From an optimization exercise on the open Yosys and OpenROAD flow, aimed at small area, a short achievable clock period and few clock cycles; shortcuts taken in it are not production practice. RTL that was checked went through simulation tests only; none was proved equivalent to the original. The series may have gaps, and a smaller design here may also do less where the tests do not look. Function not checked in runs 8 to 10: the RTL went through the layout flow alone. Power and IR drop assume default switching activity.

### design.v
`timescale 1ns / 1ps
module ALU(input [31:0]A, B,
			input [2:0]ALUControl,
			output reg [31:0]Y,
			output wire Z);
		assign Z = Y == 32'h00000000;
	always @(*) begin
		case(ALUControl)
			3'b000:
				Y = A + B;
			3'b001:
				Y = A - B;
			3'b010:
				Y = A & B;
			3'b011:
				Y = A | B;
			3'b100:
				Y = A ^ B;
			3'b101:
				Y = ~(A | B);
			3'b110:
				Y = $signed(A) < $signed(B);
			3'b111:
				Y = A < B;
		endcase
	end
endmodule
`timescale 1ns / 1ps
module SignExtend(Sgnzero, A, B);
	input Sgnzero;
	input [15:0]A;
	output [31:0]B;
	assign B = (Sgnzero)?{{16{A[15]}},A}:{16'h0000,A};
endmodule
`timescale 1ns / 1ps
module shifttoleft(A,B);
	input [31:0]A;
	output [31:0]B;
	assign B = {A[29:0], 2'b00};
endmodule
`timescale 1ns / 1ps
module Controller(op, func, zero
						, Mem2reg, Memwrite, PCSrc, ALUOP, ALUSrc, Regdst, Regwrite, Sgnzero, Branch);
	input [5:0]op,func;
	input zero;
	output reg Mem2reg, Memwrite, PCSrc, ALUSrc, Regdst, Regwrite, Sgnzero, Branch;
	output reg [2:0]ALUOP;
	always @(*) begin
		casex({op,zero})
			{6'h00,1'bx}: begin  
				case(func)
					6'd32:  
						ALUOP = 3'b000;
					6'd33:  
						ALUOP = 3'b000;
					6'd34:  
						ALUOP = 3'b001;
					6'd35:  
						ALUOP = 3'b001;
					6'd36:  
						ALUOP = 3'b010;
					6'd38:  
						ALUOP = 3'b100;
					6'd37:  
						ALUOP = 3'b011;
					6'd39:  
						ALUOP = 3'b101;
					6'd42:  
						ALUOP = 3'b110;
					6'd43:  
						ALUOP = 3'b111;
					default:
						ALUOP = 3'b010;
				endcase
				if(|func) begin
					Sgnzero = 1'b0;
					Regdst = 1'b1;
					Regwrite = 1'b1;
					Mem2reg = 1'b0;
					PCSrc = 1'b0;
					ALUSrc = 1'b0;
					Memwrite = 1'b0;
					Branch = 1'b0;
				end else begin   
					Sgnzero = 1'b0;
					Regdst = 1'b0;
					Regwrite = 1'b0;
					Mem2reg = 1'b0;
					PCSrc = 1'b0;
					ALUSrc = 1'b0;
					Memwrite = 1'b0;
					Branch = 1'b0;
				end
			end
			{6'd4,1'b0}: begin  
				Sgnzero = 1'b1;
				Regdst = 1'b0;
				Regwrite = 1'b0;
				Mem2reg = 1'b0;
				PCSrc = 1'b0;
				ALUSrc = 1'b0;
				Memwrite = 1'b0;
				ALUOP = 3'b001;
				Branch = 1'b1;
				end
			{6'd4,1'b1}:  begin  
				Sgnzero = 1'b1;
				Regdst = 1'b0;
				Regwrite = 1'b0;
				Mem2reg = 1'b0;
				PCSrc = 1'b1;
				ALUSrc = 1'b0;
				Memwrite = 1'b0;
				ALUOP = 3'b001;
				Branch = 1'b1;
				end
			{6'd5,1'b1}: begin  
				Sgnzero = 1'b1;
				Regdst = 1'b0;
				Regwrite = 1'b0;
				Mem2reg = 1'b0;
				PCSrc = 1'b0;
				ALUSrc = 1'b0;
				Memwrite = 1'b0;
				ALUOP = 3'b001;
				Branch = 1'b1;
				end
			{6'd5,1'b0}: begin  
				Sgnzero = 1'b1;
				Regdst = 1'b0;
				Regwrite = 1'b0;
				Mem2reg = 1'b0;
				PCSrc = 1'b1;
				ALUSrc = 1'b0;
				Memwrite = 1'b0;
				ALUOP = 3'b001;
				Branch = 1'b1;
				end
			{6'd8,1'bx}: begin  
				Sgnzero = 1'b1;
				Regdst = 1'b0;
				Regwrite = 1'b1;
				Mem2reg = 1'b0;
				PCSrc = 1'b0;
				ALUSrc = 1'b1;
				Memwrite = 1'b0;
				ALUOP = 3'b000;
				Branch = 1'b0;
				end
			{6'd9,1'bx}: begin  
				Sgnzero = 1'b1;
				Regdst = 1'b0;
				Regwrite = 1'b1;
				Mem2reg = 1'b0;
				PCSrc = 1'b0;
				ALUSrc = 1'b1;
				Memwrite = 1'b0;
				ALUOP = 3'b000;
				Branch = 1'b0;
				end
			{6'd12,1'bx}: begin  
				Sgnzero = 1'b0;
				Regdst = 1'b0;
				Regwrite = 1'b1;
				Mem2reg = 1'b0;
				PCSrc = 1'b0;
				ALUSrc = 1'b1;
				Memwrite = 1'b0;
				ALUOP = 3'b010;
				Branch = 1'b0;
				end
			{6'd13,1'bx}: begin  
				Sgnzero = 1'b0;
				Regdst = 1'b0;
				Regwrite = 1'b1;
				Mem2reg = 1'b0;
				PCSrc = 1'b0;
				ALUSrc = 1'b1;
				Memwrite = 1'b0;
				ALUOP = 3'b011;
				Branch = 1'b0;
				end
			{6'd14,1'bx}: begin  
				Sgnzero = 1'b0;
				Regdst = 1'b0;
				Regwrite = 1'b1;
				Mem2reg = 1'b0;
				PCSrc = 1'b0;
				ALUSrc = 1'b1;
				Memwrite = 1'b0;
				ALUOP = 3'b100;
				Branch = 1'b0;
				end
			{6'd10,1'bx}: begin  
				Sgnzero = 1'b1;
				Regdst = 1'b0;
				Regwrite = 1'b1;
				Mem2reg = 1'b0;
				PCSrc = 1'b0;
				ALUSrc = 1'b1;
				Memwrite = 1'b0;
				ALUOP = 3'b110;
				Branch = 1'b0;
				end
			{6'd11,1'bx}: begin  
				Sgnzero = 1'b1;
				Regdst = 1'b0;
				Regwrite = 1'b1;
				Mem2reg = 1'b0;
				PCSrc = 1'b0;
				ALUSrc = 1'b1;
				Memwrite = 1'b0;
				ALUOP = 3'b111;
				Branch = 1'b0;
				end
			{6'd35,1'bx}: begin  
				Sgnzero = 1'b1;
				Regdst = 1'b0;
				Regwrite = 1'b1;
				Mem2reg = 1'b1;
				PCSrc = 1'b0;
				ALUSrc = 1'b1;
				Memwrite = 1'b0;
				ALUOP = 3'b000;
				Branch = 1'b0;
				end
			{6'd43,1'bx}: begin  
				Sgnzero = 1'b1;
				Regdst = 1'b0;
				Regwrite = 1'b0;
				Mem2reg = 1'b0;
				PCSrc = 1'b0;
				ALUSrc = 1'b1;
				Memwrite = 1'b1;
				ALUOP = 3'b000;
				Branch = 1'b0;
				end
			default: begin
				Sgnzero = 1'b0;
				Regdst = 1'b0;
				Regwrite = 1'b0;
				Mem2reg = 1'b0;
				PCSrc = 1'b0;
				ALUSrc = 1'b0;
				Memwrite = 1'b0;
				ALUOP = 3'b000;
				Branch = 1'b0;
				end
			endcase
	end
endmodule
`timescale 1ns / 1ps
module RegisterFile_PipeLine(ReadReg1, ReadReg2, WriteReg, RegWrite, WriteData, clk, ReadData1, ReadData2);
	input [4:0]ReadReg1, ReadReg2, WriteReg;
	input clk, RegWrite;
	input [31:0]WriteData;
	output [31:0]ReadData1, ReadData2;
	reg [31:0]regfile[31:0];
	assign ReadData1 = (ReadReg1 == 5'h00)? 32'h0000: ((RegWrite && (WriteReg == ReadReg1))? WriteData: regfile[ReadReg1]);
	assign ReadData2 = (ReadReg2 == 5'h00)? 32'h0000: ((RegWrite && (WriteReg == ReadReg2))? WriteData: regfile[ReadReg2]);
	always @(posedge clk)
		if(RegWrite) begin
			regfile[WriteReg] <= WriteData;
		end
endmodule
`timescale 1ns / 1ps
module Hazard_Pipeline(stallf, stalld, forwardad, forwardbd, flushe, forwardae, forwardbe, memtorege, regwritee, regwritem, regwritew, branchd, rsd, rtd, rse, rte, writereg, writeregm, memtoregm, writeregw);
	output stallf, stalld, forwardad, forwardbd, flushe;
	output [1:0] forwardae, forwardbe;
	input memtorege, regwritee, regwritem, regwritew, branchd, memtoregm;
	input [4:0] rsd, rtd, rse, rte, writereg, writeregm, writeregw;
	wire [4:0]writerege;
	assign writerege = writereg;
	wire branchstall;
	assign forwardae = ((rse != 5'd0) && regwritem && (writeregm == rse))?2'b10:(((rse != 5'd0) && regwritew && (writeregw == rse))?2'b01:2'b00);
	assign forwardbe = ((rte != 5'd0) && regwritem && (writeregm == rte))?2'b10:(((rte != 5'd0) && regwritew && (writeregw == rte))?2'b01:2'b00);
	assign flushe = ((memtorege && regwritee && ((writerege == rsd) || (writerege == rtd)))?1'b1:1'b0) || (branchstall?1'b1:1'b0);
	assign stalld = ((memtorege && regwritee && ((writerege == rsd) || (writerege == rtd)))?1'b1:1'b0) || (branchstall?1'b1:1'b0);
	assign stallf = ((memtorege && regwritee && ((writerege == rsd) || (writerege == rtd)))?1'b1:1'b0) || (branchstall?1'b1:1'b0);
	assign forwardad = ((rsd != 5'd0) && regwritem && (writeregm == rsd))?1'b1:1'b0;
	assign forwardbd = ((rtd != 5'd0) && regwritem && (writeregm == rtd))?1'b1:1'b0;
	assign branchstall = (branchd && regwritee && ((rsd == writerege) || (rtd == writerege))) || (branchd && regwritem && memtoregm && ((rsd == writeregm) || (rtd == writeregm)));
endmodule
`timescale 1ns / 1ps
module Control_PipLine(clk, reset, op, func, zero, regwrited, memtoregd, memwrited, alusrcd, regdstd, pcsrcd, sgnzero, aluopd, branchd, regwritee, memtorege, memwritee, alusrce, regdste, aluope, regwritem, memtoregm, memwritem, regwritew, memtoregw, flushe);
	output regwrited, memtoregd, memwrited, alusrcd, regdstd, pcsrcd, sgnzero, branchd;
	output [2:0]aluopd;
	output reg regwritee, memtorege, memwritee, alusrce, regdste;
	output reg [2:0]aluope;
	output reg regwritem, memtoregm, memwritem;
	output reg regwritew, memtoregw;
	input [5:0]op,func;
	input clk, reset, zero, flushe;
	Controller control(.op(op), .func(func), .zero(zero), .Mem2reg(memtoregd), .Memwrite(memwrited), .PCSrc(pcsrcd), .ALUOP(aluopd), .ALUSrc(alusrcd), .Regdst(regdstd), .Regwrite(regwrited), .Sgnzero(sgnzero) , .Branch(branchd));
	always @(posedge clk)
	begin
		if(reset)
		begin
			{regwritee, memtorege, memwritee, alusrce, regdste} <= 5'h00;
			{regwritem, memtoregm, memwritem} <= 3'h0;
			{regwritew, memtoregw} <= 2'h0;
			aluope <= 3'h0;
		end
		else
		begin
			if(flushe)
				{regwritee, memtorege, memwritee, alusrce, regdste} <= 5'h00;
			else
				{regwritee, memtorege, memwritee, alusrce, regdste} <= {regwrited, memtoregd, memwrited, alusrcd, regdstd};
			{regwritem, memtoregm, memwritem} <= {regwritee, memtorege, memwritee};
			{regwritew, memtoregw} <= {regwritem, memtoregm};
			aluope <= aluopd;
		end
	end
endmodule
`timescale 1ns / 1ps
module Datapath_PipeLine(reset, clk, pcsrcd, sgnzero, alusrce, regdste, aluope, memwritem, regwritew, memtoregw, stallf, stalld, forwardad, forwardbd, flushe, forwardae, forwardbe, op, func, zero, rsd, rtd, rse, rte, writereg, writeregm, writeregw, resultw, imem_addr, imem_rdata, dmem_addr, dmem_wdata, dmem_we, dmem_rdata);
	output [31:0]imem_addr;
	input [31:0]imem_rdata;
	output [31:0]dmem_addr, dmem_wdata;
	output dmem_we;
	input [31:0]dmem_rdata;
	input clk, reset;
	output wire [31:0]resultw;
	input pcsrcd, sgnzero;
	input alusrce, regdste;
	input [2:0]aluope;
	input memwritem;
	input regwritew, memtoregw;
	output [5:0]op,func;
	output zero;
	assign op = instructiond[31:26];
	assign func = instructiond[5:0];
	input stallf, stalld, forwardad, forwardbd, flushe;
	input [1:0] forwardae, forwardbe;
	output [4:0] rsd, rtd, rse, rte, writereg, writeregm, writeregw;
	reg [4:0]writeregw;
	reg [31:0] PC;
	wire [31:0]instruction;
	wire [31:0] PCPlus4;
	assign PCPlus4 = PC + 32'h04;
	always @(posedge clk)
	begin
		if(reset)
			PC <= 32'h00000000;
		else
		if(!stallf)
			PC <= (pcsrcd)?PCBranch:PCPlus4;
		else
			PC <= PC;
	end
	assign imem_addr = PC;
	assign instruction = imem_rdata;
	reg [31:0]instructiond, PCPlus4d;
	always @(posedge clk)
	begin
		if(reset) begin
			instructiond <= 32'h00000000;
			PCPlus4d <= 32'h00000000;
		end
		else
		if(!stalld && !pcsrcd) begin
			instructiond <= instruction;
			PCPlus4d <= PCPlus4;
		end
		else
			if(stalld)
			begin
				instructiond <= instructiond;
				PCPlus4d <= PCPlus4d;
			end
			else
			if(pcsrcd)
			begin
				instructiond <= 32'h00000000;
				PCPlus4d <= 32'h00000000;
			end
	end
	wire [31:0]d1,d2;
	RegisterFile_PipeLine regfile(.ReadReg1(instructiond[25:21]), .ReadReg2(instructiond[20:16]), .WriteReg(writeregw), .RegWrite(regwritew), .WriteData(resultw), .clk(clk), .ReadData1(d1), .ReadData2(d2));
	wire [31:0]reg1, reg2;
	assign reg1 = (forwardad)?aluoutm:d1;
	assign reg2 = (forwardbd)?aluoutm:d2;
	wire zero;
	assign zero = (reg1 == reg2);
	wire [31:0]extended;
	SignExtend signorzero(.Sgnzero(sgnzero), .A(instructiond[15:0]), .B(extended));
	wire [31:0]shifted;
	shifttoleft sl(.A(extended) ,.B(shifted));
	wire [31:0]PCBranch;
	assign PCBranch = shifted + PCPlus4d;
	assign rsd = instructiond[25:21];
	assign rtd = instructiond[20:16];
	reg [31:0]d1e, d2e, extendede;
	reg [4:0]rse, rte, rde;
	always @(posedge clk)
	begin
		if(flushe) begin
			rse <= 5'h00;
			rte <= 5'h00;
			rde <= 5'h00;
			d1e <= 32'h00000000;
			d2e <= 32'h00000000;
			extendede <= 32'h00000000;
		end
		else begin			
			rse <= rsd;
			rte <= rtd;
			rde <= instructiond[15:11];
			d1e <= d1;
			d2e <= d2;
			extendede <= extended;
		end
	end
	assign writereg = (regdste)?rde:rte;
	wire [31:0]srca, srcb, aluout, writedata;
	assign srca = (forwardae==2'd0)?d1e:((forwardae==2'd1)?resultw:aluoutm);
	assign writedata = (forwardbe==2'd0)?d2e:((forwardbe==2'd1)?resultw:aluoutm);
	assign srcb = (alusrce)?extendede:writedata;
	ALU alu(.A(srca), .B(srcb), .ALUControl(aluope), .Y(aluout), .Z());
	reg [31:0]aluoutm, writedatam; 
	reg [4:0]writeregm;
	always @(posedge clk)
	begin
		aluoutm <= aluout;
		writedatam <= writedata;
		writeregm <= writereg;
	end
	wire [31:0]memout;
	assign dmem_addr = aluoutm;
	assign dmem_wdata = writedatam;
	assign dmem_we = memwritem;
	assign memout = dmem_rdata;
	reg [31:0]memoutw, aluoutw;
	always @(posedge clk)
	begin
		memoutw <= memout;
		aluoutw <= aluoutm;
		writeregw <= writeregm;
	end
	assign resultw = (memtoregw)?memoutw:aluoutw;
endmodule
`timescale 1ns / 1ps
module Main_PipeLine(clk, reset, imem_addr, imem_rdata, dmem_addr, dmem_wdata, dmem_we, dmem_rdata);
	input clk, reset;
	output [31:0]imem_addr;
	input [31:0]imem_rdata;
	output [31:0]dmem_addr, dmem_wdata;
	output dmem_we;
	input [31:0]dmem_rdata;
	wire [31:0]resultw;
	wire regwrited, memtoregd, memwrited, alusrcd, regdstd, pcsrcd, branchd, sgnzero;
	wire [2:0]aluopd;
	wire regwritee, memtorege, memwritee, alusrce, regdste;
	wire [2:0]aluope;
	wire regwritem, memtoregm, memwritem;
	wire regwritew, memtoregw;
	wire [5:0]op,func;
	wire zero;
	wire stallf, stalld, forwardad, forwardbd, flushe;
	wire [1:0] forwardae, forwardbe;
	wire [4:0] rsd, rtd, rse, rte, writereg, writeregm, writeregw;
	Datapath_PipeLine datapath(reset, clk, pcsrcd, sgnzero, alusrce, regdste, aluope, memwritem, regwritew, memtoregw, stallf, stalld, forwardad, forwardbd, flushe, forwardae, forwardbe, op, func, zero, rsd, rtd, rse, rte, writereg, writeregm, writeregw, resultw, imem_addr, imem_rdata, dmem_addr, dmem_wdata, dmem_we, dmem_rdata);
	Control_PipLine controller(clk, reset, op, func, zero, regwrited, memtoregd, memwrited, alusrcd, regdstd, pcsrcd, sgnzero, aluopd, branchd, regwritee, memtorege, memwritee, alusrce, regdste, aluope, regwritem, memtoregm, memwritem, regwritew, memtoregw, flushe);
	Hazard_Pipeline hazard(stallf, stalld, forwardad, forwardbd, flushe, forwardae, forwardbe, memtorege, regwritee, regwritem, regwritew, branchd, rsd, rtd, rse, rte, writereg, writeregm, memtoregm, writeregw);
endmodule
### config.mk
export PLATFORM = sky130hd
export DESIGN_NAME = Main_PipeLine
export DESIGN_NICKNAME = Main_PipeLine
export VERILOG_FILES = /design/flow/design.v
export SDC_FILE = /design/flow/constraint.sdc
export NUM_CORES = 4
export LEC_CHECK = 0
export CAP_MARGIN = 20
export CORE_MARGIN = 2
export CORE_UTILIZATION = 40
export PLACE_DENSITY = 0.6
export SLEW_MARGIN = 20
### constraint.sdc
create_clock -name core_clock -period 6.8 [get_ports {clk}]
set_input_delay 1.3600 -clock core_clock [delete_from_list [all_inputs] [get_ports {clk}]]
set_output_delay 1.3600 -clock core_clock [all_outputs]
set_load 0.01 [all_outputs]
### run.sh
#!/bin/bash
# synth_recipe.tcl (not shown) runs the flow's synth.tcl, then flattens the netlist and writes it again
# the make line also repeats each setting of config.mk as NAME=value (left out here)
make -C /OpenROAD-flow-scripts/flow DESIGN_CONFIG=/design/flow/config.mk WORK_HOME=/design/flow/orfs CLKGATE_MAP_FILE= SYNTH_SCRIPT=/design/flow/synth_recipe.tcl finish
==> results by group, run 1 <==
Worst setup path
  • Worst setup SP type: flip-flop
  • Crit path cell chain: inv_1, a222oi_1, and3_2, mux2i_1, o21a_1, ha_1, inv_1, fa_1, nor2b_1, o21ai_0, a21oi_1, o21ai_0, a21oi_1, o41ai_1, o21ai_0, a211oi_1, o21bai_1, a21o_1, a21oi_1, mux2i_1, o21ai_0, o221ai_1
  • Critical path capture point type: flip-flop
  • CP delay by family, top: compound AO/OA/AOI/OAI gates
  • Critical path arrival: between 6 and 7 ns
  • R2R cell count: 22
  • RR Startpoint: datapath.writeregw[2]$_DFF_P_
  • Setup CP Type: reg2reg
  • R2R setup slack: 0.49 ns
  • CP Buf/Inv Count: 2
  • CP required: 7.44 ns
  • CP max FO: 16

Clock network
  • Clock sinks: between 1000 and 1500
  • PostCTS Resize Cnt: 0
  • Hold_buf cts: 0
  • Root buffer cell: clkbuf_16
  • Clock Tree Buf Depth: 3

Status
  • Status: complete, no violations

Synth
  • Synth Cell Area: 69160 µm²
  • Synth top cells by count: edfxtp_1, mux4_2, dfxtp_1
  • Avg Cell Area, Syn: ~14 µm²
  • Cell variety after synth: 86
  • Asr flop ratio synth: 0%
  • Sequential share of the synthesized area: between 50% and 60%
  • Primary FF master, synth: edfxtp_1
  • Top-count cell post-synth: edfxtp_1
  • Synth top area share: 44.46%
  • Mapped Cells: 4884
  • Dominant cell type by area after synthesis: edfxtp_1

Global route
  • GR peak layer: met2
  • Met3 Resource Use GR: 4.067%
  • Total track usage: 24.65%
  • Initial antenna violation count: 5
  • Total grt overflow: 0
  • Met2 Use GR: 39.11%

Job
  • Max cap viols: 0

Placement
  • Routability cong.: 0.9016
  • Hpwl dp: 137900 µm

Die
  • Starting Density: 40.27%
  • Die area: between 150000 and 200000 µm²

Power
  • P_leak: around 26 nW
  • P per Cell Area: 298.0 nW/µm²
  • Max IR drop VDD: 0.2298 mV

Routing
  • Max layer used: met4
  • DR iter-0 viols: 5103

Layout
  • NumNets Final: 5197
  • Layout Area Growth over Synthesis: 13.76%
  • Share of layout cells above drive strength 1: between 20% and 30%
  • Largest Register: datapath.regfile.regfile

Timing
  • RSZ-0062 raised after global routing: no
  • Slew at the pin with the worst max-slew slack: 1.120 ns
  • Final worst path period share: between 90 and 100%
  • Final Hold Viols: 0

Min path
  • Worst min-delay path endpoint: controller.memwritem$_SDFF_PP0_
Testbench counts for the RTL of run 1, summed over its fixed seeds: cycles 41,007.
==> run 1: report_power, final <==
group | internal [mW] | leakage [nW] | switching, mW
Sequential | 10.3 | 12.1 | 0.527
Clock | 4.78 | 2.37 | 3.40
Combinational | 1.52 | 11.4 | 2.94
==> run 1: layout make-up <==
cell class / count / area [µm²]
Inverter: 159 / 596.8
Clock buffer: 189 / 4005
Tap cell: 2310 / 2890
Clock inverter: 75 / 845.8
Sequential cell: 1373 / 37770
Multi-Input combinational cell: 2996 / 29290
Fill cell: 14970 / 93050
Antenna cell: 4 / 10.01
Timing Repair Buffer: 325 / 3273
==> run 1: kinds of logic (layout without fill, tap and decap cells) <==
family,count (synthesis),count (layout),synth area share (%)
AOI/OAI and AO/OA,929,929,9.024
xor gates and xnor gates,137,137,1.735
adders and majority gates,129,129,2.366
buffers and inverters,515,748,3.558
DFF,1373,1373,54.56
muxes,835,835,22.11
other,0,4,0
and+or+nand+nor,966,966,6.648
==> run 1: worst max path at each step <==
stage                             startpoint                            to  slack, ns
3_3_place_gp   datapath.writeregw[3]$_DFF_P_  datapath.aluoutm[31]$_DFF_P_       0.58
4_1_cts        datapath.writeregw[3]$_DFF_P_  datapath.aluoutm[31]$_DFF_P_       0.45
3_5_place_dp   datapath.writeregw[3]$_DFF_P_  datapath.aluoutm[31]$_DFF_P_       0.47
5_1_grt        datapath.writeregw[3]$_DFF_P_  datapath.aluoutm[31]$_DFF_P_       0.02
6_report       datapath.writeregw[2]$_DFF_P_  datapath.aluoutm[24]$_DFF_P_       0.49
2_1_floorplan  datapath.writeregw[2]$_DFF_P_  datapath.aluoutm[27]$_DFF_P_       1.09
==> run 1: metrics by stage <==
stage          instances  power [mW]  setup WS [ns]  util, %  instance area [µm²]
4_1_cts             7426       23.53         0.4501    45.79                78640
6_report            7431       23.45         0.4851    45.82                78680
3_5_place_dp        7162       15.38         0.4694    42.96                73790
2_1_floorplan       4884       13.36          1.085        -                69160
3_3_place_gp        7162       15.35         0.5774    42.96                73790
5_1_grt             7427       24.24        0.01690    45.81                78670
==> run 1: placed cells by master (no fill, tap or decap), drive strengths merged, types with 164 or more instances in the layout <==
master and count:
inv 165, dfxtp 349, buf 164, mux2i 247, o21ai 166, mux4 550
nand2 291, edfxtp 1024, clkbuf 189, a21oi 203, nor2 226
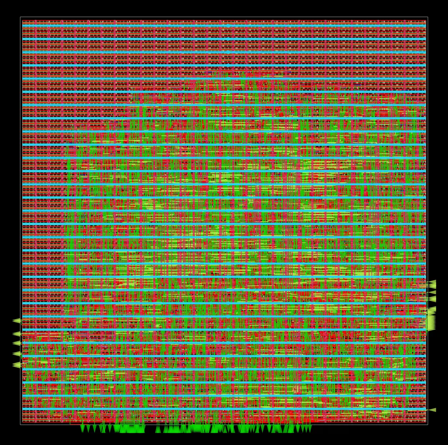
Figure 1: run 1, the whole layout, all layers.
Non-Filler Instances: 7431
io pins: 163
Chip Width: 419.8 µm
total wire length: 219400 µm

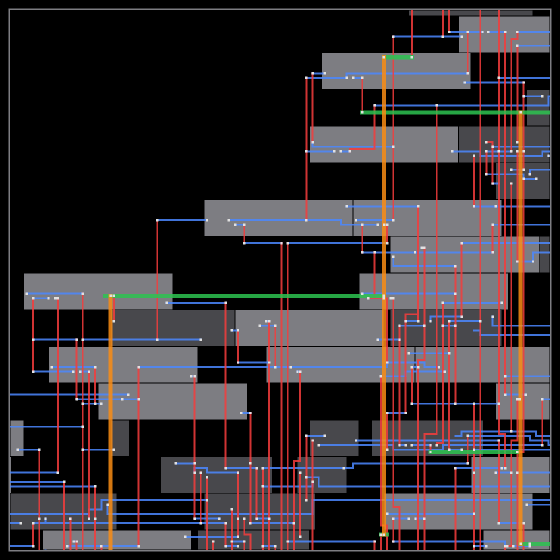
Figure 2: run 1, zoomed window.
Region (85, 295) to (125, 335) µm. Cells in grey, sequential cells in the stronger grey; small squares are vias.
legend:
  red:
    layer: metal 2
  green:
    layer: metal 3
  orange:
    layer: metal 4
  blue:
    layer: metal 1
sequential cells in the window: 16
most frequent: edfxtp_1 (16), mux4_2 (7), mux2i_1 (2)
netlist names of flops here include: datapath.regfile.regfile (16)
cells with their middle in the window: 27

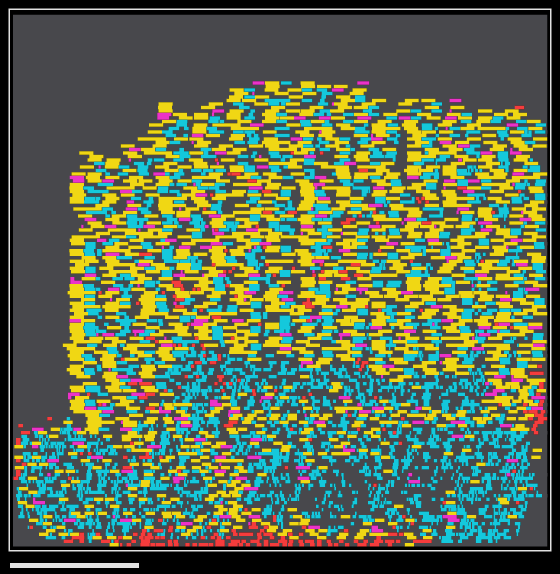
Figure 3: run 1, cells coloured by class.
Scale bar: 100 µm. Fill, decap, tap and diode cells in grey.
legend:
  cyan:
    class: combinational and other logic
    cells: 3155
  red:
    class: other buffers and delay cells
    cells: 325
  yellow:
    class: flops
    cells: 1373
  magenta:
    class: clock drivers and dummy loads
    cells: 264
row count: 152
Core Area: 171700 µm²
Seq area share: 48.00%
post-layout utilization of the core: 45.82%
Final Cell Area: 78680 µm²

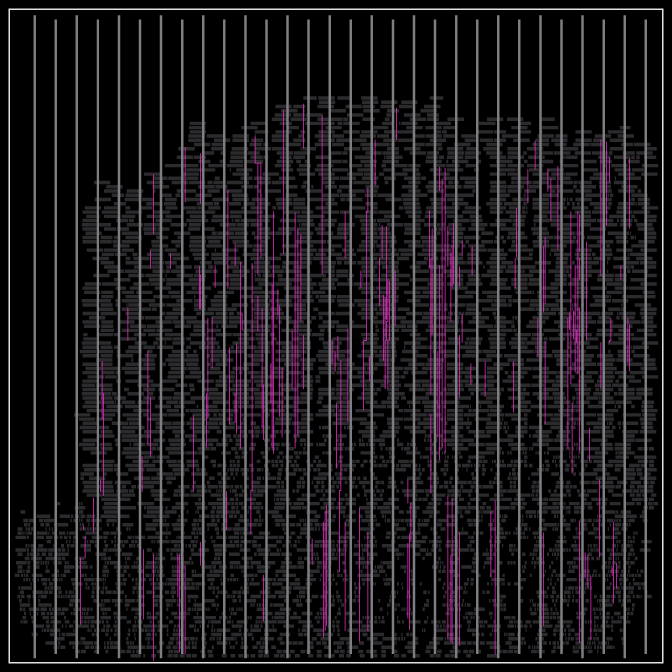
Figure 4: run 1, signal wires on met4.
Supply wires on this layer in grey. Cells faint in the background.
nets with wire on the layer: 101
wire length on this layer: 7600 µm
routed via count: 45450

==> run 2: a larger rewrite; changed files in full <==
==> design.v <==
`timescale 1ns / 1ps
module ALU(input [31:0]A, Bx,
			input sub,
			input [6:0]sel,
			output [31:0]Y,
			output Z);
	wire [31:0]s;
	wire co;
	PrefixAdd #(32, 5) add(.A(A), .B(Bx), .CI(sub), .S(s), .CO(co));
	wire [31:0]x = A ^ Bx;
	wire [31:0]o = A | Bx;
	wire lt = (A[31] ^ ~Bx[31]) ? A[31] : s[31];
	wire ltu = ~co;
	assign Z = (x == 32'h0);
	assign Y = ({32{sel[0]}} & s) |
	           ({32{sel[1]}} & (A & Bx)) |
	           ({32{sel[2]}} & o) |
	           ({32{sel[3]}} & x) |
	           ({32{sel[4]}} & ~o) |
	           {31'h0, (sel[5] & lt) | (sel[6] & ltu)};
endmodule
`timescale 1ns / 1ps
module PrefixAdd #(parameter N = 32, parameter L = 5) (input [N-1:0]A, B, input CI, output [N-1:0]S, output CO);
	wire [N-1:0]g0 = A & B;
	wire [N-1:0]p0 = A ^ B;
	genvar k, i;
	generate
		for (k = 0; k <= L; k = k + 1) begin : lvl
			wire [N-1:0]g, p;
			if (k == 0) begin : first
				assign g = {g0[N-1:1], g0[0] | (p0[0] & CI)};
				assign p = p0;
			end else begin : next
				for (i = 0; i < N; i = i + 1) begin : bt
					if ((i >> (k-1)) & 1) begin : cmb
						assign g[i] = lvl[k-1].g[i] | (lvl[k-1].p[i] & lvl[k-1].g[((i>>(k-1))<<(k-1))-1]);
						assign p[i] = lvl[k-1].p[i] & lvl[k-1].p[((i>>(k-1))<<(k-1))-1];
					end else begin : pas
						assign g[i] = lvl[k-1].g[i];
						assign p[i] = lvl[k-1].p[i];
					end
				end
			end
		end
	endgenerate
	assign S = p0 ^ {lvl[L].g[N-2:0], CI};
	assign CO = lvl[L].g[N-1];
endmodule
`timescale 1ns / 1ps
module RegisterFile_PipeLine(ReadReg1, ReadReg2, WriteReg, RegWrite, WriteData, clk, ReadData1, ReadData2);
	input [4:0]ReadReg1, ReadReg2, WriteReg;
	input clk, RegWrite;
	input [31:0]WriteData;
	output reg [31:0]ReadData1, ReadData2;
	reg [31:0]regfile[31:1];
	integer i;
	always @(*) begin
		ReadData1 = 32'h0;
		ReadData2 = 32'h0;
		for (i = 1; i < 32; i = i + 1) begin
			ReadData1 = ReadData1 | ({32{ReadReg1 == i}} & regfile[i]);
			ReadData2 = ReadData2 | ({32{ReadReg2 == i}} & regfile[i]);
		end
	end
	always @(posedge clk)
		if(RegWrite && WriteReg != 5'h00)
			regfile[WriteReg] <= WriteData;
endmodule
`timescale 1ns / 1ps
module Main_PipeLine(clk, reset, imem_addr, imem_rdata, dmem_addr, dmem_wdata, dmem_we, dmem_rdata);
	input clk, reset;
	output [31:0]imem_addr;
	input [31:0]imem_rdata;
	output [31:0]dmem_addr, dmem_wdata;
	output dmem_we;
	input [31:0]dmem_rdata;
	reg [9:0]pc;
	reg [31:0]a_e, b_e;
	reg sub_e;
	reg [6:0]sel_e;
	reg [4:0]dest_e;
	reg rw_e, mw_e, mr_e, br_e, bne_e, pt_e;
	reg [9:0]alt_e;
	reg [9:0]maddr_e;
	wire [31:0]aluy;
	wire eq;
	ALU alu(.A(a_e), .Bx(b_e), .sub(sub_e), .sel(sel_e), .Y(aluy), .Z(eq));
	assign dmem_addr = {20'h0, maddr_e, 2'b00};
	assign dmem_wdata = b_e;
	assign dmem_we = mw_e;
	wire [31:0]wb = mr_e ? dmem_rdata : aluy;
	wire mis = br_e & (eq ^ bne_e ^ pt_e);
	wire [31:0]ins = imem_rdata;
	wire [5:0]op = ins[31:26];
	wire [4:0]rs = ins[25:21];
	wire [4:0]rt = ins[20:16];
	wire [4:0]rd = ins[15:11];
	wire [5:0]fn = ins[5:0];
	wire rtype = (op == 6'd0);
	wire ialu = (op[5:3] == 3'b001);
	wire lw = (op == 6'd35);
	wire sw = (op == 6'd43);
	wire isbr = (op[5:1] == 5'b00010);
	wire [31:0]rf1, rf2;
	RegisterFile_PipeLine regfile(.ReadReg1(rs), .ReadReg2(rt), .WriteReg(dest_e), .RegWrite(rw_e),
		.WriteData(wb), .clk(clk), .ReadData1(rf1), .ReadData2(rf2));
	wire fa = rw_e && (dest_e == rs);
	wire fb = rw_e && (dest_e == rt);
	wire [31:0]ra = fa ? wb : rf1;
	wire [31:0]rb = fb ? wb : rf2;
	wire [11:0]maddr_d;
	wire maddr_co;
	PrefixAdd #(12, 4) agu(.A(rf1[11:0]), .B(ins[11:0]), .CI(1'b0), .S(maddr_d), .CO(maddr_co));
	wire stall = (lw || sw) && fa && ~mis;
	wire rw_d = (rtype && fn != 6'd0) || ialu || lw;
	wire [4:0]dest_d = rtype ? rd : rt;
	wire [6:0]sel_d;
	wire sub_d;
	wire [3:0]code = rtype ? fn[3:0] :
	                 ialu ? (op[2] ? {2'b01, op[1:0]} : (op[1] ? {3'b101, op[0]} : 4'b0000)) : 4'b0000;
	assign sel_d[0] = (code[3:2] == 2'b00);
	assign sel_d[1] = (code == 4'b0100);
	assign sel_d[2] = (code == 4'b0101);
	assign sel_d[3] = (code == 4'b0110);
	assign sel_d[4] = (code == 4'b0111);
	assign sel_d[5] = (code == 4'b1010);
	assign sel_d[6] = (code == 4'b1011);
	assign sub_d = (code[3:1] == 3'b001) || code[3];
	wire sx_d = ~(ialu && op[2]);
	wire alusrc_d = ~rtype && ~isbr && ~sw;
	wire [31:0]imm_d = {{16{sx_d & ins[15]}}, ins[15:0]};
	wire [31:0]bx_d = (alusrc_d ? imm_d : rb) ^ {32{sub_d}};
	wire [9:0]pc1 = pc + 10'd1;
	wire [9:0]tgt = pc1 + ins[9:0];
	wire same = (rs == rt);
	wire pt_d = isbr && (same ? ~op[0] : (op[0] | ins[15]));
	wire [9:0]npc = mis ? alt_e : (stall ? pc : (pt_d ? tgt : pc1));
	assign imem_addr = {20'h0, pc, 2'b00};
	always @(posedge clk) begin
		a_e <= ra;
		b_e <= bx_d;
		sub_e <= sub_d;
		sel_e <= sel_d;
		dest_e <= dest_d;
		bne_e <= op[0];
		pt_e <= pt_d;
		alt_e <= pt_d ? pc1 : tgt;
		maddr_e <= maddr_d[11:2];
		if (reset) begin
			pc <= 10'h0;
			rw_e <= 1'b0;
			mw_e <= 1'b0;
			mr_e <= 1'b0;
			br_e <= 1'b0;
		end else begin
			pc <= npc;
			rw_e <= ~mis && ~stall && rw_d && (dest_d != 5'h0);
			mw_e <= ~mis && ~stall && sw;
			mr_e <= lw;
			br_e <= ~mis && isbr;
		end
	end
endmodule
==> config.mk <==
export PLATFORM = sky130hd
export DESIGN_NAME = Main_PipeLine
export DESIGN_NICKNAME = Main_PipeLine
export VERILOG_FILES = /design/flow/design.v
export SDC_FILE = /design/flow/constraint.sdc
export NUM_CORES = 4
export LEC_CHECK = 0
export CAP_MARGIN = 20
export CORE_MARGIN = 2
export CORE_UTILIZATION = 30
export PLACE_DENSITY = 0.5
export SETUP_SLACK_MARGIN = 2.5
export SLEW_MARGIN = 20
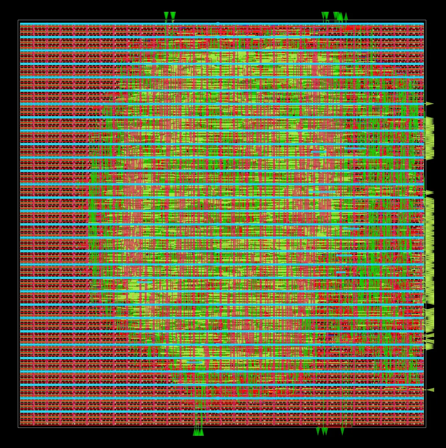
Figure 5: run 2, the whole layout, all layers.
Non-Filler Instances: 6611
Final Cell Area: 61910 µm²
die area: 171800 µm²

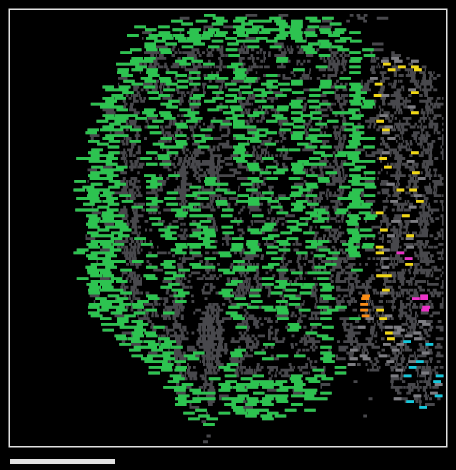
Figure 6: run 2, register map, names as in the netlist.
Scale bar: 100 µm. Other sequential cells in the stronger grey, the rest of the logic in the fainter grey.
legend:
  cyan:
    netlist_name: pc
    flops: 10
    where: lower right
  yellow:
    netlist_name: a_e
    flops: 32
  orange:
    netlist_name: dest_e
    flops: 5
  green:
    netlist_name: regfile.regfile
    flops: 992
  magenta:
    netlist_name: sel_e
    flops: 7
not coloured: 59
sequential cell area: 32060 µm²
Seq area share: 51.79%
post-layout utilization of the core: 37.02%
Sequential Power: 8.54 mW

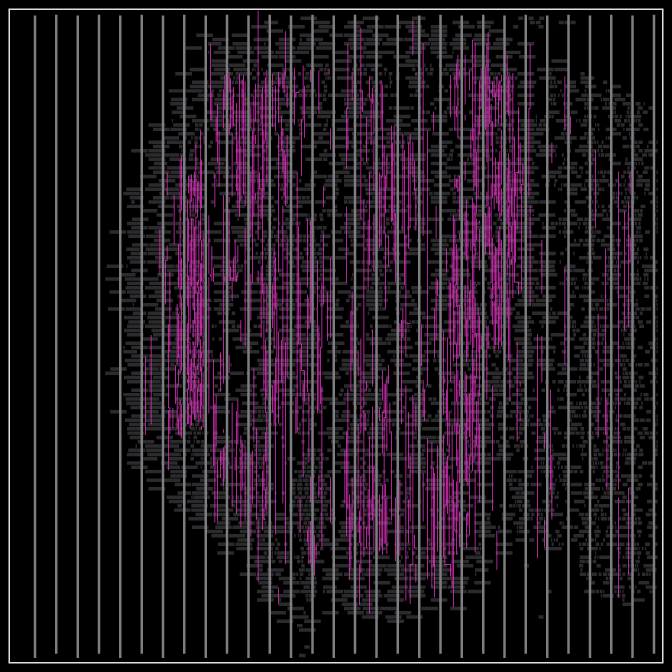
Figure 7: run 2, signal wires on met4.
Supply wires on this layer in grey. Cells faint in the background.
total wire length: 275100 µm
routed via count: 44270

==> results by group, run 2 <==
Power
  • Final Power: 18.35 mW (-22%)
  • Top power group: sequential cells
  • P_sw: 5.276 mW (-23%)
  • P_leak: 21.23 nW (-18%)
  • Clock Power: 6.62 mW (-19%)

Die
  • Row count: 150 (-1.3%)
  • Chip Width: 414.5 µm (-1.3%)

Worst setup path
  • Critical path arrival: 4.99 ns (-1.97 ns)
  • CP delay by family, top: simple AND/OR/NAND/NOR gates
  • CP max FO: 9 (-7)
  • Crit path cell chain: clkdlybuf4s15_2, buf_6, nand3b_1, buf_12, buf_4, nor2_4, buf_6, a222oi_1, nand3_1, or3_4, ha_4, o21ai_0, nand2b_1, o21ai_4, o21ai_2, nor2_2, fa_2, inv_2
  • Worst setup SP type: input port

Job
  • Max cap viols: 0 (unchanged)

Placement
  • Dpl cells: 6242 (-13%)
  • Routability cong.: 0.9770 (+8.4%)
  • Placed cell area: 56170 µm² (-24%)

Clock network
  • Hold_buf cts: 0 (unchanged)
  • Clock Tree Buf Depth: 3 (unchanged)
  • Root buffer cell: clkbuf_16

Layout
  • NumNets Final: 4463 (-14%)
  • Layout Area Growth over Synthesis: 22.45%
  • Share of layout cells above drive strength 1: 18.14% (-2.8 points)
  • Commonest cells after routing, fill and taps aside: edfxtp_1, a22oi_1, buf_4, nand2_1, a22o_1

Synth
  • Avg Cell Area, Syn: 12.77 µm² (-9.8%)

Global route
  • Initial antenna violation count: 17 (+12)

Status
  • Status: complete, no violations
Testbench counts for the RTL of run 2, summed over its fixed seeds: cycles 35,141.
run 2: cell count changes after synthesis, sizes merged, moves of 109 or more:
cell	change
dfxtp	-236
mux2i	-223
a221oi	+127
mux4	-548
a22oi	+496
a21oi	-109
run 2: cell families (layout without fill, tap and decap cells):
group                    Yosys count  count (layout)  synth area share, %
multiplexers                      48              48                1.054
adder cells (fa/ha/maj)           95              95                2.514
buffers and inverters            414             811                3.521
AND/OR/NAND/NOR                  946             946                8.926
XOR/XNOR                          69              69                1.210
AO/OA/AOI/OAI                   1281            1281                19.38
other                              1              52             0.007417
flip-flops                      1105            1105                63.39
run 2: worst register-to-register path, stage by stage, from the launching register on:
cell	delay, ns
dfxtp_4	0.38
fa_1	0.18
inv_1	0.05
fa_2	0.34
nor2b_1	0.14
o31a_1	0.23
o21ai_4	0.11
a21o_4	0.24
a211o_4	0.36
a211oi_4	0.25
nor3_4	0.07
fa_1	0.39
a222oi_1	0.41
nand3_1	0.12
o22a_1	0.19
o21a_1	0.14
buf_12	0.17
run 2: worst paths after layout:
| check | cells after the start | slack [ns] | startpoint | end |
|---|---|---|---|---|
| max | 18 | 2.47 | imem_rdata[24] | maddr_e[6]$_DFF_P_ |
| min | 2 | 0.44 | alt_e[2]$_DFF_P_ | pc[2]$_SDFFE_PP0P_ |
| max reg2reg | 16 | 2.64 | b_e[0]$_DFF_P_ | regfile.regfile[10][0]$_DFFE_PP_ |
| min reg2reg | 2 | 0.44 | alt_e[2]$_DFF_P_ | pc[2]$_SDFFE_PP0P_ |
run 2: final cells by class:
type / count / area, µm²
Fill cell: 15930 / 105300
Clock buffer: 140 / 3013
Multi-Input combinational cell: 2483 / 18290
Tap cell: 2204 / 2758
Clock inverter: 73 / 834.6
Inverter: 107 / 404.1
Sequential cell: 1105 / 32060
Antenna cell: 8 / 20.02
Timing Repair Buffer: 491 / 4532
run 2: repair_timing:
item | 4_1_cts | 5_1_grt
buffers inserted | 73 | 73
gates cloned | 0 | 0
pin swaps | 25 | 56
setup endpoints to repair | 90 | 59
gates resized for setup | 44 | 89
run 2: routing by layer:
layer  routed length, µm  up-vias  GRT usage (%)
met5                 120        -              0
met4               20280       16          18.00
met3               42850     1277          13.21
met2              114500     4530          45.07
met1               97280    21800          37.58
li1                    -    16640              -
==> run 3, diff against run 2 <==
--- a/design.v
+++ b/design.v
@@ -6,6 +6,12 @@
 			output Z);
 	wire [31:0]s;
-	wire co;
-	PrefixAdd #(32, 5) add(.A(A), .B(Bx), .CI(sub), .S(s), .CO(co));
+	wire co, s0, c16, hs0, hs1;
+	wire [15:0]h0, h1;
+	wire co0, co1;
+	assign {c16, s[15:0], s0} = {1'b0, A[15:0], 1'b1} + {1'b0, Bx[15:0], sub};
+	assign {co0, h0} = {1'b0, A[31:16]} + {1'b0, Bx[31:16]};
+	assign {co1, h1, hs1} = {1'b0, A[31:16], 1'b1} + {1'b0, Bx[31:16], 1'b1};
+	assign s[31:16] = c16 ? h1 : h0;
+	assign co = c16 ? co1 : co0;
 	wire [31:0]x = A ^ Bx;
 	wire [31:0]o = A | Bx;
@@ -19,31 +25,4 @@
 	           ({32{sel[4]}} & ~o) |
 	           {31'h0, (sel[5] & lt) | (sel[6] & ltu)};
-endmodule
-`timescale 1ns / 1ps
-module PrefixAdd #(parameter N = 32, parameter L = 5) (input [N-1:0]A, B, input CI, output [N-1:0]S, output CO);
-	wire [N-1:0]g0 = A & B;
-	wire [N-1:0]p0 = A ^ B;
-	genvar k, i;
-	generate
-		for (k = 0; k <= L; k = k + 1) begin : lvl
-			wire [N-1:0]g, p;
-			if (k == 0) begin : first
-				assign g = {g0[N-1:1], g0[0] | (p0[0] & CI)};
-				assign p = p0;
-			end else begin : next
-				for (i = 0; i < N; i = i + 1) begin : bt
-					if ((i >> (k-1)) & 1) begin : cmb
-						assign g[i] = lvl[k-1].g[i] | (lvl[k-1].p[i] & lvl[k-1].g[((i>>(k-1))<<(k-1))-1]);
-						assign p[i] = lvl[k-1].p[i] & lvl[k-1].p[((i>>(k-1))<<(k-1))-1];
-					end else begin : pas
-						assign g[i] = lvl[k-1].g[i];
-						assign p[i] = lvl[k-1].p[i];
-					end
-				end
-			end
-		end
-	endgenerate
-	assign S = p0 ^ {lvl[L].g[N-2:0], CI};
-	assign CO = lvl[L].g[N-1];
 endmodule
 `timescale 1ns / 1ps
@@ -89,5 +68,5 @@
 	assign dmem_wdata = b_e;
 	assign dmem_we = mw_e;
-	wire [31:0]wb = mr_e ? dmem_rdata : aluy;
+	wire [31:0]wb = aluy | ({32{mr_e}} & dmem_rdata);
 	wire mis = br_e & (eq ^ bne_e ^ pt_e);
 	wire [31:0]ins = imem_rdata;
@@ -110,6 +89,5 @@
 	wire [31:0]rb = fb ? wb : rf2;
 	wire [11:0]maddr_d;
-	wire maddr_co;
-	PrefixAdd #(12, 4) agu(.A(rf1[11:0]), .B(ins[11:0]), .CI(1'b0), .S(maddr_d), .CO(maddr_co));
+	assign maddr_d = rf1[11:0] + ins[11:0];
 	wire stall = (lw || sw) && fa && ~mis;
 	wire rw_d = (rtype && fn != 6'd0) || ialu || lw;
@@ -118,5 +96,6 @@
 	wire sub_d;
 	wire [3:0]code = rtype ? fn[3:0] :
-	                 ialu ? (op[2] ? {2'b01, op[1:0]} : (op[1] ? {3'b101, op[0]} : 4'b0000)) : 4'b0000;
+	                 ialu ? (op[2] ? {2'b01, op[1:0]} : (op[1] ? {3'b101, op[0]} : 4'b0000)) :
+	                 lw ? 4'b1111 : 4'b0000;
 	assign sel_d[0] = (code[3:2] == 2'b00);
 	assign sel_d[1] = (code == 4'b0100);
--- a/config.mk
+++ b/config.mk
@@ -9,5 +9,8 @@
 export CORE_MARGIN = 2
 export CORE_UTILIZATION = 30
-export PLACE_DENSITY = 0.5
-export SETUP_SLACK_MARGIN = 2.5
+export CTS_CLUSTER_DIAMETER = 60
+export CTS_CLUSTER_SIZE = 30
+export PLACE_DENSITY = 0.6
+export SETUP_SLACK_MARGIN = 3.5
 export SLEW_MARGIN = 20
+export TNS_END_PERCENT = 5
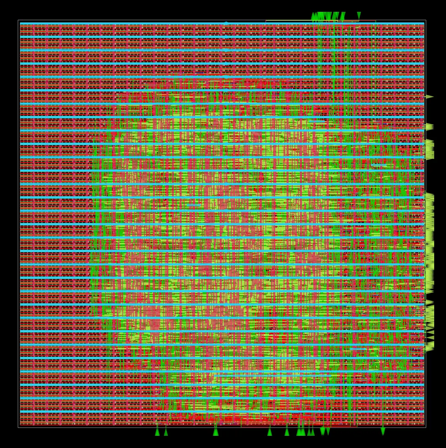
Figure 8: run 3, the whole layout, all layers.
total wire length: 262200 µm
post-layout utilization of the core: 37.83%

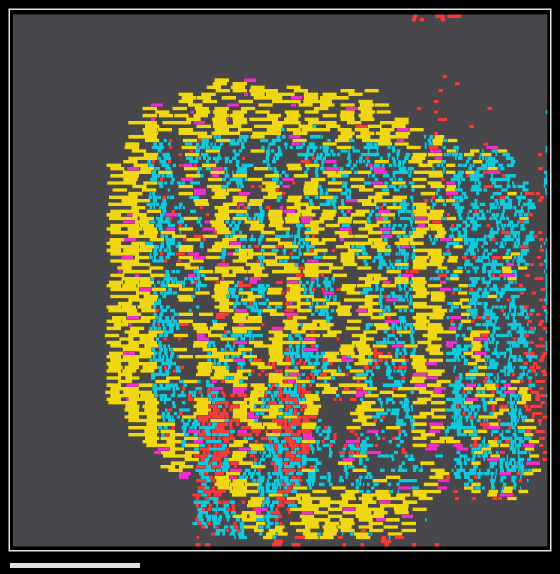
Figure 9: run 3, cells coloured by class.
Scale bar: 100 µm. Fill, decap, tap and diode cells in grey.
legend:
  red:
    class: other buffers and delay cells
    cells: 578
  yellow:
    class: flops
    cells: 1105
  cyan:
    class: combinational and other logic
    cells: 2538
  magenta:
    class: clock drivers and dummy loads
    cells: 170
row count: 150
Seq area share: 50.70%
Final Cell Area: 63260 µm²
Core Area: 167200 µm²

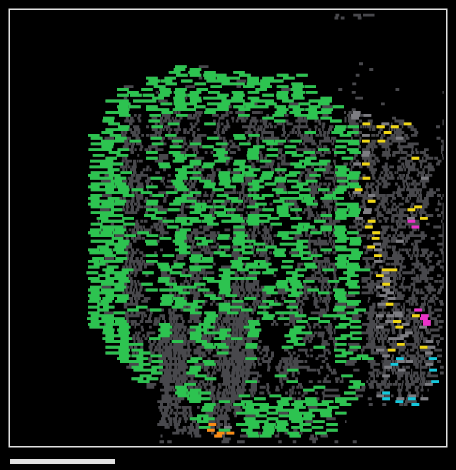
Figure 10: run 3, register map, names as in the netlist.
Scale bar: 100 µm. Other sequential cells in the stronger grey, the rest of the logic in the fainter grey.
sequential cell area: 32080 µm²

==> results by group, run 3 <==
Routing
  • Max layer used: met5
  • Met3 WL: 44580 µm (+4.0%)
  • WL met2: 107800 µm (-5.8%)
  • Routed via count: 44950 (+1.5%)
  • Met1 WL: 87840 µm (-9.7%)

Synth
  • Post-synthesis compound-gate area fraction: 19.68% (+0.30 points)
  • Cell variety after synth: 85
  • Synth Area in Simple Gates: 8.266% (-0.66 points)
  • Post-synthesis mux area share: 1.118% (+0.064 points)
  • Largest family of logic cells by synthesized area: compound AO/OA/AOI/OAI gates
  • Top-count cell post-synth: edfxtp_1
  • Synth Area in XOR/XNOR: 1.492% (+0.28 points)
  • Synth top area share: 59.01%
  • Avg Cell Area, Syn: 12.90 µm² (+1.0%)
  • Adder-cell share of the synthesized area: 2.241% (-0.27 points)

Global route
  • Initial antenna violation count: 14 (-3)

Clock network
  • CTS tree: built
  • Clock Tree Buf Depth: 3 (unchanged)
  • Clk slew on worst S/H paths: approximately 0.090 ns
  • Hold_buf cts: 0 (unchanged)
  • Root buffer cell: clkbuf_16
  • H-tree levels: 3
  • Clock sinks: 1105

Layout
  • Share of layout cells above drive strength 1: 22.14% (+4.0 points)
  • Fill cell count: 15620 (-2.0%)
  • NumNets Final: 4467 (+0.090%)
  • Layout Area Growth over Synthesis: 25.32%
  • Commonest cells after routing, fill and taps aside: edfxtp_1, a22oi_1, buf_4, nand2_1, a22o_1
  • Largest regs: regfile.regfile x992, a_e x32, b_e x32

Timing
  • WHS: roughly 0.45 ns
  • Slew at the pin with the worst max-slew slack: 1.181 ns

Job
  • Max cap viols: 0 (unchanged)

Power
  • P_leak: 21.64 nW (+2.0%)

Status
  • Status: complete, no violations

Min path
  • Worst min-delay path startpoint: alt_e[4]$_DFF_P_

Worst setup path
  • Worst setup SP type: input port
  • Slowest-stage cell, CP: or3_4
  • RR Startpoint: b_e[0]$_DFF_P_
  • Critical path origin: imem_rdata[22]
  • Crit path cell chain: buf_12, nand2b_4, buf_4, buf_4, nor2_4, a22o_1, a221oi_1, nand3_1, or3_4, ha_4, or3_1, o31a_1, a21o_1, a21oi_2, xnor2_1
  • Critical path arrival: 4.56 ns (-0.43 ns)
  • CP max FO: 7 (-2)
  • CP delay by family, top: compound AO/OA/AOI/OAI gates

Placement
  • Hpwl dp: between 150000 and 200000 µm
  • Routability cong.: 0.9956 (+1.9%)

Die
  • Chip Width: 414.2 µm (about the same)
  • Die area: 171600 µm² (-0.16%)
Testbench counts for the RTL of run 3, summed over its fixed seeds: cycles 35,141.
## run 3: area by class of cell
type                            count  area, µm²  area share [%]
Inverter                          100      382.9          0.6052
Clock buffer                       98       2397           3.789
Tap cell                         2204       2758           4.359
Timing Repair Buffer              578       5743           9.078
Clock inverter                     72       1281           2.025
Antenna cell                        9      22.52         0.03560
Timing Repair inverter              1      5.005        0.007911
Multi-Input combinational cell   2437      18600           29.40
Sequential cell                  1105      32080           50.70
## run 3: cell families after synthesis
| group | count (synthesis) |
|---|---|
| simple gates | 861 |
| flops | 1105 |
| other cells | 1 |
| mux | 54 |
| compound gates | 1299 |
| buf+inv | 418 |
| fa+ha+maj | 88 |
| xor+xnor | 86 |
## run 3: worst register-to-register path, cell delays in order (launching register included)
cell      delay, ns
dfxtp_4        0.39
fa_1           0.53
a21o_1         0.20
a21o_1         0.22
a2111o_1       0.48
nand4_1        0.15
and2_1         0.19
o21ai_1        0.09
a31oi_1        0.24
mux2i_1        0.38
or2_4          0.45
## run 3: power breakdown
group	total (mW)	switching, mW	internal (mW)
sequential	8.54	0.119	8.42
clock	6.21	3.25	2.96
combinational	3.46	2.39	1.06
## run 3: worst paths after layout
kind,to,slack (ns),cells past startpoint
worst max-delay path,maddr_e[8]$_DFF_P_,2.89,15
worst min-delay path,pc[4]$_SDFFE_PP0P_,0.45,2
worst max register to register,regfile.regfile[30][15]$_DFFE_PP_,3.20,10
worst min register to register,pc[4]$_SDFFE_PP0P_,0.45,2
## run 3: timing repair
action | in CTS | in global routing
gates cloned | 3 | 6
pin swaps | 92 | 50
setup buffers | 204 | 55
resized for setup | 225 | 151
endpoints found under the setup margin | 473 | 606
## run 3: layer usage
layer / track usage (%) / up-vias
met5: 0 / -
met4: 18.20 / 10
met3: 12.30 / 1525
met2: 42.52 / 5155
met1: 35.28 / 21640
li1: - / 16620
## run 3: metrics by stage
| step | total power [mW] | util, % | std cells | cell area, µm² | setup WS (ns) |
|---|---|---|---|---|---|
| 5_1_grt | 18.64 | 37.82 | 6597 | 63240 | 2.911 |
| 2_1_floorplan | 10.22 | - | 3955 | 50830 | 2.609 |
| 3_5_place_dp | 11.59 | 33.19 | 6157 | 55510 | 1.141 |
| 3_3_place_gp | 11.56 | 33.18 | 6156 | 55490 | 1.161 |
| 6_report | 18.21 | 37.83 | 6604 | 63260 | 2.889 |
| 4_1_cts | 17.86 | 37.09 | 6534 | 62030 | 3.150 |
==> run 4: a larger rewrite; changed files in full <==
==> design.v <==
`timescale 1ns / 1ps
module ALU(input [31:0]A, Bx,
			input sub,
			input [6:0]sel,
			output [31:0]Y,
			output Z);
	wire [31:0]s;
	wire co, s0;
	assign {co, s, s0} = {1'b0, A, 1'b1} + {1'b0, Bx, sub};
	wire [31:0]x = A ^ Bx;
	wire [31:0]o = A | Bx;
	wire lt = (A[31] ^ ~Bx[31]) ? A[31] : s[31];
	wire ltu = ~co;
	assign Z = (x == 32'h0);
	assign Y = ({32{sel[0]}} & s) |
	           ({32{sel[1]}} & (A & Bx)) |
	           ({32{sel[2]}} & o) |
	           ({32{sel[3]}} & x) |
	           ({32{sel[4]}} & ~o) |
	           {31'h0, (sel[5] & lt) | (sel[6] & ltu)};
endmodule
`timescale 1ns / 1ps
module RegisterFile_PipeLine(ReadReg1, ReadReg2, WriteReg, RegWrite, WriteData, clk, ReadData1, ReadData2);
	input [4:0]ReadReg1, ReadReg2, WriteReg;
	input clk, RegWrite;
	input [31:0]WriteData;
	output reg [31:0]ReadData1, ReadData2;
	reg [31:0]regfile[31:1];
	integer i;
	always @(*) begin
		ReadData1 = 32'h0;
		ReadData2 = 32'h0;
		for (i = 1; i < 32; i = i + 1) begin
			ReadData1 = ReadData1 | ({32{ReadReg1 == i}} & regfile[i]);
			ReadData2 = ReadData2 | ({32{ReadReg2 == i}} & regfile[i]);
		end
	end
	always @(posedge clk)
		if(RegWrite && WriteReg != 5'h00)
			regfile[WriteReg] <= WriteData;
endmodule
`timescale 1ns / 1ps
module Main_PipeLine(clk, reset, imem_addr, imem_rdata, dmem_addr, dmem_wdata, dmem_we, dmem_rdata);
	input clk, reset;
	output [31:0]imem_addr;
	input [31:0]imem_rdata;
	output [31:0]dmem_addr, dmem_wdata;
	output dmem_we;
	input [31:0]dmem_rdata;
	reg [9:0]pc;
	reg v_d;
	reg [31:0]ins_d;
	reg [9:0]pc_d, alt_d;
	reg pt_d;
	reg [31:0]a_e, b_e;
	reg sub_e;
	reg [6:0]sel_e;
	reg [4:0]dest_e;
	reg rw_e, mw_e, mr_e, br_e, bne_e, pt_e;
	reg [9:0]alt_e;
	reg [9:0]maddr_e;
	wire [31:0]aluy;
	wire eq;
	ALU alu(.A(a_e), .Bx(b_e), .sub(sub_e), .sel(sel_e), .Y(aluy), .Z(eq));
	assign dmem_addr = {20'h0, maddr_e, 2'b00};
	assign dmem_wdata = b_e;
	assign dmem_we = mw_e;
	wire [31:0]wb = aluy | ({32{mr_e}} & dmem_rdata);
	wire mis = br_e & (eq ^ bne_e ^ pt_e);
	wire [5:0]op = ins_d[31:26];
	wire [4:0]rs = ins_d[25:21];
	wire [4:0]rt = ins_d[20:16];
	wire [4:0]rd = ins_d[15:11];
	wire [5:0]fn = ins_d[5:0];
	wire rtype = (op == 6'd0);
	wire ialu = (op[5:3] == 3'b001);
	wire lw = (op == 6'd35);
	wire sw = (op == 6'd43);
	wire isbr = (op[5:1] == 5'b00010);
	wire [31:0]rf1, rf2;
	RegisterFile_PipeLine regfile(.ReadReg1(rs), .ReadReg2(rt), .WriteReg(dest_e), .RegWrite(rw_e),
		.WriteData(wb), .clk(clk), .ReadData1(rf1), .ReadData2(rf2));
	wire fa = rw_e && (dest_e == rs);
	wire fb = rw_e && (dest_e == rt);
	wire [31:0]ra = fa ? wb : rf1;
	wire [31:0]rb = fb ? wb : rf2;
	wire [11:0]maddr_d;
	assign maddr_d = rf1[11:0] + ins_d[11:0];
	wire stall = v_d && (lw || sw) && fa && ~mis;
	wire rw_d = (rtype && fn != 6'd0) || ialu || lw;
	wire [4:0]dest_d = rtype ? rd : rt;
	wire [6:0]sel_d;
	wire [3:0]code = rtype ? fn[3:0] :
	                 ialu ? (op[2] ? {2'b01, op[1:0]} : (op[1] ? {3'b101, op[0]} : 4'b0000)) :
	                 lw ? 4'b1111 : 4'b0000;
	assign sel_d[0] = (code[3:2] == 2'b00);
	assign sel_d[1] = (code == 4'b0100);
	assign sel_d[2] = (code == 4'b0101);
	assign sel_d[3] = (code == 4'b0110);
	assign sel_d[4] = (code == 4'b0111);
	assign sel_d[5] = (code == 4'b1010);
	assign sel_d[6] = (code == 4'b1011);
	wire sub_d = (code[3:1] == 3'b001) || code[3];
	wire sx_d = ~(ialu && op[2]);
	wire alusrc_d = ~rtype && ~isbr && ~sw;
	wire [31:0]imm_d = {{16{sx_d & ins_d[15]}}, ins_d[15:0]};
	wire [31:0]bx_d = (alusrc_d ? imm_d : rb) ^ {32{sub_d}};
	wire [31:0]ins = imem_rdata;
	wire isbr_f = (ins[31:27] == 5'b00010);
	wire [9:0]pc1 = pc + 10'd1;
	wire [9:0]tgt = pc1 + ins[9:0];
	wire pt_f = isbr_f && ((ins[25:21] == ins[20:16]) ? ~ins[26] : (ins[26] | ins[15]));
	wire [9:0]npc = mis ? alt_e : (stall ? pc_d : (pt_f ? tgt : pc1));
	assign imem_addr = {20'h0, pc, 2'b00};
	always @(posedge clk) begin
		ins_d <= ins;
		pc_d <= pc;
		pt_d <= pt_f;
		alt_d <= pt_f ? pc1 : tgt;
		a_e <= ra;
		b_e <= bx_d;
		sub_e <= sub_d;
		sel_e <= sel_d;
		dest_e <= dest_d;
		bne_e <= op[0];
		pt_e <= pt_d;
		alt_e <= alt_d;
		maddr_e <= maddr_d[11:2];
		if (reset) begin
			pc <= 10'h0;
			v_d <= 1'b0;
			rw_e <= 1'b0;
			mw_e <= 1'b0;
			mr_e <= 1'b0;
			br_e <= 1'b0;
		end else begin
			pc <= npc;
			v_d <= ~mis && ~stall;
			rw_e <= v_d && ~mis && ~stall && rw_d && (dest_d != 5'h0);
			mw_e <= v_d && ~mis && ~stall && sw;
			mr_e <= lw;
			br_e <= v_d && ~mis && isbr;
		end
	end
endmodule
==> config.mk <==
export PLATFORM = sky130hd
export DESIGN_NAME = Main_PipeLine
export DESIGN_NICKNAME = Main_PipeLine
export VERILOG_FILES = /design/flow/design.v
export SDC_FILE = /design/flow/constraint.sdc
export NUM_CORES = 4
export LEC_CHECK = 0
export CAP_MARGIN = 20
export CORE_MARGIN = 2
export CORE_UTILIZATION = 30
export PLACE_DENSITY = 0.5
export SETUP_SLACK_MARGIN = 3.0
export SLEW_MARGIN = 20
export TNS_END_PERCENT = 5
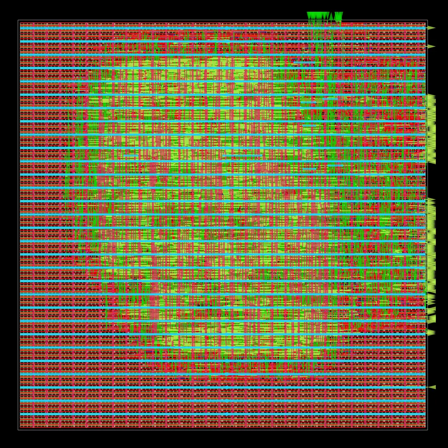
Figure 11: run 4, the whole layout, all layers.
die area: 175600 µm²
Final Cell Area: 62880 µm²

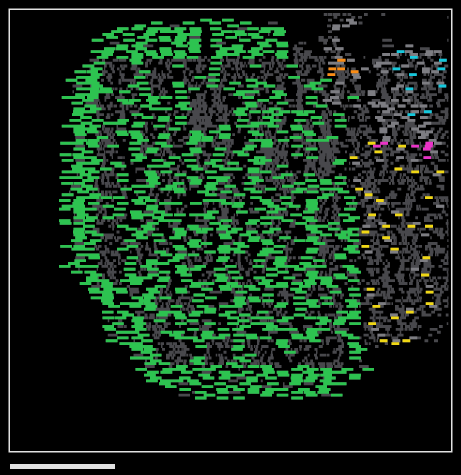
Figure 12: run 4, register map, names as in the netlist.
Scale bar: 100 µm. Other sequential cells in the stronger grey, the rest of the logic in the fainter grey.
Sequential Power: 8.86 mW
sequential cell area: 33170 µm²
Seq area share: 52.75%

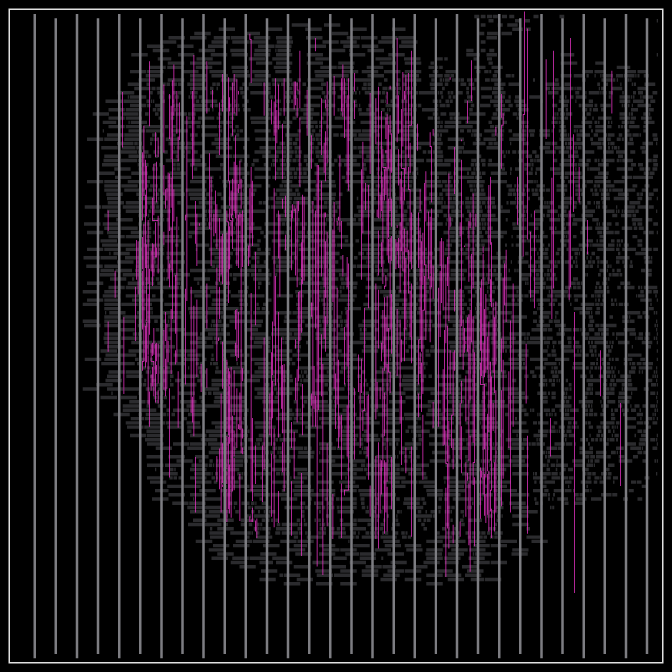
Figure 13: run 4, signal wires on met4.
Supply wires on this layer in grey. Cells faint in the background.
main direction: vertical
longest straight run: 258 µm
share of all routed wire: 7.2%
nets with wire on the layer: 262
wire length on this layer: 19600 µm
total wire length: 270600 µm
routed via count: 44350

==> results by group, run 4 <==
Clock network
  • Root buffer cell: clkbuf_16
  • Clk slew on worst S/H paths: 0.06 ns (-0.03 ns)
  • H-tree levels: 4 (+1)
  • Clock Tree Buf Depth: 3 (unchanged)

Layout
  • Share of layout cells above drive strength 1: 17.47% (-4.7 points)
  • Commonest cells after routing, fill and taps aside: edfxtp_1, a22oi_1, buf_4, nand2_1, dfxtp_1
  • Layout Area Growth over Synthesis: 21.69%
  • Non-Filler Instances: 6750 (+2.2%)
  • NumNets Final: 4482 (+0.34%)

Global route
  • Grt met1 use: 37.50% (+2.2 points)
  • GR peak layer: met2
  • Met3 Resource Use GR: 12.92% (+0.61 points)

Min path
  • Worst min path class: reg2reg
  • Worst min-delay path startpoint: alt_d[8]$_DFF_P_
  • Hold path depth: 0 (-2)
  • Worst min-delay path endpoint: alt_e[8]$_DFF_P_

Power
  • Final Power: 19.44 mW (+6.7%)
  • P_leak: 21.62 nW (-0.12%)

Synth
  • Top-count cell post-synth: edfxtp_1
  • Synth top area share: 57.65% (-1.4 points)
  • Avg Cell Area, Syn: 12.85 µm² (-0.39%)
  • Cell variety after synth: 83 (-2.4%)

Placement
  • Hpwl dp: 157400 µm (+2.7%)
  • Routability cong.: 0.9589 (-3.7%)
  • Dpl cells: 6358 (+3.3%)

Worst setup path
  • CP max FO: 24 (+17)
  • Critical path origin: ins_d[18]$_DFF_P_
  • R2R setup slack: 2.72 ns (-0.48 ns)
  • Crit path cell chain: nand2_2, nor2_4, buf_6, a22oi_1, nand3_1, a21oi_1, nand3_1, o21ai_0, a21oi_1, xor2_1
  • RR Startpoint: ins_d[18]$_DFF_P_
  • Crit path to: b_e[14]$_DFF_P_
  • Slowest-stage cell, CP: dfxtp_1
  • R2R cell count: 10 (unchanged)

Die
  • Chip Width: 419.0 µm (+1.2%)
  • Core Area: 171400 µm² (+2.5%)
  • Row count: 152 (+1.3%)

Timing
  • Slew at the pin with the worst max-slew slack: 1.339 ns (+0.1585 ns)

Status
  • Status: complete, no violations
Testbench counts for the RTL of run 4, summed over its fixed seeds: cycles 36,150.
run 4: cell count changes in the layout (fill, tap and decap cells not counted), sizes merged, moves of 21 or more:
cell / delta
a221oi: -79
nand2: +32
a22oi: +151
dfxtp: +54
clkbuf: +58
buf: -135
clkinv: +21
inv: -24
a22o: -77
run 4: cell type report:
type | instances | area share (%)
antenna | 9 | 0.03582
clock buffer | 159 | 5.713
clock inverter | 78 | 1.283
inverter | 103 | 0.6148
multi-input combinational | 2485 | 28.69
sequential | 1159 | 52.75
tap | 2310 | 4.596
timing repair buffer | 447 | 6.321
run 4: per-stage QoR:
| step | util, % | setup slack, ns | hold slack, ns |
|---|---|---|---|
| finish | 36.70 | 2.720 | 0.3232 |
| floorplan | - | 2.413 | 0.3096 |
| global placement | 33.01 | 1.897 | 0.3100 |
| CTS | 36.35 | 2.742 | 0.3239 |
| global route | 36.68 | 2.790 | 0.3279 |
| detailed placement | 33.04 | 1.852 | 0.3121 |
run 4: timing repair:
action	in CTS	in global routing
endpoints found under the hold margin	0	0
hold buffers	0	0
cloned	2	0
pin swaps	41	31
endpoints found under the setup margin	143	167
resized for setup	53	79
buffers inserted	119	22
run 4: critical path, delay by kind of cell, from the launching register on:
family,cells,cell delay (ns)
and+or+nand+nor,4,1.60
xor gates and xnor gates,1,0.30
AOI/OAI and AO/OA,4,0.88
buffers and inverters,1,0.48
DFF,1,0.68
run 4: power by group:
part / switching, mW / internal (mW) / leakage (nW)
clock: 3.07 / 4.28 / 2.15
combinational: 2.33 / 0.901 / 9.13
sequential: 0.116 / 8.75 / 10.3
total: 5.51 / 13.9 / 21.6
run 4: logic make-up (layout without fill, tap and decap cells):
kind of cell,count (synthesis),after routing,synth area share [%]
adder cells (fa/ha/maj),87,87,2.150
AND/OR/NAND/NOR,914,916,8.480
other,1,53,0.007257
multiplexers,60,60,1.216
AO/OA/AOI/OAI,1289,1289,18.87
buffers and inverters,421,787,3.654
flip-flops,1159,1159,64.12
XOR/XNOR,89,89,1.509
run 4: layer usage:
layer	vias to the layer above	wire, µm
met3	1174	43640
met4	16	19620
met1	21810	96580
met5	-	137
li1	16730	-
met2	4628	110600
==> run 5, diff against run 4 <==
--- a/design.v
+++ b/design.v
@@ -6,6 +6,12 @@
 			output Z);
 	wire [31:0]s;
-	wire co, s0;
-	assign {co, s, s0} = {1'b0, A, 1'b1} + {1'b0, Bx, sub};
+	wire co, s0, c16, hs0, hs1;
+	wire [15:0]h0, h1;
+	wire co0, co1;
+	assign {c16, s[15:0], s0} = {1'b0, A[15:0], 1'b1} + {1'b0, Bx[15:0], sub};
+	assign {co0, h0} = {1'b0, A[31:16]} + {1'b0, Bx[31:16]};
+	assign {co1, h1, hs1} = {1'b0, A[31:16], 1'b1} + {1'b0, Bx[31:16], 1'b1};
+	assign s[31:16] = c16 ? h1 : h0;
+	assign co = c16 ? co1 : co0;
 	wire [31:0]x = A ^ Bx;
 	wire [31:0]o = A | Bx;
@@ -21,6 +27,8 @@
 endmodule
 `timescale 1ns / 1ps
-module RegisterFile_PipeLine(ReadReg1, ReadReg2, WriteReg, RegWrite, WriteData, clk, ReadData1, ReadData2);
-	input [4:0]ReadReg1, ReadReg2, WriteReg;
+module RegisterFile_PipeLine(ReadHi1, ReadLo1, ReadHi2, ReadLo2, WriteReg, RegWrite, WriteData, clk, ReadData1, ReadData2);
+	input [3:0]ReadHi1, ReadHi2;
+	input [7:0]ReadLo1, ReadLo2;
+	input [4:0]WriteReg;
 	input clk, RegWrite;
 	input [31:0]WriteData;
@@ -32,6 +40,6 @@
 		ReadData2 = 32'h0;
 		for (i = 1; i < 32; i = i + 1) begin
-			ReadData1 = ReadData1 | ({32{ReadReg1 == i}} & regfile[i]);
-			ReadData2 = ReadData2 | ({32{ReadReg2 == i}} & regfile[i]);
+			ReadData1 = ReadData1 | ({32{ReadHi1[i / 8] & ReadLo1[i % 8]}} & regfile[i]);
+			ReadData2 = ReadData2 | ({32{ReadHi2[i / 8] & ReadLo2[i % 8]}} & regfile[i]);
 		end
 	end
@@ -53,4 +61,6 @@
 	reg [9:0]pc_d, alt_d;
 	reg pt_d;
+	reg [3:0]rshi_d, rthi_d;
+	reg [7:0]rslo_d, rtlo_d;
 	reg [31:0]a_e, b_e;
 	reg sub_e;
@@ -79,5 +89,5 @@
 	wire isbr = (op[5:1] == 5'b00010);
 	wire [31:0]rf1, rf2;
-	RegisterFile_PipeLine regfile(.ReadReg1(rs), .ReadReg2(rt), .WriteReg(dest_e), .RegWrite(rw_e),
+	RegisterFile_PipeLine regfile(.ReadHi1(rshi_d), .ReadLo1(rslo_d), .ReadHi2(rthi_d), .ReadLo2(rtlo_d), .WriteReg(dest_e), .RegWrite(rw_e),
 		.WriteData(wb), .clk(clk), .ReadData1(rf1), .ReadData2(rf2));
 	wire fa = rw_e && (dest_e == rs);
@@ -115,4 +125,8 @@
 	always @(posedge clk) begin
 		ins_d <= ins;
+		rshi_d <= 4'b0001 << ins[25:24];
+		rslo_d <= 8'b00000001 << ins[23:21];
+		rthi_d <= 4'b0001 << ins[20:19];
+		rtlo_d <= 8'b00000001 << ins[18:16];
 		pc_d <= pc;
 		pt_d <= pt_f;
--- a/config.mk
+++ b/config.mk
@@ -10,5 +10,5 @@
 export CORE_UTILIZATION = 30
 export PLACE_DENSITY = 0.5
-export SETUP_SLACK_MARGIN = 3.0
+export SETUP_SLACK_MARGIN = 3.5
 export SLEW_MARGIN = 20
 export TNS_END_PERCENT = 5
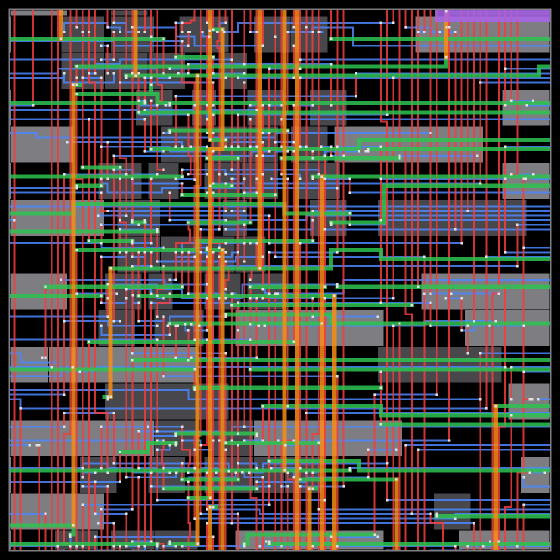
Figure 14: run 5, zoomed window.
Region (85, 295) to (125, 335) µm. Cells in grey, sequential cells in the stronger grey; small squares are vias.

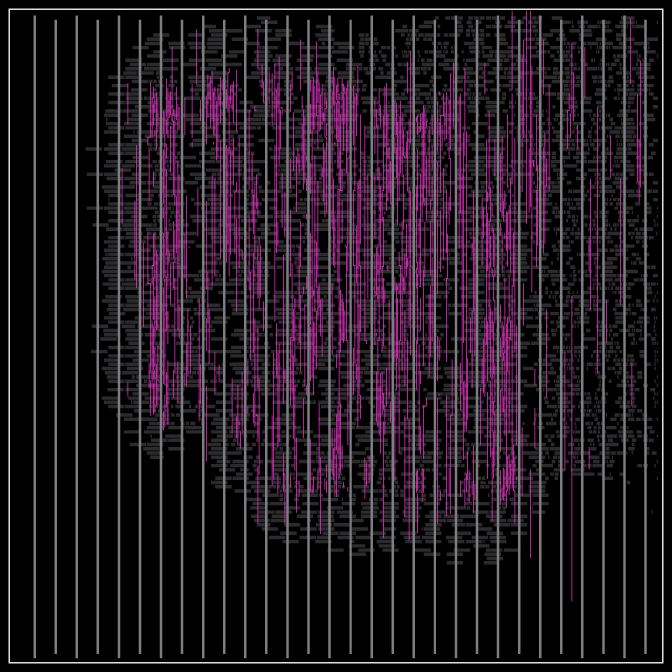
Figure 15: run 5, signal wires on met4.
Supply wires on this layer in grey. Cells faint in the background.
routed via count: 44430
total wire length: 273100 µm

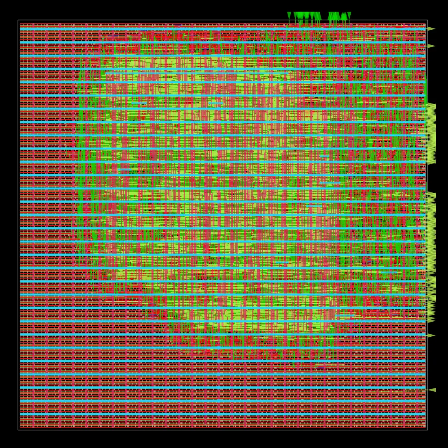
Figure 16: run 5, the whole layout, all layers.
Chip Width: 420.0 µm
row count: 152
die area: 176400 µm²

==> results by group, run 5 <==
Status
  • Status: complete, no violations

Timing
  • Relative slew slack: 21.15%
  • Slew at the pin with the worst max-slew slack: 1.174 ns (-0.1655 ns)
  • WHS: 0.3251 ns (+0.001913 ns)
  • Max Fclk: 273.2 MHz
  • Setup WS post-layout: 3.139 ns (+0.4188 ns)

Synth
  • Yosys warns: 2
  • Top-count cell post-synth: edfxtp_1
  • Avg Cell Area, Syn: 13.46 µm² (+4.7%)
  • Cell variety after synth: 78 (-6.0%)
  • Synth top area share: 57.38% (-0.27 points)

Worst setup path
  • RR Startpoint: rshi_d[3]$_SDFF_PN0_
  • R2R setup slack: 3.14 ns (+0.42 ns)
  • CP max FO: 12 (-50%)

Global route
  • Initial antenna violation count: 23

Min path
  • Worst min path class: reg2reg
  • Worst min-delay path endpoint: alt_e[1]$_DFF_P_
  • Worst min-delay path startpoint: alt_d[1]$_DFF_P_
  • Hold path depth: 0 (unchanged)

Clock network
  • Worst-skew pair later-pin latency: 0.80 ns
  • Root buffer cell: clkbuf_16
  • H-tree levels: 4 (unchanged)
  • Clk slew on worst S/H paths: 0.06 ns (about the same)
  • Hold_buf cts: 0 (unchanged)
  • Clock Tree Buf Depth: 3 (unchanged)

Layout
  • Post-layout utilization of the core: 36.64% (-0.060 points)
  • NumNets Final: 4265 (-4.8%)
  • Share of layout cells above drive strength 1: 17.77% (+0.30 points)
  • Commonest cells after routing, fill and taps aside: edfxtp_1, a22oi_1, a22o_1, buf_4, a221oi_1
  • Final Cell Area: 62920 µm² (about the same)
  • Non-Filler Instances: 6533 (-3.2%)

Power
  • P per Cell Area: 313.1 nW/µm²
  • P_leak: 21.12 nW (-2.3%)
  • Final Power: 19.70 mW (+1.4%)

Routing
  • Post-route ant nets: 0

Placement
  • Dpl cells: 6146 (-3.3%)
  • Pre-CTS setup slack: 2.229 ns (+0.3776 ns)
  • Hpwl dp: 150200 µm (-4.6%)
  • IO Port Bufs: around 120

Die
  • Core Area: 171700 µm² (+0.22%)
Testbench counts for the RTL of run 5, summed over its fixed seeds: cycles 36,150.
-- run 5: critical path: stages (launching register included) --
cell and delay (ns):
dfxtp_4 0.39, buf_4 0.19, and2_4 0.17, buf_4 0.26, a22o_1 0.28, a221oi_1 0.37
nand4_1 0.19, or3_4 0.50, ha_1 0.35, nand3_1 0.08, nand2_1 0.05, a41o_1 0.24
nor4_1 0.23, nor3_1 0.10, xnor2_1 0.14
-- run 5: per-layer routing --
metal	track usage, %	up-vias	wire length, µm
met2	42.32	4864	110400
li1	-	16350	-
met5	0.7502	-	308
met3	13.48	1397	46780
met1	36.37	21800	93620
met4	18.53	20	22050
-- run 5: area by class of cell --
class / count / area, µm²
clock buffer: 161 / 3550
antenna: 3 / 7.507
multi-input combinational: 2295 / 17750
inverter: 93 / 362.8
timing repair buffer: 403 / 3814
sequential: 1183 / 33670
tap: 2310 / 2890
fill: 16330 / 108800
timing repair inverter: 3 / 22.52
clock inverter: 82 / 849.6
-- run 5: worst max path at each step --
stage                              start                           endpoint  slack, ns  cells after the start
finish              rshi_d[3]$_SDFF_PN0_                 maddr_e[9]$_DFF_P_       3.14                     14
global placement          b_e[0]$_DFF_P_  regfile.regfile[15][28]$_DFFE_PP_       2.27                     11
floorplan                 b_e[0]$_DFF_P_                    b_e[23]$_DFF_P_       2.34                     12
global route        rshi_d[1]$_SDFF_PP0_                 maddr_e[9]$_DFF_P_       3.15                     15
CTS                       b_e[0]$_DFF_P_                    a_e[11]$_DFF_P_       3.19                     10
detailed placement        b_e[0]$_DFF_P_  regfile.regfile[15][28]$_DFFE_PP_       2.23                     11
-- run 5: what timing repair did --
action                     CTS  global route
setup buffers              102            18
setup endpoints to repair  662           686
gates cloned                12             6
pin swaps                   57            23
resized for setup          207            66
-- run 5: kinds of logic (layout without fill, tap and decap cells) --
logic type | Yosys count | in the layout | synth area share, %
compound gates | 1271 | 1274 | 19.40
xor+xnor | 79 | 79 | 1.333
fa+ha+maj | 88 | 88 | 2.179
buf+inv | 431 | 742 | 3.451
flops | 1183 | 1183 | 64.74
mux | 61 | 61 | 1.241
other cells | 1 | 47 | 0.007223
simple gates | 743 | 749 | 7.654
-- run 5: report_power, final --
part / leakage (nW) / switching, mW / internal (mW)
Sequential: 10.5 / 0.116 / 8.84
Combinational: 8.44 / 2.37 / 1.00
Clock: 2.14 / 3.10 / 4.28
==> run 6, diff against run 5 <==
--- a/config.mk
+++ b/config.mk
@@ -9,5 +9,7 @@
 export CORE_MARGIN = 2
 export CORE_UTILIZATION = 30
-export PLACE_DENSITY = 0.5
+export CTS_CLUSTER_DIAMETER = 60
+export CTS_CLUSTER_SIZE = 30
+export PLACE_DENSITY = 0.6
 export SETUP_SLACK_MARGIN = 3.5
 export SLEW_MARGIN = 20
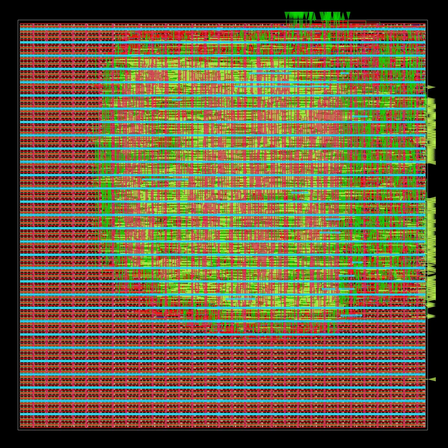
Figure 17: run 6, the whole layout, all layers.
Final Cell Area: 62020 µm²
Non-Filler Instances: 6485
total wire length: 258800 µm
Die Y: 420.0 µm

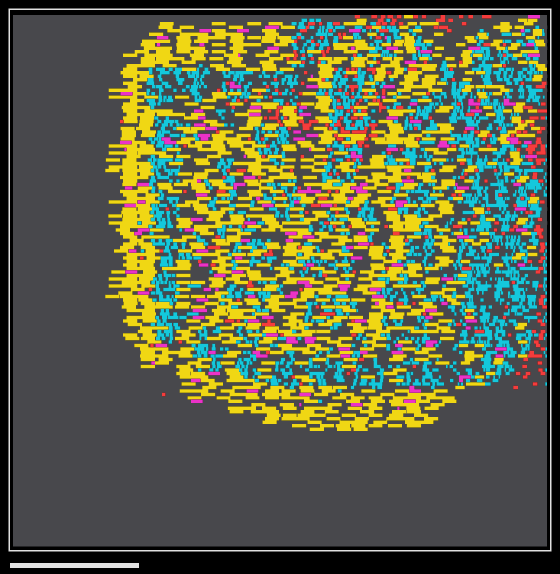
Figure 18: run 6, cells coloured by class.
Scale bar: 100 µm. Fill, decap, tap and diode cells in grey.
legend:
  magenta:
    class: clock drivers and dummy loads
    cells: 175
  cyan:
    class: combinational and other logic
    cells: 2395
  yellow:
    class: flops
    cells: 1183
  red:
    class: other buffers and delay cells
    cells: 399
Core Area: 171700 µm²
Seq area share: 54.29%
post-layout utilization of the core: 36.11%

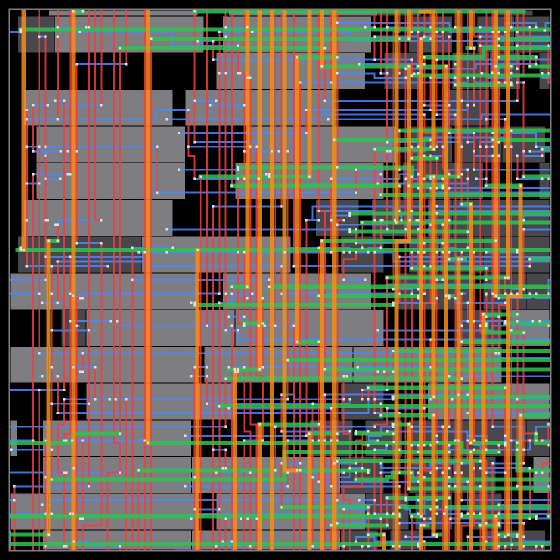
Figure 19: run 6, zoomed window.
Region (85, 295) to (125, 335) µm. Cells in grey, sequential cells in the stronger grey; small squares are vias.
legend:
  green:
    layer: metal 3
  blue:
    layer: metal 1
  red:
    layer: metal 2
  orange:
    layer: metal 4
most frequent: edfxtp_1 (27), a22oi_1 (13), a221oi_1 (11)
cells with their middle in the window: 72
sequential cells in the window: 27
netlist names of flops here include: regfile.regfile (27)

==> results by group, run 6 <==
Timing
  • Relative slew slack: 16.48% (-4.7 points)
  • WHS: 0.3314 ns (+0.006305 ns)
  • Slew at the pin with the worst max-slew slack: 1.243 ns (+0.06941 ns)
  • Max Fclk: 278.3 MHz (+1.9%)

Synth
  • Yosys warns: 2 (unchanged)
  • Cell variety after synth: 78 (unchanged)
  • Synth top area share: 57.38% (unchanged)
  • Asr flop ratio synth: 0%
  • Avg Cell Area, Syn: 13.46 µm² (unchanged)
  • Top-count cell post-synth: edfxtp_1

Worst setup path
  • Crit path cell chain: and2_2, buf_4, a22o_1, a221oi_1, nand4_1, nor3_1, a21oi_1, a22oi_2, xnor2_1
  • Slowest-stage cell, CP: nor3_1
  • R2R cell count: 9
  • CP max FO: 19 (+7)
  • Worst path max stage delay: 0.80 ns (+0.30 ns)

Clock network
  • H-tree levels: 3 (-1)
  • Root buffer cell: clkbuf_16
  • Clk slew on worst S/H paths: 0.09 ns (+0.03 ns)
  • Hold_buf cts: 0 (unchanged)
  • Clock Tree Buf Depth: 3 (unchanged)

Min path
  • Worst min path class: reg2reg
  • Hold path depth: 0 (unchanged)

Power
  • P per Cell Area: 295.5 nW/µm² (-5.6%)
  • Final Power: 18.33 mW (-7.0%)
  • P_leak: 20.68 nW (-2.1%)

Die
  • Die area: 176400 µm² (unchanged)
  • Row count: 152 (unchanged)
  • Chip Width: 420.0 µm (unchanged)

Routing
  • Post-route ant nets: 0 (unchanged)

Status
  • Status: complete, no violations

Layout
  • Commonest cells after routing, fill and taps aside: edfxtp_1, a22oi_1, a22o_1, buf_4, a221oi_1
  • NumNets Final: 4226 (-0.91%)

Global route
  • Met2 Use GR: 40.38% (-1.9 points)
  • Met3 Resource Use GR: 13.31% (-0.18 points)
  • Initial antenna violation count: 28 (+22%)
  • Grt met1 use: 33.37% (-3.0 points)
  • GR peak layer: met2

Placement
  • Hpwl dp: 144300 µm (-4.0%)
  • IO Port Bufs: 118 (unchanged)
run 6: what timing repair did:
| item | in CTS | in global routing |
|---|---|---|
| setup buffers | 109 | 23 |
| pin swaps | 54 | 26 |
| endpoints found under the setup margin | 642 | 662 |
| cloned | 10 | 7 |
| gates resized for setup | 194 | 92 |
run 6: logic make-up (layout without fill, tap and decap cells):
logic type | count (synthesis) | count (layout) | synth area share (%)
adders and majority gates | 88 | 88 | 2.179
xor gates and xnor gates | 79 | 79 | 1.333
other | 1 | 67 | 0.007223
DFF | 1183 | 1183 | 64.74
buffers and inverters | 431 | 672 | 3.451
AOI/OAI and AO/OA | 1271 | 1271 | 19.40
muxes | 61 | 61 | 1.241
and+or+nand+nor | 743 | 754 | 7.654
run 6: cell type report:
type / instances / area [µm²]
Fill cell: 16340 / 109700
Sequential cell: 1183 / 33670
Multi-Input combinational cell: 2297 / 17800
Timing Repair Buffer: 399 / 3716
Tap cell: 2310 / 2890
Clock buffer: 100 / 2406
Clock inverter: 75 / 1080
Inverter: 93 / 360.3
Antenna cell: 23 / 57.56
Timing Repair inverter: 5 / 35.03
run 6: final timing paths:
check	startpoint	slack (ns)	end
worst min register to register	alt_d[5]$_DFF_P_	0.33	alt_e[5]$_DFF_P_
worst max register to register	rthi_d[1]$_SDFF_PP0_	3.21	b_e[0]$_DFF_P_
worst min-delay path	alt_d[5]$_DFF_P_	0.33	alt_e[5]$_DFF_P_
worst max-delay path	rthi_d[1]$_SDFF_PP0_	3.21	b_e[0]$_DFF_P_
run 6: through the flow:
step                      instances  setup WS, ns
final                          6485         3.207
after global routing           6466         3.222
after CTS                      6432         3.204
after detailed placement       6138         2.322
after global placement         6137         2.413
after floorplan                3900         2.340
run 6: where the power goes:
| group | leakage [nW] | internal, mW | switching [mW] |
|---|---|---|---|
| Sequential | 10.5 | 8.82 | 0.119 |
| Clock | 1.67 | 2.91 | 3.26 |
| Combinational | 8.47 | 0.949 | 2.27 |
run 6: critical path: cells and delay by family, from the launching register on:
kind,cells,cell delay [ns]
flip-flops,1,0.42
XOR/XNOR,1,0.19
buffers and inverters,1,0.45
AO/OA/AOI/OAI,4,0.88
AND/OR/NAND/NOR,3,1.51
run 6: layer usage:
layer  routed length, µm  up-vias
met3               45150     1625
met5                 354        -
met1               86150    21480
li1                    -    16280
met2              103300     5216
met4               23840       30
==> run 7, diff against run 6 <==
--- a/config.mk
+++ b/config.mk
@@ -11,5 +11,5 @@
 export CTS_CLUSTER_DIAMETER = 60
 export CTS_CLUSTER_SIZE = 30
-export PLACE_DENSITY = 0.6
+export PLACE_DENSITY = 0.65
 export SETUP_SLACK_MARGIN = 3.5
 export SLEW_MARGIN = 20
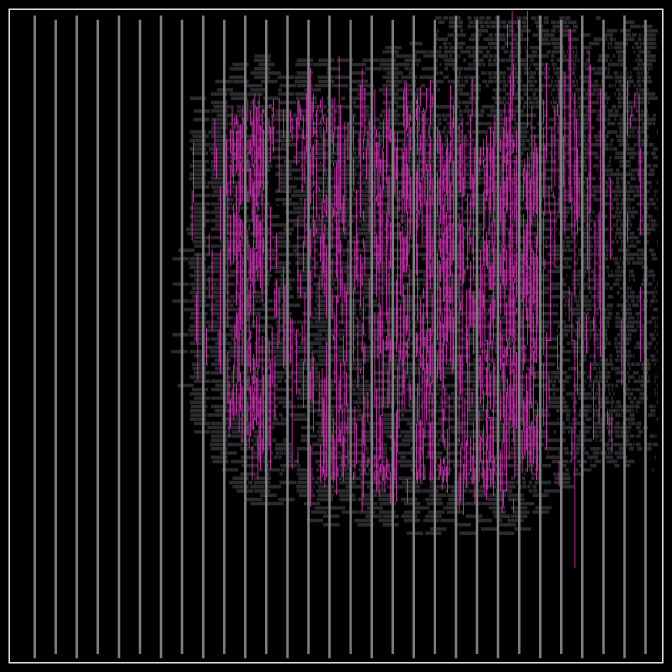
Figure 20: run 7, signal wires on met4.
Supply wires on this layer in grey. Cells faint in the background.
wire length on this layer: 24.8 mm
share of all routed wire: 9.9%
longest straight run: 212 µm
routed via count: 44830
total wire length: 251400 µm

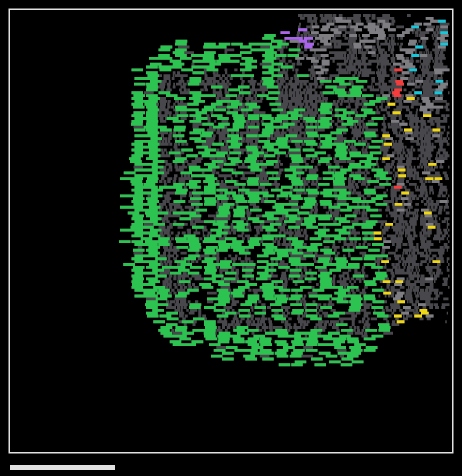
Figure 21: run 7, register map, names as in the netlist.
Scale bar: 100 µm. Other sequential cells in the stronger grey, the rest of the logic in the fainter grey.
legend:
  cyan:
    netlist_name: pc
    flops: 10
    where: upper right
  green:
    netlist_name: regfile.regfile
    flops: 992
  red:
    netlist_name: sel_e
    flops: 7
    where: upper right
  yellow:
    netlist_name: a_e
    flops: 32
  purple:
    netlist_name: rslo_d
    flops: 8
not coloured: 134
post-layout utilization of the core: 36.22%
sequential cell area: 33670 µm²

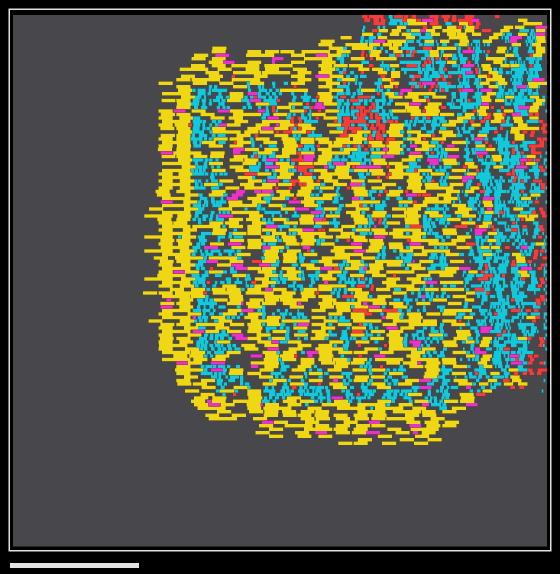
Figure 22: run 7, cells coloured by class.
Scale bar: 100 µm. Fill, decap, tap and diode cells in grey.
legend:
  cyan:
    class: combinational and other logic
    cells: 2394
  yellow:
    class: flops
    cells: 1183
  red:
    class: other buffers and delay cells
    cells: 398
  magenta:
    class: clock drivers and dummy loads
    cells: 158
Final Cell Area: 62210 µm²
Seq area share: 54.13%

==> results by group, run 7 <==
Status
  • Status: complete, no violations

Synth
  • Cell variety after synth: 78 (unchanged)
  • Top-count cell post-synth: edfxtp_1
  • Synth top area share: 57.38% (unchanged)
  • Yosys warns: 2 (unchanged)
  • Asr flop ratio synth: 0% (unchanged)

Layout
  • Fill cell count: 16150 (-1.2%)
  • NumNets Final: 4217 (-0.21%)
  • Non-Filler Instances: 6457 (-0.43%)
  • Commonest cells after routing, fill and taps aside: edfxtp_1, a22oi_1, a22o_1, buf_4, a221oi_1

Power
  • P per Cell Area: 294.8 nW/µm² (-0.26%)
  • P_leak: 20.70 nW (about the same)

Placement
  • Dpl cells: 6135 (-0.049%)
  • Pre-CTS setup slack: 2.346 ns (+0.02436 ns)
  • Hpwl dp: 136900 µm (-5.2%)

Routing
  • Met1 WL: 78510 µm (-8.9%)
  • WL met2: 99340 µm (-3.8%)
  • Max layer used: met5

Timing
  • WHS: 0.3325 ns (+0.001083 ns)
  • Slew at the pin with the worst max-slew slack: 1.220 ns (-0.02351 ns)
  • Max Fclk: 280.0 MHz (+0.61%)

Worst setup path
  • R2R cell count: 14 (+5)
  • RR Startpoint: rshi_d[2]$_SDFF_PN0_
  • Worst path max stage delay: 0.51 ns (-0.29 ns)
  • Slowest-stage cell, CP: or3_4
  • CP max FO: 20 (+1)
  • Reg-to-reg endpoint: maddr_e[9]$_DFF_P_
  • R2R setup slack: 3.23 ns (+0.02 ns)

Die
  • Core Area: 171700 µm² (unchanged)
  • Chip Width: 420.0 µm (unchanged)
  • Row count: 152 (unchanged)
  • Die area: 176400 µm² (unchanged)
  • Die Y: 420.0 µm (unchanged)

Clock network
  • Hold_buf cts: 0 (unchanged)
  • Root buffer cell: clkbuf_16
  • Clk slew on worst S/H paths: 0.10 ns (about the same)
  • H-tree levels: 3 (unchanged)
  • Clock Tree Buf Depth: 3 (unchanged)

Min path
  • Worst min-delay path endpoint: alt_e[6]$_DFF_P_
  • Worst min path class: reg2reg

Global route
  • Met2 Use GR: 38.39% (-2.0 points)
  • Initial antenna violation count: 24 (-14%)
  • Met3 Resource Use GR: 13.65% (+0.35 points)
  • GR peak layer: met2
  • Grt met1 use: 31.04% (-2.3 points)
-- run 7: worst max path at each step --
stage	startpoint	endpoint	slack [ns]
final	rshi_d[2]$_SDFF_PN0_	maddr_e[9]$_DFF_P_	3.23
after detailed placement	b_e[7]$_DFF_P_	b_e[25]$_DFF_P_	2.35
after CTS	rshi_d[2]$_SDFF_PN0_	maddr_e[9]$_DFF_P_	3.22
after global placement	b_e[0]$_DFF_P_	regfile.regfile[15][28]$_DFFE_PP_	2.52
after floorplan	b_e[0]$_DFF_P_	b_e[23]$_DFF_P_	2.34
after global routing	rslo_d[7]$_SDFF_PN0_	maddr_e[9]$_DFF_P_	3.23
-- run 7: cell type report --
| type | count | area [µm²] | share of cell area, % |
|---|---|---|---|
| Sequential cell | 1183 | 33670 | 54.13 |
| Multi-Input combinational cell | 2298 | 18030 | 28.99 |
| Timing Repair Buffer | 398 | 3870 | 6.221 |
| Tap cell | 2310 | 2890 | 4.646 |
| Clock buffer | 89 | 2185 | 3.512 |
| Clock inverter | 69 | 1139 | 1.830 |
| Inverter | 93 | 360.3 | 0.5793 |
| Antenna cell | 14 | 35.03 | 0.05632 |
| Timing Repair inverter | 3 | 20.02 | 0.03218 |
-- run 7: cell families (layout without fill, tap and decap cells) --
family | after synthesis | count (layout) | share of synthesized area, %
buffers and inverters | 431 | 652 | 3.451
multiplexers | 61 | 61 | 1.241
AND/OR/NAND/NOR | 743 | 753 | 7.654
flip-flops | 1183 | 1183 | 64.74
AO/OA/AOI/OAI | 1271 | 1273 | 19.40
other | 1 | 58 | 0.007223
XOR/XNOR | 79 | 79 | 1.333
adder cells (fa/ha/maj) | 88 | 88 | 2.179
-- run 7: timing repair --
action,4_1_cts,5_1_grt
setup endpoints to repair,652,617
pin swaps,26,62
gates cloned,8,12
setup buffers,50,80
resized for setup,144,204
-- run 7: power by group --
part	switching (mW)	internal, mW	leakage, nW
logic	2.37	1.05	8.58
clock network	3.21	2.77	1.58
registers	0.114	8.82	10.5
-- run 7: worst register-to-register path, stage by stage, from the launching register on --
cell      delay (ns)
dfxtp_4         0.40
buf_6           0.15
and2_4          0.18
buf_6           0.24
a22o_1          0.25
a221oi_1        0.32
nand4_1         0.18
or3_4           0.51
ha_1            0.37
nand3_1         0.10
nand2_1         0.05
a41o_1          0.25
nor4_2          0.25
nor3_2          0.09
xnor2_1         0.12
## Run 8: files that changed since run 7, shown whole
==> design.v <==
`timescale 1ns / 1ps
module ALU(input [31:0]A, B,
			input sub,
			input [6:0]sel,
			output [31:0]Y,
			output Z);
	wire [31:0]bx = B ^ {32{sub}};
	wire [32:0]s = {1'b0, A} + {1'b0, bx} + {32'h0, sub};
	wire [31:0]x = A ^ B;
	wire [31:0]o = A | B;
	wire lt = (A[31] ^ B[31]) ? A[31] : s[31];
	wire ltu = ~s[32];
	assign Z = (x == 32'h0);
	assign Y = ({32{sel[0]}} & s[31:0]) |
	           ({32{sel[1]}} & (A & B)) |
	           ({32{sel[2]}} & o) |
	           ({32{sel[3]}} & x) |
	           ({32{sel[4]}} & ~o) |
	           {31'h0, (sel[5] & lt) | (sel[6] & ltu)};
endmodule
`timescale 1ns / 1ps
module RegisterFile_PipeLine(ReadReg1, ReadReg2, WriteReg, RegWrite, WriteData, clk, ReadData1, ReadData2);
	input [4:0]ReadReg1, ReadReg2, WriteReg;
	input clk, RegWrite;
	input [31:0]WriteData;
	output reg [31:0]ReadData1, ReadData2;
	reg [31:0]regfile[31:1];
	integer i;
	always @(*) begin
		ReadData1 = 32'h0;
		ReadData2 = 32'h0;
		for (i = 1; i < 32; i = i + 1) begin
			ReadData1 = ReadData1 | ({32{ReadReg1 == i}} & regfile[i]);
			ReadData2 = ReadData2 | ({32{ReadReg2 == i}} & regfile[i]);
		end
	end
	always @(posedge clk)
		if(RegWrite && WriteReg != 5'h00)
			regfile[WriteReg] <= WriteData;
endmodule
`timescale 1ns / 1ps
module Main_PipeLine(clk, reset, imem_addr, imem_rdata, dmem_addr, dmem_wdata, dmem_we, dmem_rdata);
	input clk, reset;
	output [31:0]imem_addr;
	input [31:0]imem_rdata;
	output [31:0]dmem_addr, dmem_wdata;
	output dmem_we;
	input [31:0]dmem_rdata;
	reg [9:0]pc;
	reg [31:0]a_e, b_e;
	reg [15:0]imm_e;
	reg sx_e, alusrc_e, sub_e;
	reg [6:0]sel_e;
	reg [4:0]dest_e;
	reg rw_e, mw_e, mr_e, br_e, bne_e, pt_e;
	reg [9:0]alt_e;
	wire [31:0]srcb = alusrc_e ? {{16{sx_e & imm_e[15]}}, imm_e} : b_e;
	wire [31:0]aluy;
	wire eq;
	ALU alu(.A(a_e), .B(srcb), .sub(sub_e), .sel(sel_e), .Y(aluy), .Z(eq));
	wire [11:0]maddr = a_e[11:0] + imm_e[11:0];
	assign dmem_addr = {20'h0, maddr};
	assign dmem_wdata = b_e;
	assign dmem_we = mw_e;
	wire [31:0]wb = mr_e ? dmem_rdata : aluy;
	wire mis = br_e & (eq ^ bne_e ^ pt_e);
	wire [31:0]ins = imem_rdata;
	wire [5:0]op = ins[31:26];
	wire [4:0]rs = ins[25:21];
	wire [4:0]rt = ins[20:16];
	wire [4:0]rd = ins[15:11];
	wire [5:0]fn = ins[5:0];
	wire rtype = (op == 6'd0);
	wire ialu = (op[5:3] == 3'b001);
	wire lw = (op == 6'd35);
	wire sw = (op == 6'd43);
	wire isbr = (op[5:1] == 5'b00010);
	wire [31:0]rf1, rf2;
	RegisterFile_PipeLine regfile(.ReadReg1(rs), .ReadReg2(rt), .WriteReg(dest_e), .RegWrite(rw_e),
		.WriteData(wb), .clk(clk), .ReadData1(rf1), .ReadData2(rf2));
	wire fa = rw_e && (dest_e == rs);
	wire fb = rw_e && (dest_e == rt);
	wire [31:0]ra = fa ? wb : rf1;
	wire [31:0]rb = fb ? wb : rf2;
	wire rw_d = (rtype && fn != 6'd0) || ialu || lw;
	wire [4:0]dest_d = rtype ? rd : rt;
	wire [6:0]sel_d;
	wire sub_d;
	wire [3:0]code = rtype ? fn[3:0] :
	                 ialu ? (op[2] ? {2'b01, op[1:0]} : (op[1] ? {3'b101, op[0]} : 4'b0000)) : 4'b0000;
	assign sel_d[0] = (code[3:2] == 2'b00);
	assign sel_d[1] = (code == 4'b0100);
	assign sel_d[2] = (code == 4'b0101);
	assign sel_d[3] = (code == 4'b0110);
	assign sel_d[4] = (code == 4'b0111);
	assign sel_d[5] = (code == 4'b1010);
	assign sel_d[6] = (code == 4'b1011);
	assign sub_d = (code[3:1] == 3'b001) || code[3];
	wire sx_d = ~(ialu && op[2]);
	wire [9:0]pc1 = pc + 10'd1;
	wire [9:0]tgt = pc1 + ins[9:0];
	wire same = (rs == rt);
	wire pt_d = isbr && (same ? ~op[0] : ins[15]);
	wire [9:0]npc = mis ? alt_e : (pt_d ? tgt : pc1);
	assign imem_addr = {20'h0, pc, 2'b00};
	always @(posedge clk) begin
		a_e <= ra;
		b_e <= rb;
		imm_e <= ins[15:0];
		sx_e <= sx_d;
		alusrc_e <= ~rtype && ~isbr;
		sub_e <= sub_d;
		sel_e <= sel_d;
		dest_e <= dest_d;
		bne_e <= op[0];
		pt_e <= pt_d;
		alt_e <= pt_d ? pc1 : tgt;
		if (reset) begin
			pc <= 10'h0;
			rw_e <= 1'b0;
			mw_e <= 1'b0;
			mr_e <= 1'b0;
			br_e <= 1'b0;
		end else begin
			pc <= npc;
			rw_e <= ~mis && rw_d && (dest_d != 5'h0);
			mw_e <= ~mis && sw;
			mr_e <= lw;
			br_e <= ~mis && isbr;
		end
	end
endmodule
==> config.mk <==
export PLATFORM = sky130hd
export DESIGN_NAME = Main_PipeLine
export DESIGN_NICKNAME = Main_PipeLine
export VERILOG_FILES = /design/flow/design.v
export SDC_FILE = /design/flow/constraint.sdc
export NUM_CORES = 4
export LEC_CHECK = 0
export CAP_MARGIN = 20
export CORE_MARGIN = 2
export CORE_UTILIZATION = 40
export PLACE_DENSITY = 0.6
export SLEW_MARGIN = 20
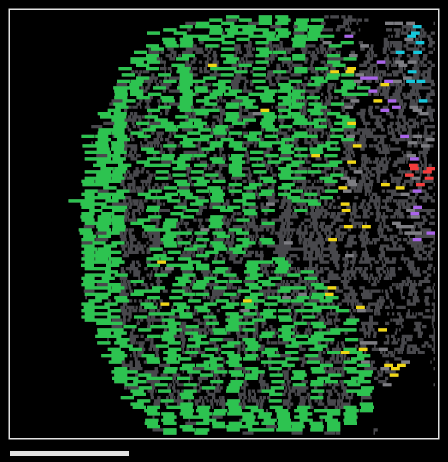
Figure 23: run 8, register map, names as in the netlist.
Scale bar: 100 µm. Other sequential cells in the stronger grey, the rest of the logic in the fainter grey.
legend:
  yellow:
    netlist_name: a_e
    flops: 32
  green:
    netlist_name: regfile.regfile
    flops: 992
  cyan:
    netlist_name: pc
    flops: 10
    where: upper right
  red:
    netlist_name: sel_e
    flops: 7
  purple:
    netlist_name: imm_e
    flops: 16
Seq area share: 54.44%
Sequential Power: 8.58 mW
post-layout utilization of the core: 47.00%
sequential cell area: 32210 µm²

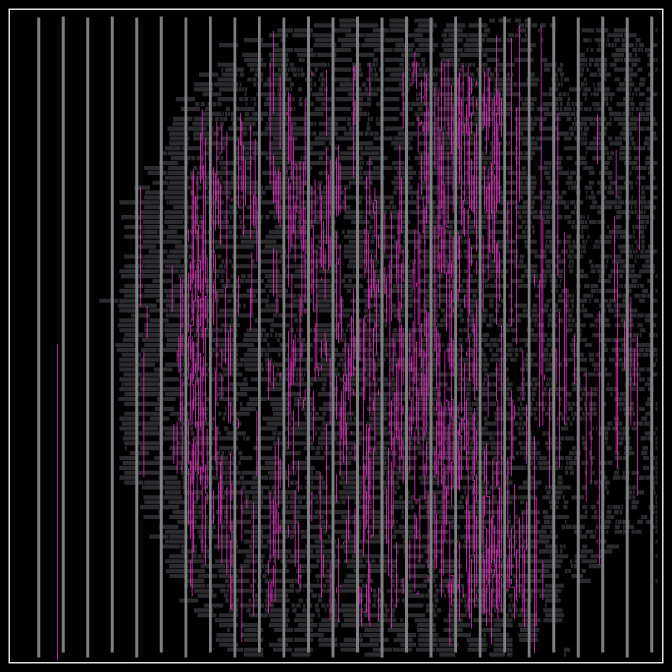
Figure 24: run 8, signal wires on met4.
Supply wires on this layer in grey. Cells faint in the background.
wire length on this layer: 18900 µm
nets with wire on the layer: 247
share of all routed wire: 7.7%
total wire length: 245000 µm
routed via count: 43490

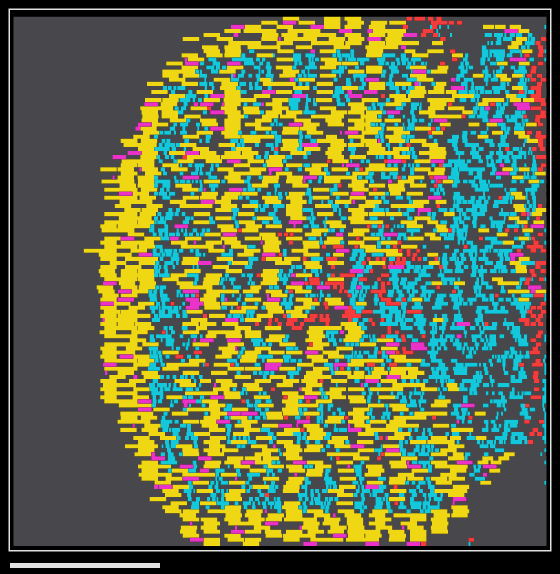
Figure 25: run 8, cells coloured by class.
Scale bar: 100 µm. Fill, decap, tap and diode cells in grey.
legend:
  magenta:
    class: clock drivers and dummy loads
    cells: 200
  red:
    class: other buffers and delay cells
    cells: 303
  cyan:
    class: combinational and other logic
    cells: 2634
  yellow:
    class: flops
    cells: 1113
row count: 130
Final Cell Area: 59180 µm²
Core Area: 125900 µm²

==> results by group, run 8 <==
Placement
  • Hpwl dp: 145500 µm (+6.3%)
  • Routability cong.: 0.9836
  • Pre-CTS setup slack: 1.559 ns (-0.7870 ns)
  • Placed cell area: around 55000 µm²

Timing
  • Worst clock skew: ~0.033 ns
  • Max Fclk: 186.9 MHz (-33%)
  • Final worst path period share: 78.67%
  • WHS: 0.4748 ns (+0.1423 ns)
  • RSZ-0062 raised after global routing: no
  • Slew at the pin with the worst max-slew slack: 1.326 ns (+0.1061 ns)
  • Final Hold Viols: 0

Clock network
  • Clock Tree Buf Depth: 3 (unchanged)
  • Root buffer cell: clkbuf_16
  • H-tree levels: 3 (unchanged)
  • Clock sinks: 1113
  • PostCTS Resize Cnt: 0 (-100%)
  • Post-CTS Setup Bufs: 0 (-100%)
  • Clk slew on worst S/H paths: 0.06 ns (-0.04 ns)
  • Hold_buf cts: 0 (unchanged)

Synth
  • Synth top area share: 58.51% (+1.1 points)
  • Synth Register Bits: 1113
  • Avg Cell Area, Syn: 12.71 µm²
  • Top-count cell post-synth: edfxtp_1
  • Area contributors post-synth: edfxtp_1, a22oi_1, dfxtp_1, ha_1, nand2_1
  • Cell variety after synth: 71 (-9.0%)
  • Number of enable flip-flop cells after synthesis: approximately 990
  • Synth top cells by count: edfxtp_1, a22oi_1, nand2_1
  • Sequential share of the synthesized area: 63.26%
  • Yosys warns: 2 (unchanged)
  • Asr flop ratio synth: 0% (unchanged)

Power
  • Sequential power share: 48.5% (-0.2 points)
  • Clock Power: 6.23 mW (+4.2%)
  • P_sw: 5.033 mW (-12%)
  • Logic pwr share: 16.3% (-2.4 points)
  • P_comb: 2.90 mW (-15%)
  • Clock group share of total power: 35.2% (+2.6 points)
  • Top power group: sequential cells
  • Switching power share of the total: 28.42% (-2.6 points)
  • P per Cell Area: 299.3 nW/µm² (+1.5%)
  • P_leak: 20.25 nW (-2.2%)
  • Internal: 12.68 mW (+0.25%)

Die
  • Die Y: 360.8 µm (-14%)
  • Io pins: 163
  • Chip Width: 360.8 µm (-14%)
  • Die area: 130200 µm² (-26%)

Worst setup path
  • Critical path capture point type: flip-flop
  • Worst path max stage delay: 0.75 ns (+0.24 ns)
  • CP max FO: 31 (+55%)
  • Slowest-stage cell, CP: o211ai_1

Status
  • Status: complete, no violations

Layout
  • NumNets Final: 4345 (+3.0%)
  • Fill cell count: 11050 (-32%)
  • Share of layout cells above drive strength 1: 11.86%
  • Commonest cells after routing, fill and taps aside: edfxtp_1, a22oi_1, nand2_1, buf_4, clkdlybuf4s50_1

Global route
  • Pin count of the biggest net entering global routing: 34
  • Initial antenna violation count: 11 (-54%)

Min path
  • Worst min path class: reg2reg
[run 8: final cells by class]
class / count / area [µm²] / area share (%)
flip-flops and latches: 1113 / 32210 / 54.44
clock buffers: 131 / 2884 / 4.874
well taps: 1650 / 2064 / 3.489
diodes: 6 / 15.01 / 0.02537
clock inverters: 69 / 718.2 / 1.214
repair buffers: 303 / 2850 / 4.817
inverters: 117 / 439.2 / 0.7422
multi-input cells: 2517 / 17990 / 30.40
[run 8: final timing paths]
| path | startpoint | to | slack [ns] | depth (start not counted) |
|---|---|---|---|---|
| worst max-delay path | alusrc_e$_DFF_P_ | regfile.regfile[10][22]$_DFFE_PP_ | 1.45 | 12 |
| worst min-delay path | alt_e[2]$_DFF_P_ | pc[2]$_SDFF_PP0_ | 0.47 | 2 |
| worst max register to register | alusrc_e$_DFF_P_ | regfile.regfile[10][22]$_DFFE_PP_ | 1.45 | 12 |
| worst min register to register | alt_e[2]$_DFF_P_ | pc[2]$_SDFF_PP0_ | 0.47 | 2 |
[run 8: cell families after synthesis]
family                   after synthesis  share of synthesized area, %
buffers and inverters                418                         3.426
AO/OA/AOI/OAI                       1270                         18.59
AND/OR/NAND/NOR                      919                         8.626
flip-flops                          1113                         63.26
multiplexers                          76                         1.553
other                                  1                      0.007365
adder cells (fa/ha/maj)              119                         2.969
XOR/XNOR                              91                         1.565
[run 8: metrics by stage]
step | cells | utilization, % | power, mW
2_1_floorplan | 4048 | - | 10.13
3_3_place_gp | 5694 | 44.00 | 11.43
3_5_place_dp | 5695 | 44.03 | 11.45
4_1_cts | 5895 | 46.89 | 17.53
5_1_grt | 5900 | 46.99 | 18.09
6_report | 5906 | 47.00 | 17.71
[run 8: metal layers]
| metal | wire length, µm | vias to the layer above | global-route usage (%) |
|---|---|---|---|
| li1 | - | 16330 | - |
| met1 | 80750 | 20830 | 44.42 |
| met2 | 99640 | 5006 | 51.87 |
| met3 | 45410 | 1307 | 17.64 |
| met4 | 18940 | 20 | 21.12 |
| met5 | 264 | - | 0.6289 |
[run 8: worst reg2reg max path, delay by kind of cell (launching register included)]
kind | cells | cell delay [ns]
and+or+nand+nor | 1 | 0.18
muxes | 2 | 0.57
adders and majority gates | 1 | 0.43
buffers and inverters | 2 | 0.97
DFF | 1 | 0.58
AOI/OAI and AO/OA | 6 | 2.18
==> run 9, diff against run 8 <==
--- a/config.mk
+++ b/config.mk
@@ -10,3 +10,4 @@
 export CORE_UTILIZATION = 40
 export PLACE_DENSITY = 0.6
+export SETUP_SLACK_MARGIN = 3.5
 export SLEW_MARGIN = 20
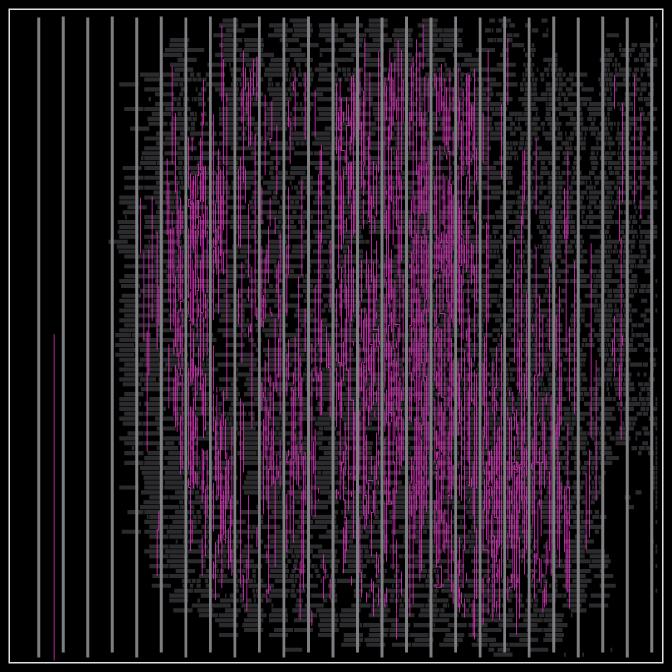
Figure 26: run 9, signal wires on met4.
Supply wires on this layer in grey. Cells faint in the background.
wire length on this layer: 24.7 mm
longest straight run: 180 µm
nets with wire on the layer: 367
main direction: vertical
total wire length: 270100 µm
routed via count: 47660

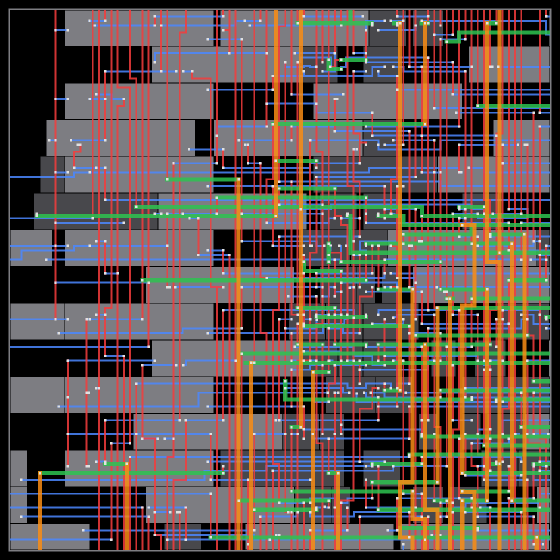
Figure 27: run 9, zoomed window.
Region (70, 251) to (110, 291) µm. Cells in grey, sequential cells in the stronger grey; small squares are vias.
legend:
  green:
    layer: metal 3
  red:
    layer: metal 2
  orange:
    layer: metal 4
  blue:
    layer: metal 1
most frequent: edfxtp_1 (24), a22oi_1 (22), nand2_1 (5)
netlist names of flops here include: regfile.regfile (24)
cells with their middle in the window: 68
sequential cells in the window: 24

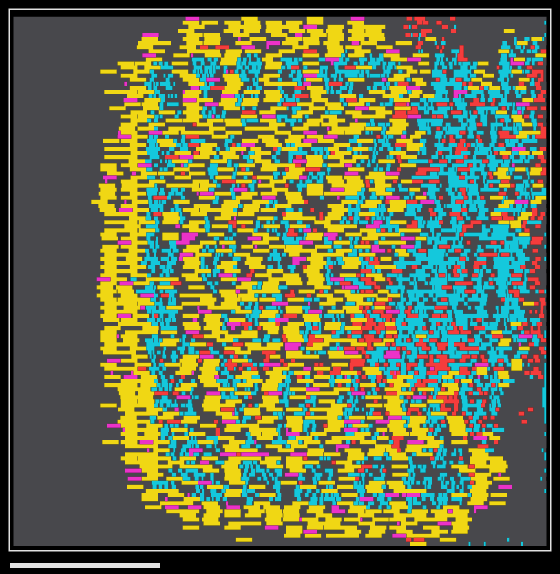
Figure 28: run 9, cells coloured by class.
Scale bar: 100 µm. Fill, decap, tap and diode cells in grey.
legend:
  yellow:
    class: flops
    cells: 1113
  red:
    class: other buffers and delay cells
    cells: 600
  magenta:
    class: clock drivers and dummy loads
    cells: 206
  cyan:
    class: combinational and other logic
    cells: 2681
Final Cell Area: 65620 µm²
post-layout utilization of the core: 52.12%
Seq area share: 49.14%

==> results by group, run 9 <==
Die
  • Core Area: 125900 µm² (unchanged)
  • Die Y: 360.8 µm (unchanged)
  • Io pins: 163 (unchanged)
  • Row count: 130 (unchanged)
  • Die area: 130200 µm² (unchanged)
  • Chip Width: 360.8 µm (unchanged)

Min path
  • Worst min path class: reg2reg

Worst setup path
  • Critical path capture point type: output pin
  • CP max FO: 2 (-94%)
  • Slowest-stage cell, CP: dfxtp_4
  • Worst path max stage delay: 0.41 ns (-0.34 ns)
  • Worst setup SP type: flip-flop

Global route
  • GR peak layer: met2
  • Grt met1 use: 47.34% (+2.9 points)
  • Pin count of the biggest net entering global routing: 43 (+26%)
  • Met3 Resource Use GR: 22.62% (+5.0 points)
  • Met2 Use GR: 52.82% (+0.94 points)
  • Initial antenna violation count: 13 (+2)

Synth
  • Synth Register Bits: 1113 (unchanged)
  • Asr flop ratio synth: 0% (unchanged)
  • Avg Cell Area, Syn: 12.71 µm² (unchanged)
  • Number of enable flip-flop cells after synthesis: 992 (unchanged)
  • Top-count cell post-synth: edfxtp_1
  • Synth top cells by count: edfxtp_1, a22oi_1, nand2_1
  • Sequential share of the synthesized area: 63.26% (unchanged)
  • Dominant cell type by area after synthesis: edfxtp_1
  • Cell variety after synth: 71 (unchanged)
  • Area contributors post-synth: edfxtp_1, a22oi_1, dfxtp_1, ha_1, nand2_1
  • Synth top area share: 58.51% (unchanged)
  • Yosys warns: 2 (unchanged)

Timing
  • Worst clock skew: 0.04206 ns (+0.008775 ns)
  • Final Hold Viols: 0 (unchanged)
  • Final worst path period share: 63.96% (-15 points)
  • Count of final setup violators: 0
  • Max Fclk: 229.9 MHz (+23%)
  • Slew at the pin with the worst max-slew slack: 1.283 ns (-0.04245 ns)
  • RSZ-0062 raised after global routing: yes

Layout
  • Largest regs: regfile.regfile x992, a_e x32, b_e x32
  • Share of layout cells above drive strength 1: 24.26% (+12 points)
  • Commonest non-fill, non-tap cell in the layout: edfxtp_1
  • NumNets Final: 4690 (+7.9%)
  • Commonest cells after routing, fill and taps aside: edfxtp_1, a22oi_1, buf_4, nand2_1, clkbuf_16
  • Fill cell count: 10380 (-6.0%)

Clock network
  • H-tree levels: 3 (unchanged)
  • Clock Tree Buf Depth: 3 (unchanged)
  • Root buffer cell: clkbuf_16
  • Clock sinks: 1113 (unchanged)
  • Hold_buf cts: 0 (unchanged)
  • Clk slew on worst S/H paths: 0.07 ns (about the same)

Status
  • Status: complete, no violations

Placement
  • Pre-CTS setup slack: 1.460 ns (-0.09941 ns)
  • Hpwl dp: 136400 µm (-6.2%)

Power
  • P_leak: 22.90 nW (+13%)
  • P per Cell Area: 308.3 nW/µm² (+3.0%)
==> run 9: cell counts after synthesis <==
No cell type changed its count.
==> run 9: path summary, 6_finish.rpt <==
check / from / end / slack (ns) / depth (start not counted)
setup / recovery: a_e[0]$_DFF_P_ / dmem_addr[10] / 2.45 / 12
hold / removal: alt_e[2]$_DFF_P_ / pc[2]$_SDFF_PP0_ / 0.48 / 2
setup reg to reg: alusrc_e$_DFF_P_ / regfile.regfile[29][29]$_DFFE_PP_ / 2.83 / 17
hold reg to reg: alt_e[2]$_DFF_P_ / pc[2]$_SDFF_PP0_ / 0.48 / 2
==> run 9: stage by stage <==
step	hold slack [ns]	total power, mW	utilization, %	instance area [µm²]	instances
final	0.4800	20.23	52.12	65620	6266
after global routing	0.4995	20.51	52.10	65590	6254
after CTS	0.4749	18.83	50.40	63450	6166
after floorplan	0.4365	10.21	-	51370	4048
after global placement	0.4464	11.43	43.89	55260	5666
after detailed placement	0.4598	11.45	43.97	55350	5670
==> run 9: cell type report <==
class,count,area (µm²),share of cell area (%)
Clock inverter,65,649.4,0.9896
Inverter,117,531.8,0.8103
Timing Repair Buffer,600,6568,10.01
Sequential cell,1113,32240,49.14
Multi-Input combinational cell,2549,20370,31.04
Clock buffer,141,3023,4.607
Timing Repair inverter,15,136.4,0.2078
Tap cell,1650,2064,3.146
Antenna cell,16,40.04,0.06101
==> run 9: what timing repair did <==
| action | in CTS | in global routing |
|---|---|---|
| gates resized for setup | 405 | 222 |
| gates cloned | 48 | 23 |
| pin swaps | 137 | 96 |
| endpoints found under the setup margin | 975 | 949 |
| setup buffers | 242 | 58 |
==> run 9: logic make-up (layout without fill, tap and decap cells) <==
group                    Yosys count  after routing  share of synthesized area (%)
AO/OA/AOI/OAI                   1270           1289                          18.59
flip-flops                      1113           1113                          63.26
AND/OR/NAND/NOR                  919            932                          8.626
buffers and inverters            418            938                          3.426
adder cells (fa/ha/maj)          119            119                          2.969
XOR/XNOR                          91             91                          1.565
multiplexers                      76             76                          1.553
other                              1             58                       0.007365
==> run 9: where the power goes <==
part | total (mW) | internal, mW | switching, mW
clock | 6.30 | 3.49 | 2.81
combinational | 5.34 | 2.22 | 3.13
sequential | 8.59 | 8.40 | 0.190
==> run 9: per-layer routing <==
layer,vias to the layer above,wire (µm)
li1,17140,-
met1,22690,86910
met2,5975,102200
met3,1827,55010
met4,29,24700
met5,-,1234
==> run 10, diff against run 9 <==
--- a/config.mk
+++ b/config.mk
@@ -8,6 +8,6 @@
 export CAP_MARGIN = 20
 export CORE_MARGIN = 2
-export CORE_UTILIZATION = 40
-export PLACE_DENSITY = 0.6
-export SETUP_SLACK_MARGIN = 3.5
+export CORE_UTILIZATION = 30
+export PLACE_DENSITY = 0.5
+export SETUP_SLACK_MARGIN = 2.5
 export SLEW_MARGIN = 20
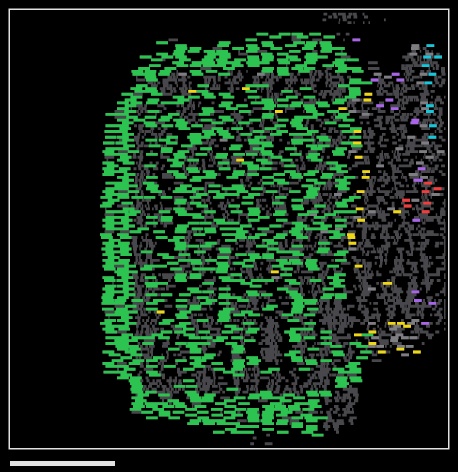
Figure 29: run 10, register map, names as in the netlist.
Scale bar: 100 µm. Other sequential cells in the stronger grey, the rest of the logic in the fainter grey.
Sequential Power: 8.56 mW
sequential cell area: 32230 µm²
post-layout utilization of the core: 36.29%
Seq area share: 52.58%

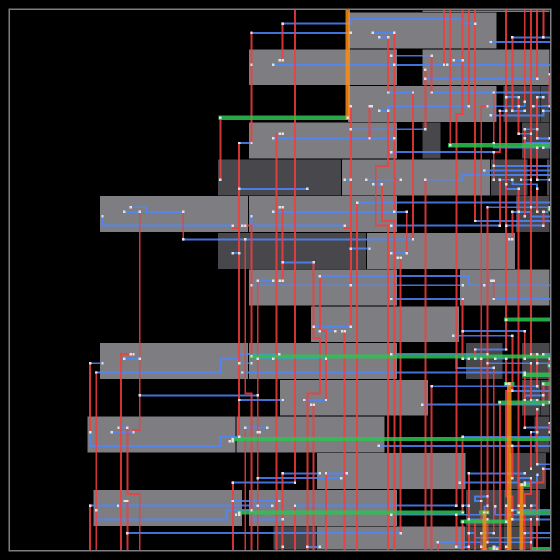
Figure 30: run 10, zoomed window.
Region (84, 292) to (124, 332) µm. Cells in grey, sequential cells in the stronger grey; small squares are vias.
legend:
  red:
    layer: metal 2
  orange:
    layer: metal 4
  blue:
    layer: metal 1
  green:
    layer: metal 3
cells with their middle in the window: 38
netlist names of flops here include: regfile.regfile (21)
most frequent: edfxtp_1 (21), a22oi_1 (9)
sequential cells in the window: 21

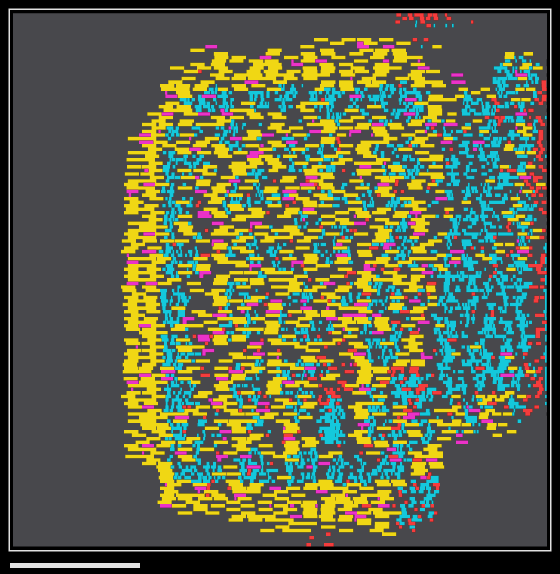
Figure 31: run 10, cells coloured by class.
Scale bar: 100 µm. Fill, decap, tap and diode cells in grey.
legend:
  red:
    class: other buffers and delay cells
    cells: 360
  magenta:
    class: clock drivers and dummy loads
    cells: 212
  cyan:
    class: combinational and other logic
    cells: 2645
  yellow:
    class: flops
    cells: 1113
Core Area: 168900 µm²
row count: 151
Final Cell Area: 61300 µm²

==> results by group, run 10 <==
Worst setup path
  • Critical path capture point type: output pin
  • RR Startpoint: alusrc_e$_DFF_P_
  • CP max FO: 2 (unchanged)
  • R2R setup slack: 2.59 ns (-0.24 ns)

Layout
  • N_diodes: 0 (-16)
  • Share of layout cells above drive strength 1: 14.73% (-9.5 points)
  • NumNets Final: 4417 (-5.8%)

Power
  • Internal: 13.37 mW (-5.2%)
  • Final Power: 18.72 mW (-7.5%)
  • Sequential power share: 45.7% (+3.3 points)

Synth
  • Dominant cell type by area after synthesis: edfxtp_1
  • Avg Cell Area, Syn: 12.71 µm² (unchanged)
  • Area contributors post-synth: edfxtp_1, a22oi_1, dfxtp_1, ha_1, nand2_1
  • Sequential share of the synthesized area: 63.26% (unchanged)
  • Synth Register Bits: 1113 (unchanged)
  • Top-count cell post-synth: edfxtp_1

Timing
  • Worst clock skew: 0.03649 ns (-0.005570 ns)
  • WHS: 0.4747 ns (-0.005308 ns)
  • Final Hold Viols: 0 (unchanged)
  • Count of final setup violators: 0 (unchanged)
  • RSZ-0062 raised after global routing: yes

Routing
  • Total wire length: 265800 µm (-1.6%)
  • Routed via count: 43580 (-8.6%)

Min path
  • Worst min-delay path startpoint: alt_e[2]$_DFF_P_
  • Hold path depth: 2 (unchanged)
  • Worst min-delay path endpoint: pc[2]$_SDFF_PP0_

Status
  • Status: complete, no violations

Die
  • Io pins: 163 (unchanged)
  • Die Y: 416.0 µm (+15%)

Clock network
  • Root buffer cell: clkbuf_16
  • Clk slew on worst S/H paths: 0.07 ns (about the same)
-- run 10: kinds of logic after synthesis --
group,Yosys count,share of synthesized area [%]
mux,76,1.553
other cells,1,0.007365
simple gates,919,8.626
flops,1113,63.26
buf+inv,418,3.426
xor+xnor,91,1.565
compound gates,1270,18.59
fa+ha+maj,119,2.969
-- run 10: repair_timing --
action | CTS | global route
endpoints found under the setup margin | 563 | 429
gates cloned | 8 | 3
pin swaps | 16 | 22
gates resized for setup | 83 | 33
setup buffers | 25 | 37
-- run 10: power groups by stage --
stage                     clock network, mW  logic, mW  registers, mW
after floorplan                           0       1.50           8.64
after global placement                    0       2.80           8.72
after detailed placement                  0       2.84           8.72
after CTS                              6.84       3.04           8.56
after global routing                   7.10       3.46           8.56
final                                  6.84       3.33           8.56
-- run 10: layer usage --
metal	part of all wire, %	GRT usage [%]	wire, µm	up-vias
met5	0.12	0.5001	316	-
met4	7.5	17.23	19870	24
met3	15	11.83	40940	1279
met2	42	44.45	112800	4492
met1	35	35.66	91880	21280
li1	-	-	-	16500
-- run 10: worst max-delay path by stage --
| stage | cells past startpoint | start | to | slack (ns) |
|---|---|---|---|---|
| 2_1_floorplan | 12 | alusrc_e$_DFF_P_ | regfile.regfile[10][15]$_DFFE_PP_ | 2.50 |
| 3_3_place_gp | 11 | alusrc_e$_DFF_P_ | regfile.regfile[19][11]$_DFFE_PP_ | 1.46 |
| 3_5_place_dp | 13 | alusrc_e$_DFF_P_ | regfile.regfile[4][30]$_DFFE_PP_ | 1.37 |
| 4_1_cts | 12 | a_e[0]$_DFF_P_ | dmem_addr[10] | 2.24 |
| 5_1_grt | 12 | a_e[0]$_DFF_P_ | dmem_addr[10] | 2.18 |
| 6_report | 12 | a_e[0]$_DFF_P_ | dmem_addr[10] | 2.31 |
-- run 10: area by class of cell --
cell class | count | area, µm²
clock buffer | 142 | 3079
clock inverter | 70 | 928.4
fill | 16220 | 107600
inverter | 117 | 467.9
multi-input combinational | 2520 | 18270
sequential | 1113 | 32230
tap | 2218 | 2775
timing repair buffer | 360 | 3490
timing repair inverter | 8 | 60.06
-- run 10: metrics by stage --
step                      instances  setup WS, ns  utilization, %  cell area (µm²)
after global placement         6259         1.456           33.23            56140
after global routing           6548         2.180           36.29            61300
after detailed placement       6261         1.371           33.26            56180
after floorplan                4048         2.501               -            51100
final                          6548         2.311           36.29            61300
after CTS                      6506         2.237           35.94            60710

==> re-timing with driven ports <==
Ports are ideal in the flow. The routed layouts listed here were re-timed in OpenROAD.
Step 1 (the two cells are an assumption about what drives the block):
set clk [get_ports {clk}]
set_driving_cell -lib_cell sky130_fd_sc_hd__clkbuf_16 $clk
set_driving_cell -lib_cell sky130_fd_sc_hd__buf_2 [delete_from_list [all_inputs] $clk]
Step 2 also shifts input and output timing later by t, the mid clock arrival at the registers, as if the neighbouring blocks saw the same clock.
a / b / c = ideal / step 1 / step 2; a / b = the first two.
run | t (ns) | setup slack, ns | worst setup path after step 2 | worst register clock-pin slew, ns
run 1 | 0.871 | 0.485 / 0.485 / 0.485 | register to register | 0.07 / 0.07
run 2 | 0.859 | 2.468 / 2.474 / 1.615 | input to register | 0.07 / 0.07
run 3 | 0.790 | 2.889 / 2.875 / 2.084 | input to register | 0.11 / 0.11
run 4 | 0.853 | 2.720 / 2.720 / 2.508 | input to register | 0.07 / 0.07
run 5 | 0.861 | 3.139 / 3.139 / 2.570 | input to register | 0.07 / 0.07
run 6 | 0.835 | 3.207 / 3.207 / 2.867 | input to register | 0.11 / 0.11
run 7 | 0.790 | 3.229 / 3.229 / 2.858 | input to register | 0.11 / 0.11
run 8 | 0.822 | 1.451 / 1.388 / 1.143 | input to register | 0.07 / 0.07
run 9 | 0.834 | 2.451 / 2.368 / 2.423 | input to register | 0.07 / 0.07
run 10 | 0.849 | 2.311 / 2.227 / 1.508 | input to register | 0.07 / 0.07
After both steps every run listed still meets setup and hold. For run 2, which loses most, drivers alone change the setup slack by +0.006 ns; drivers and shift together by -0.853 ns.
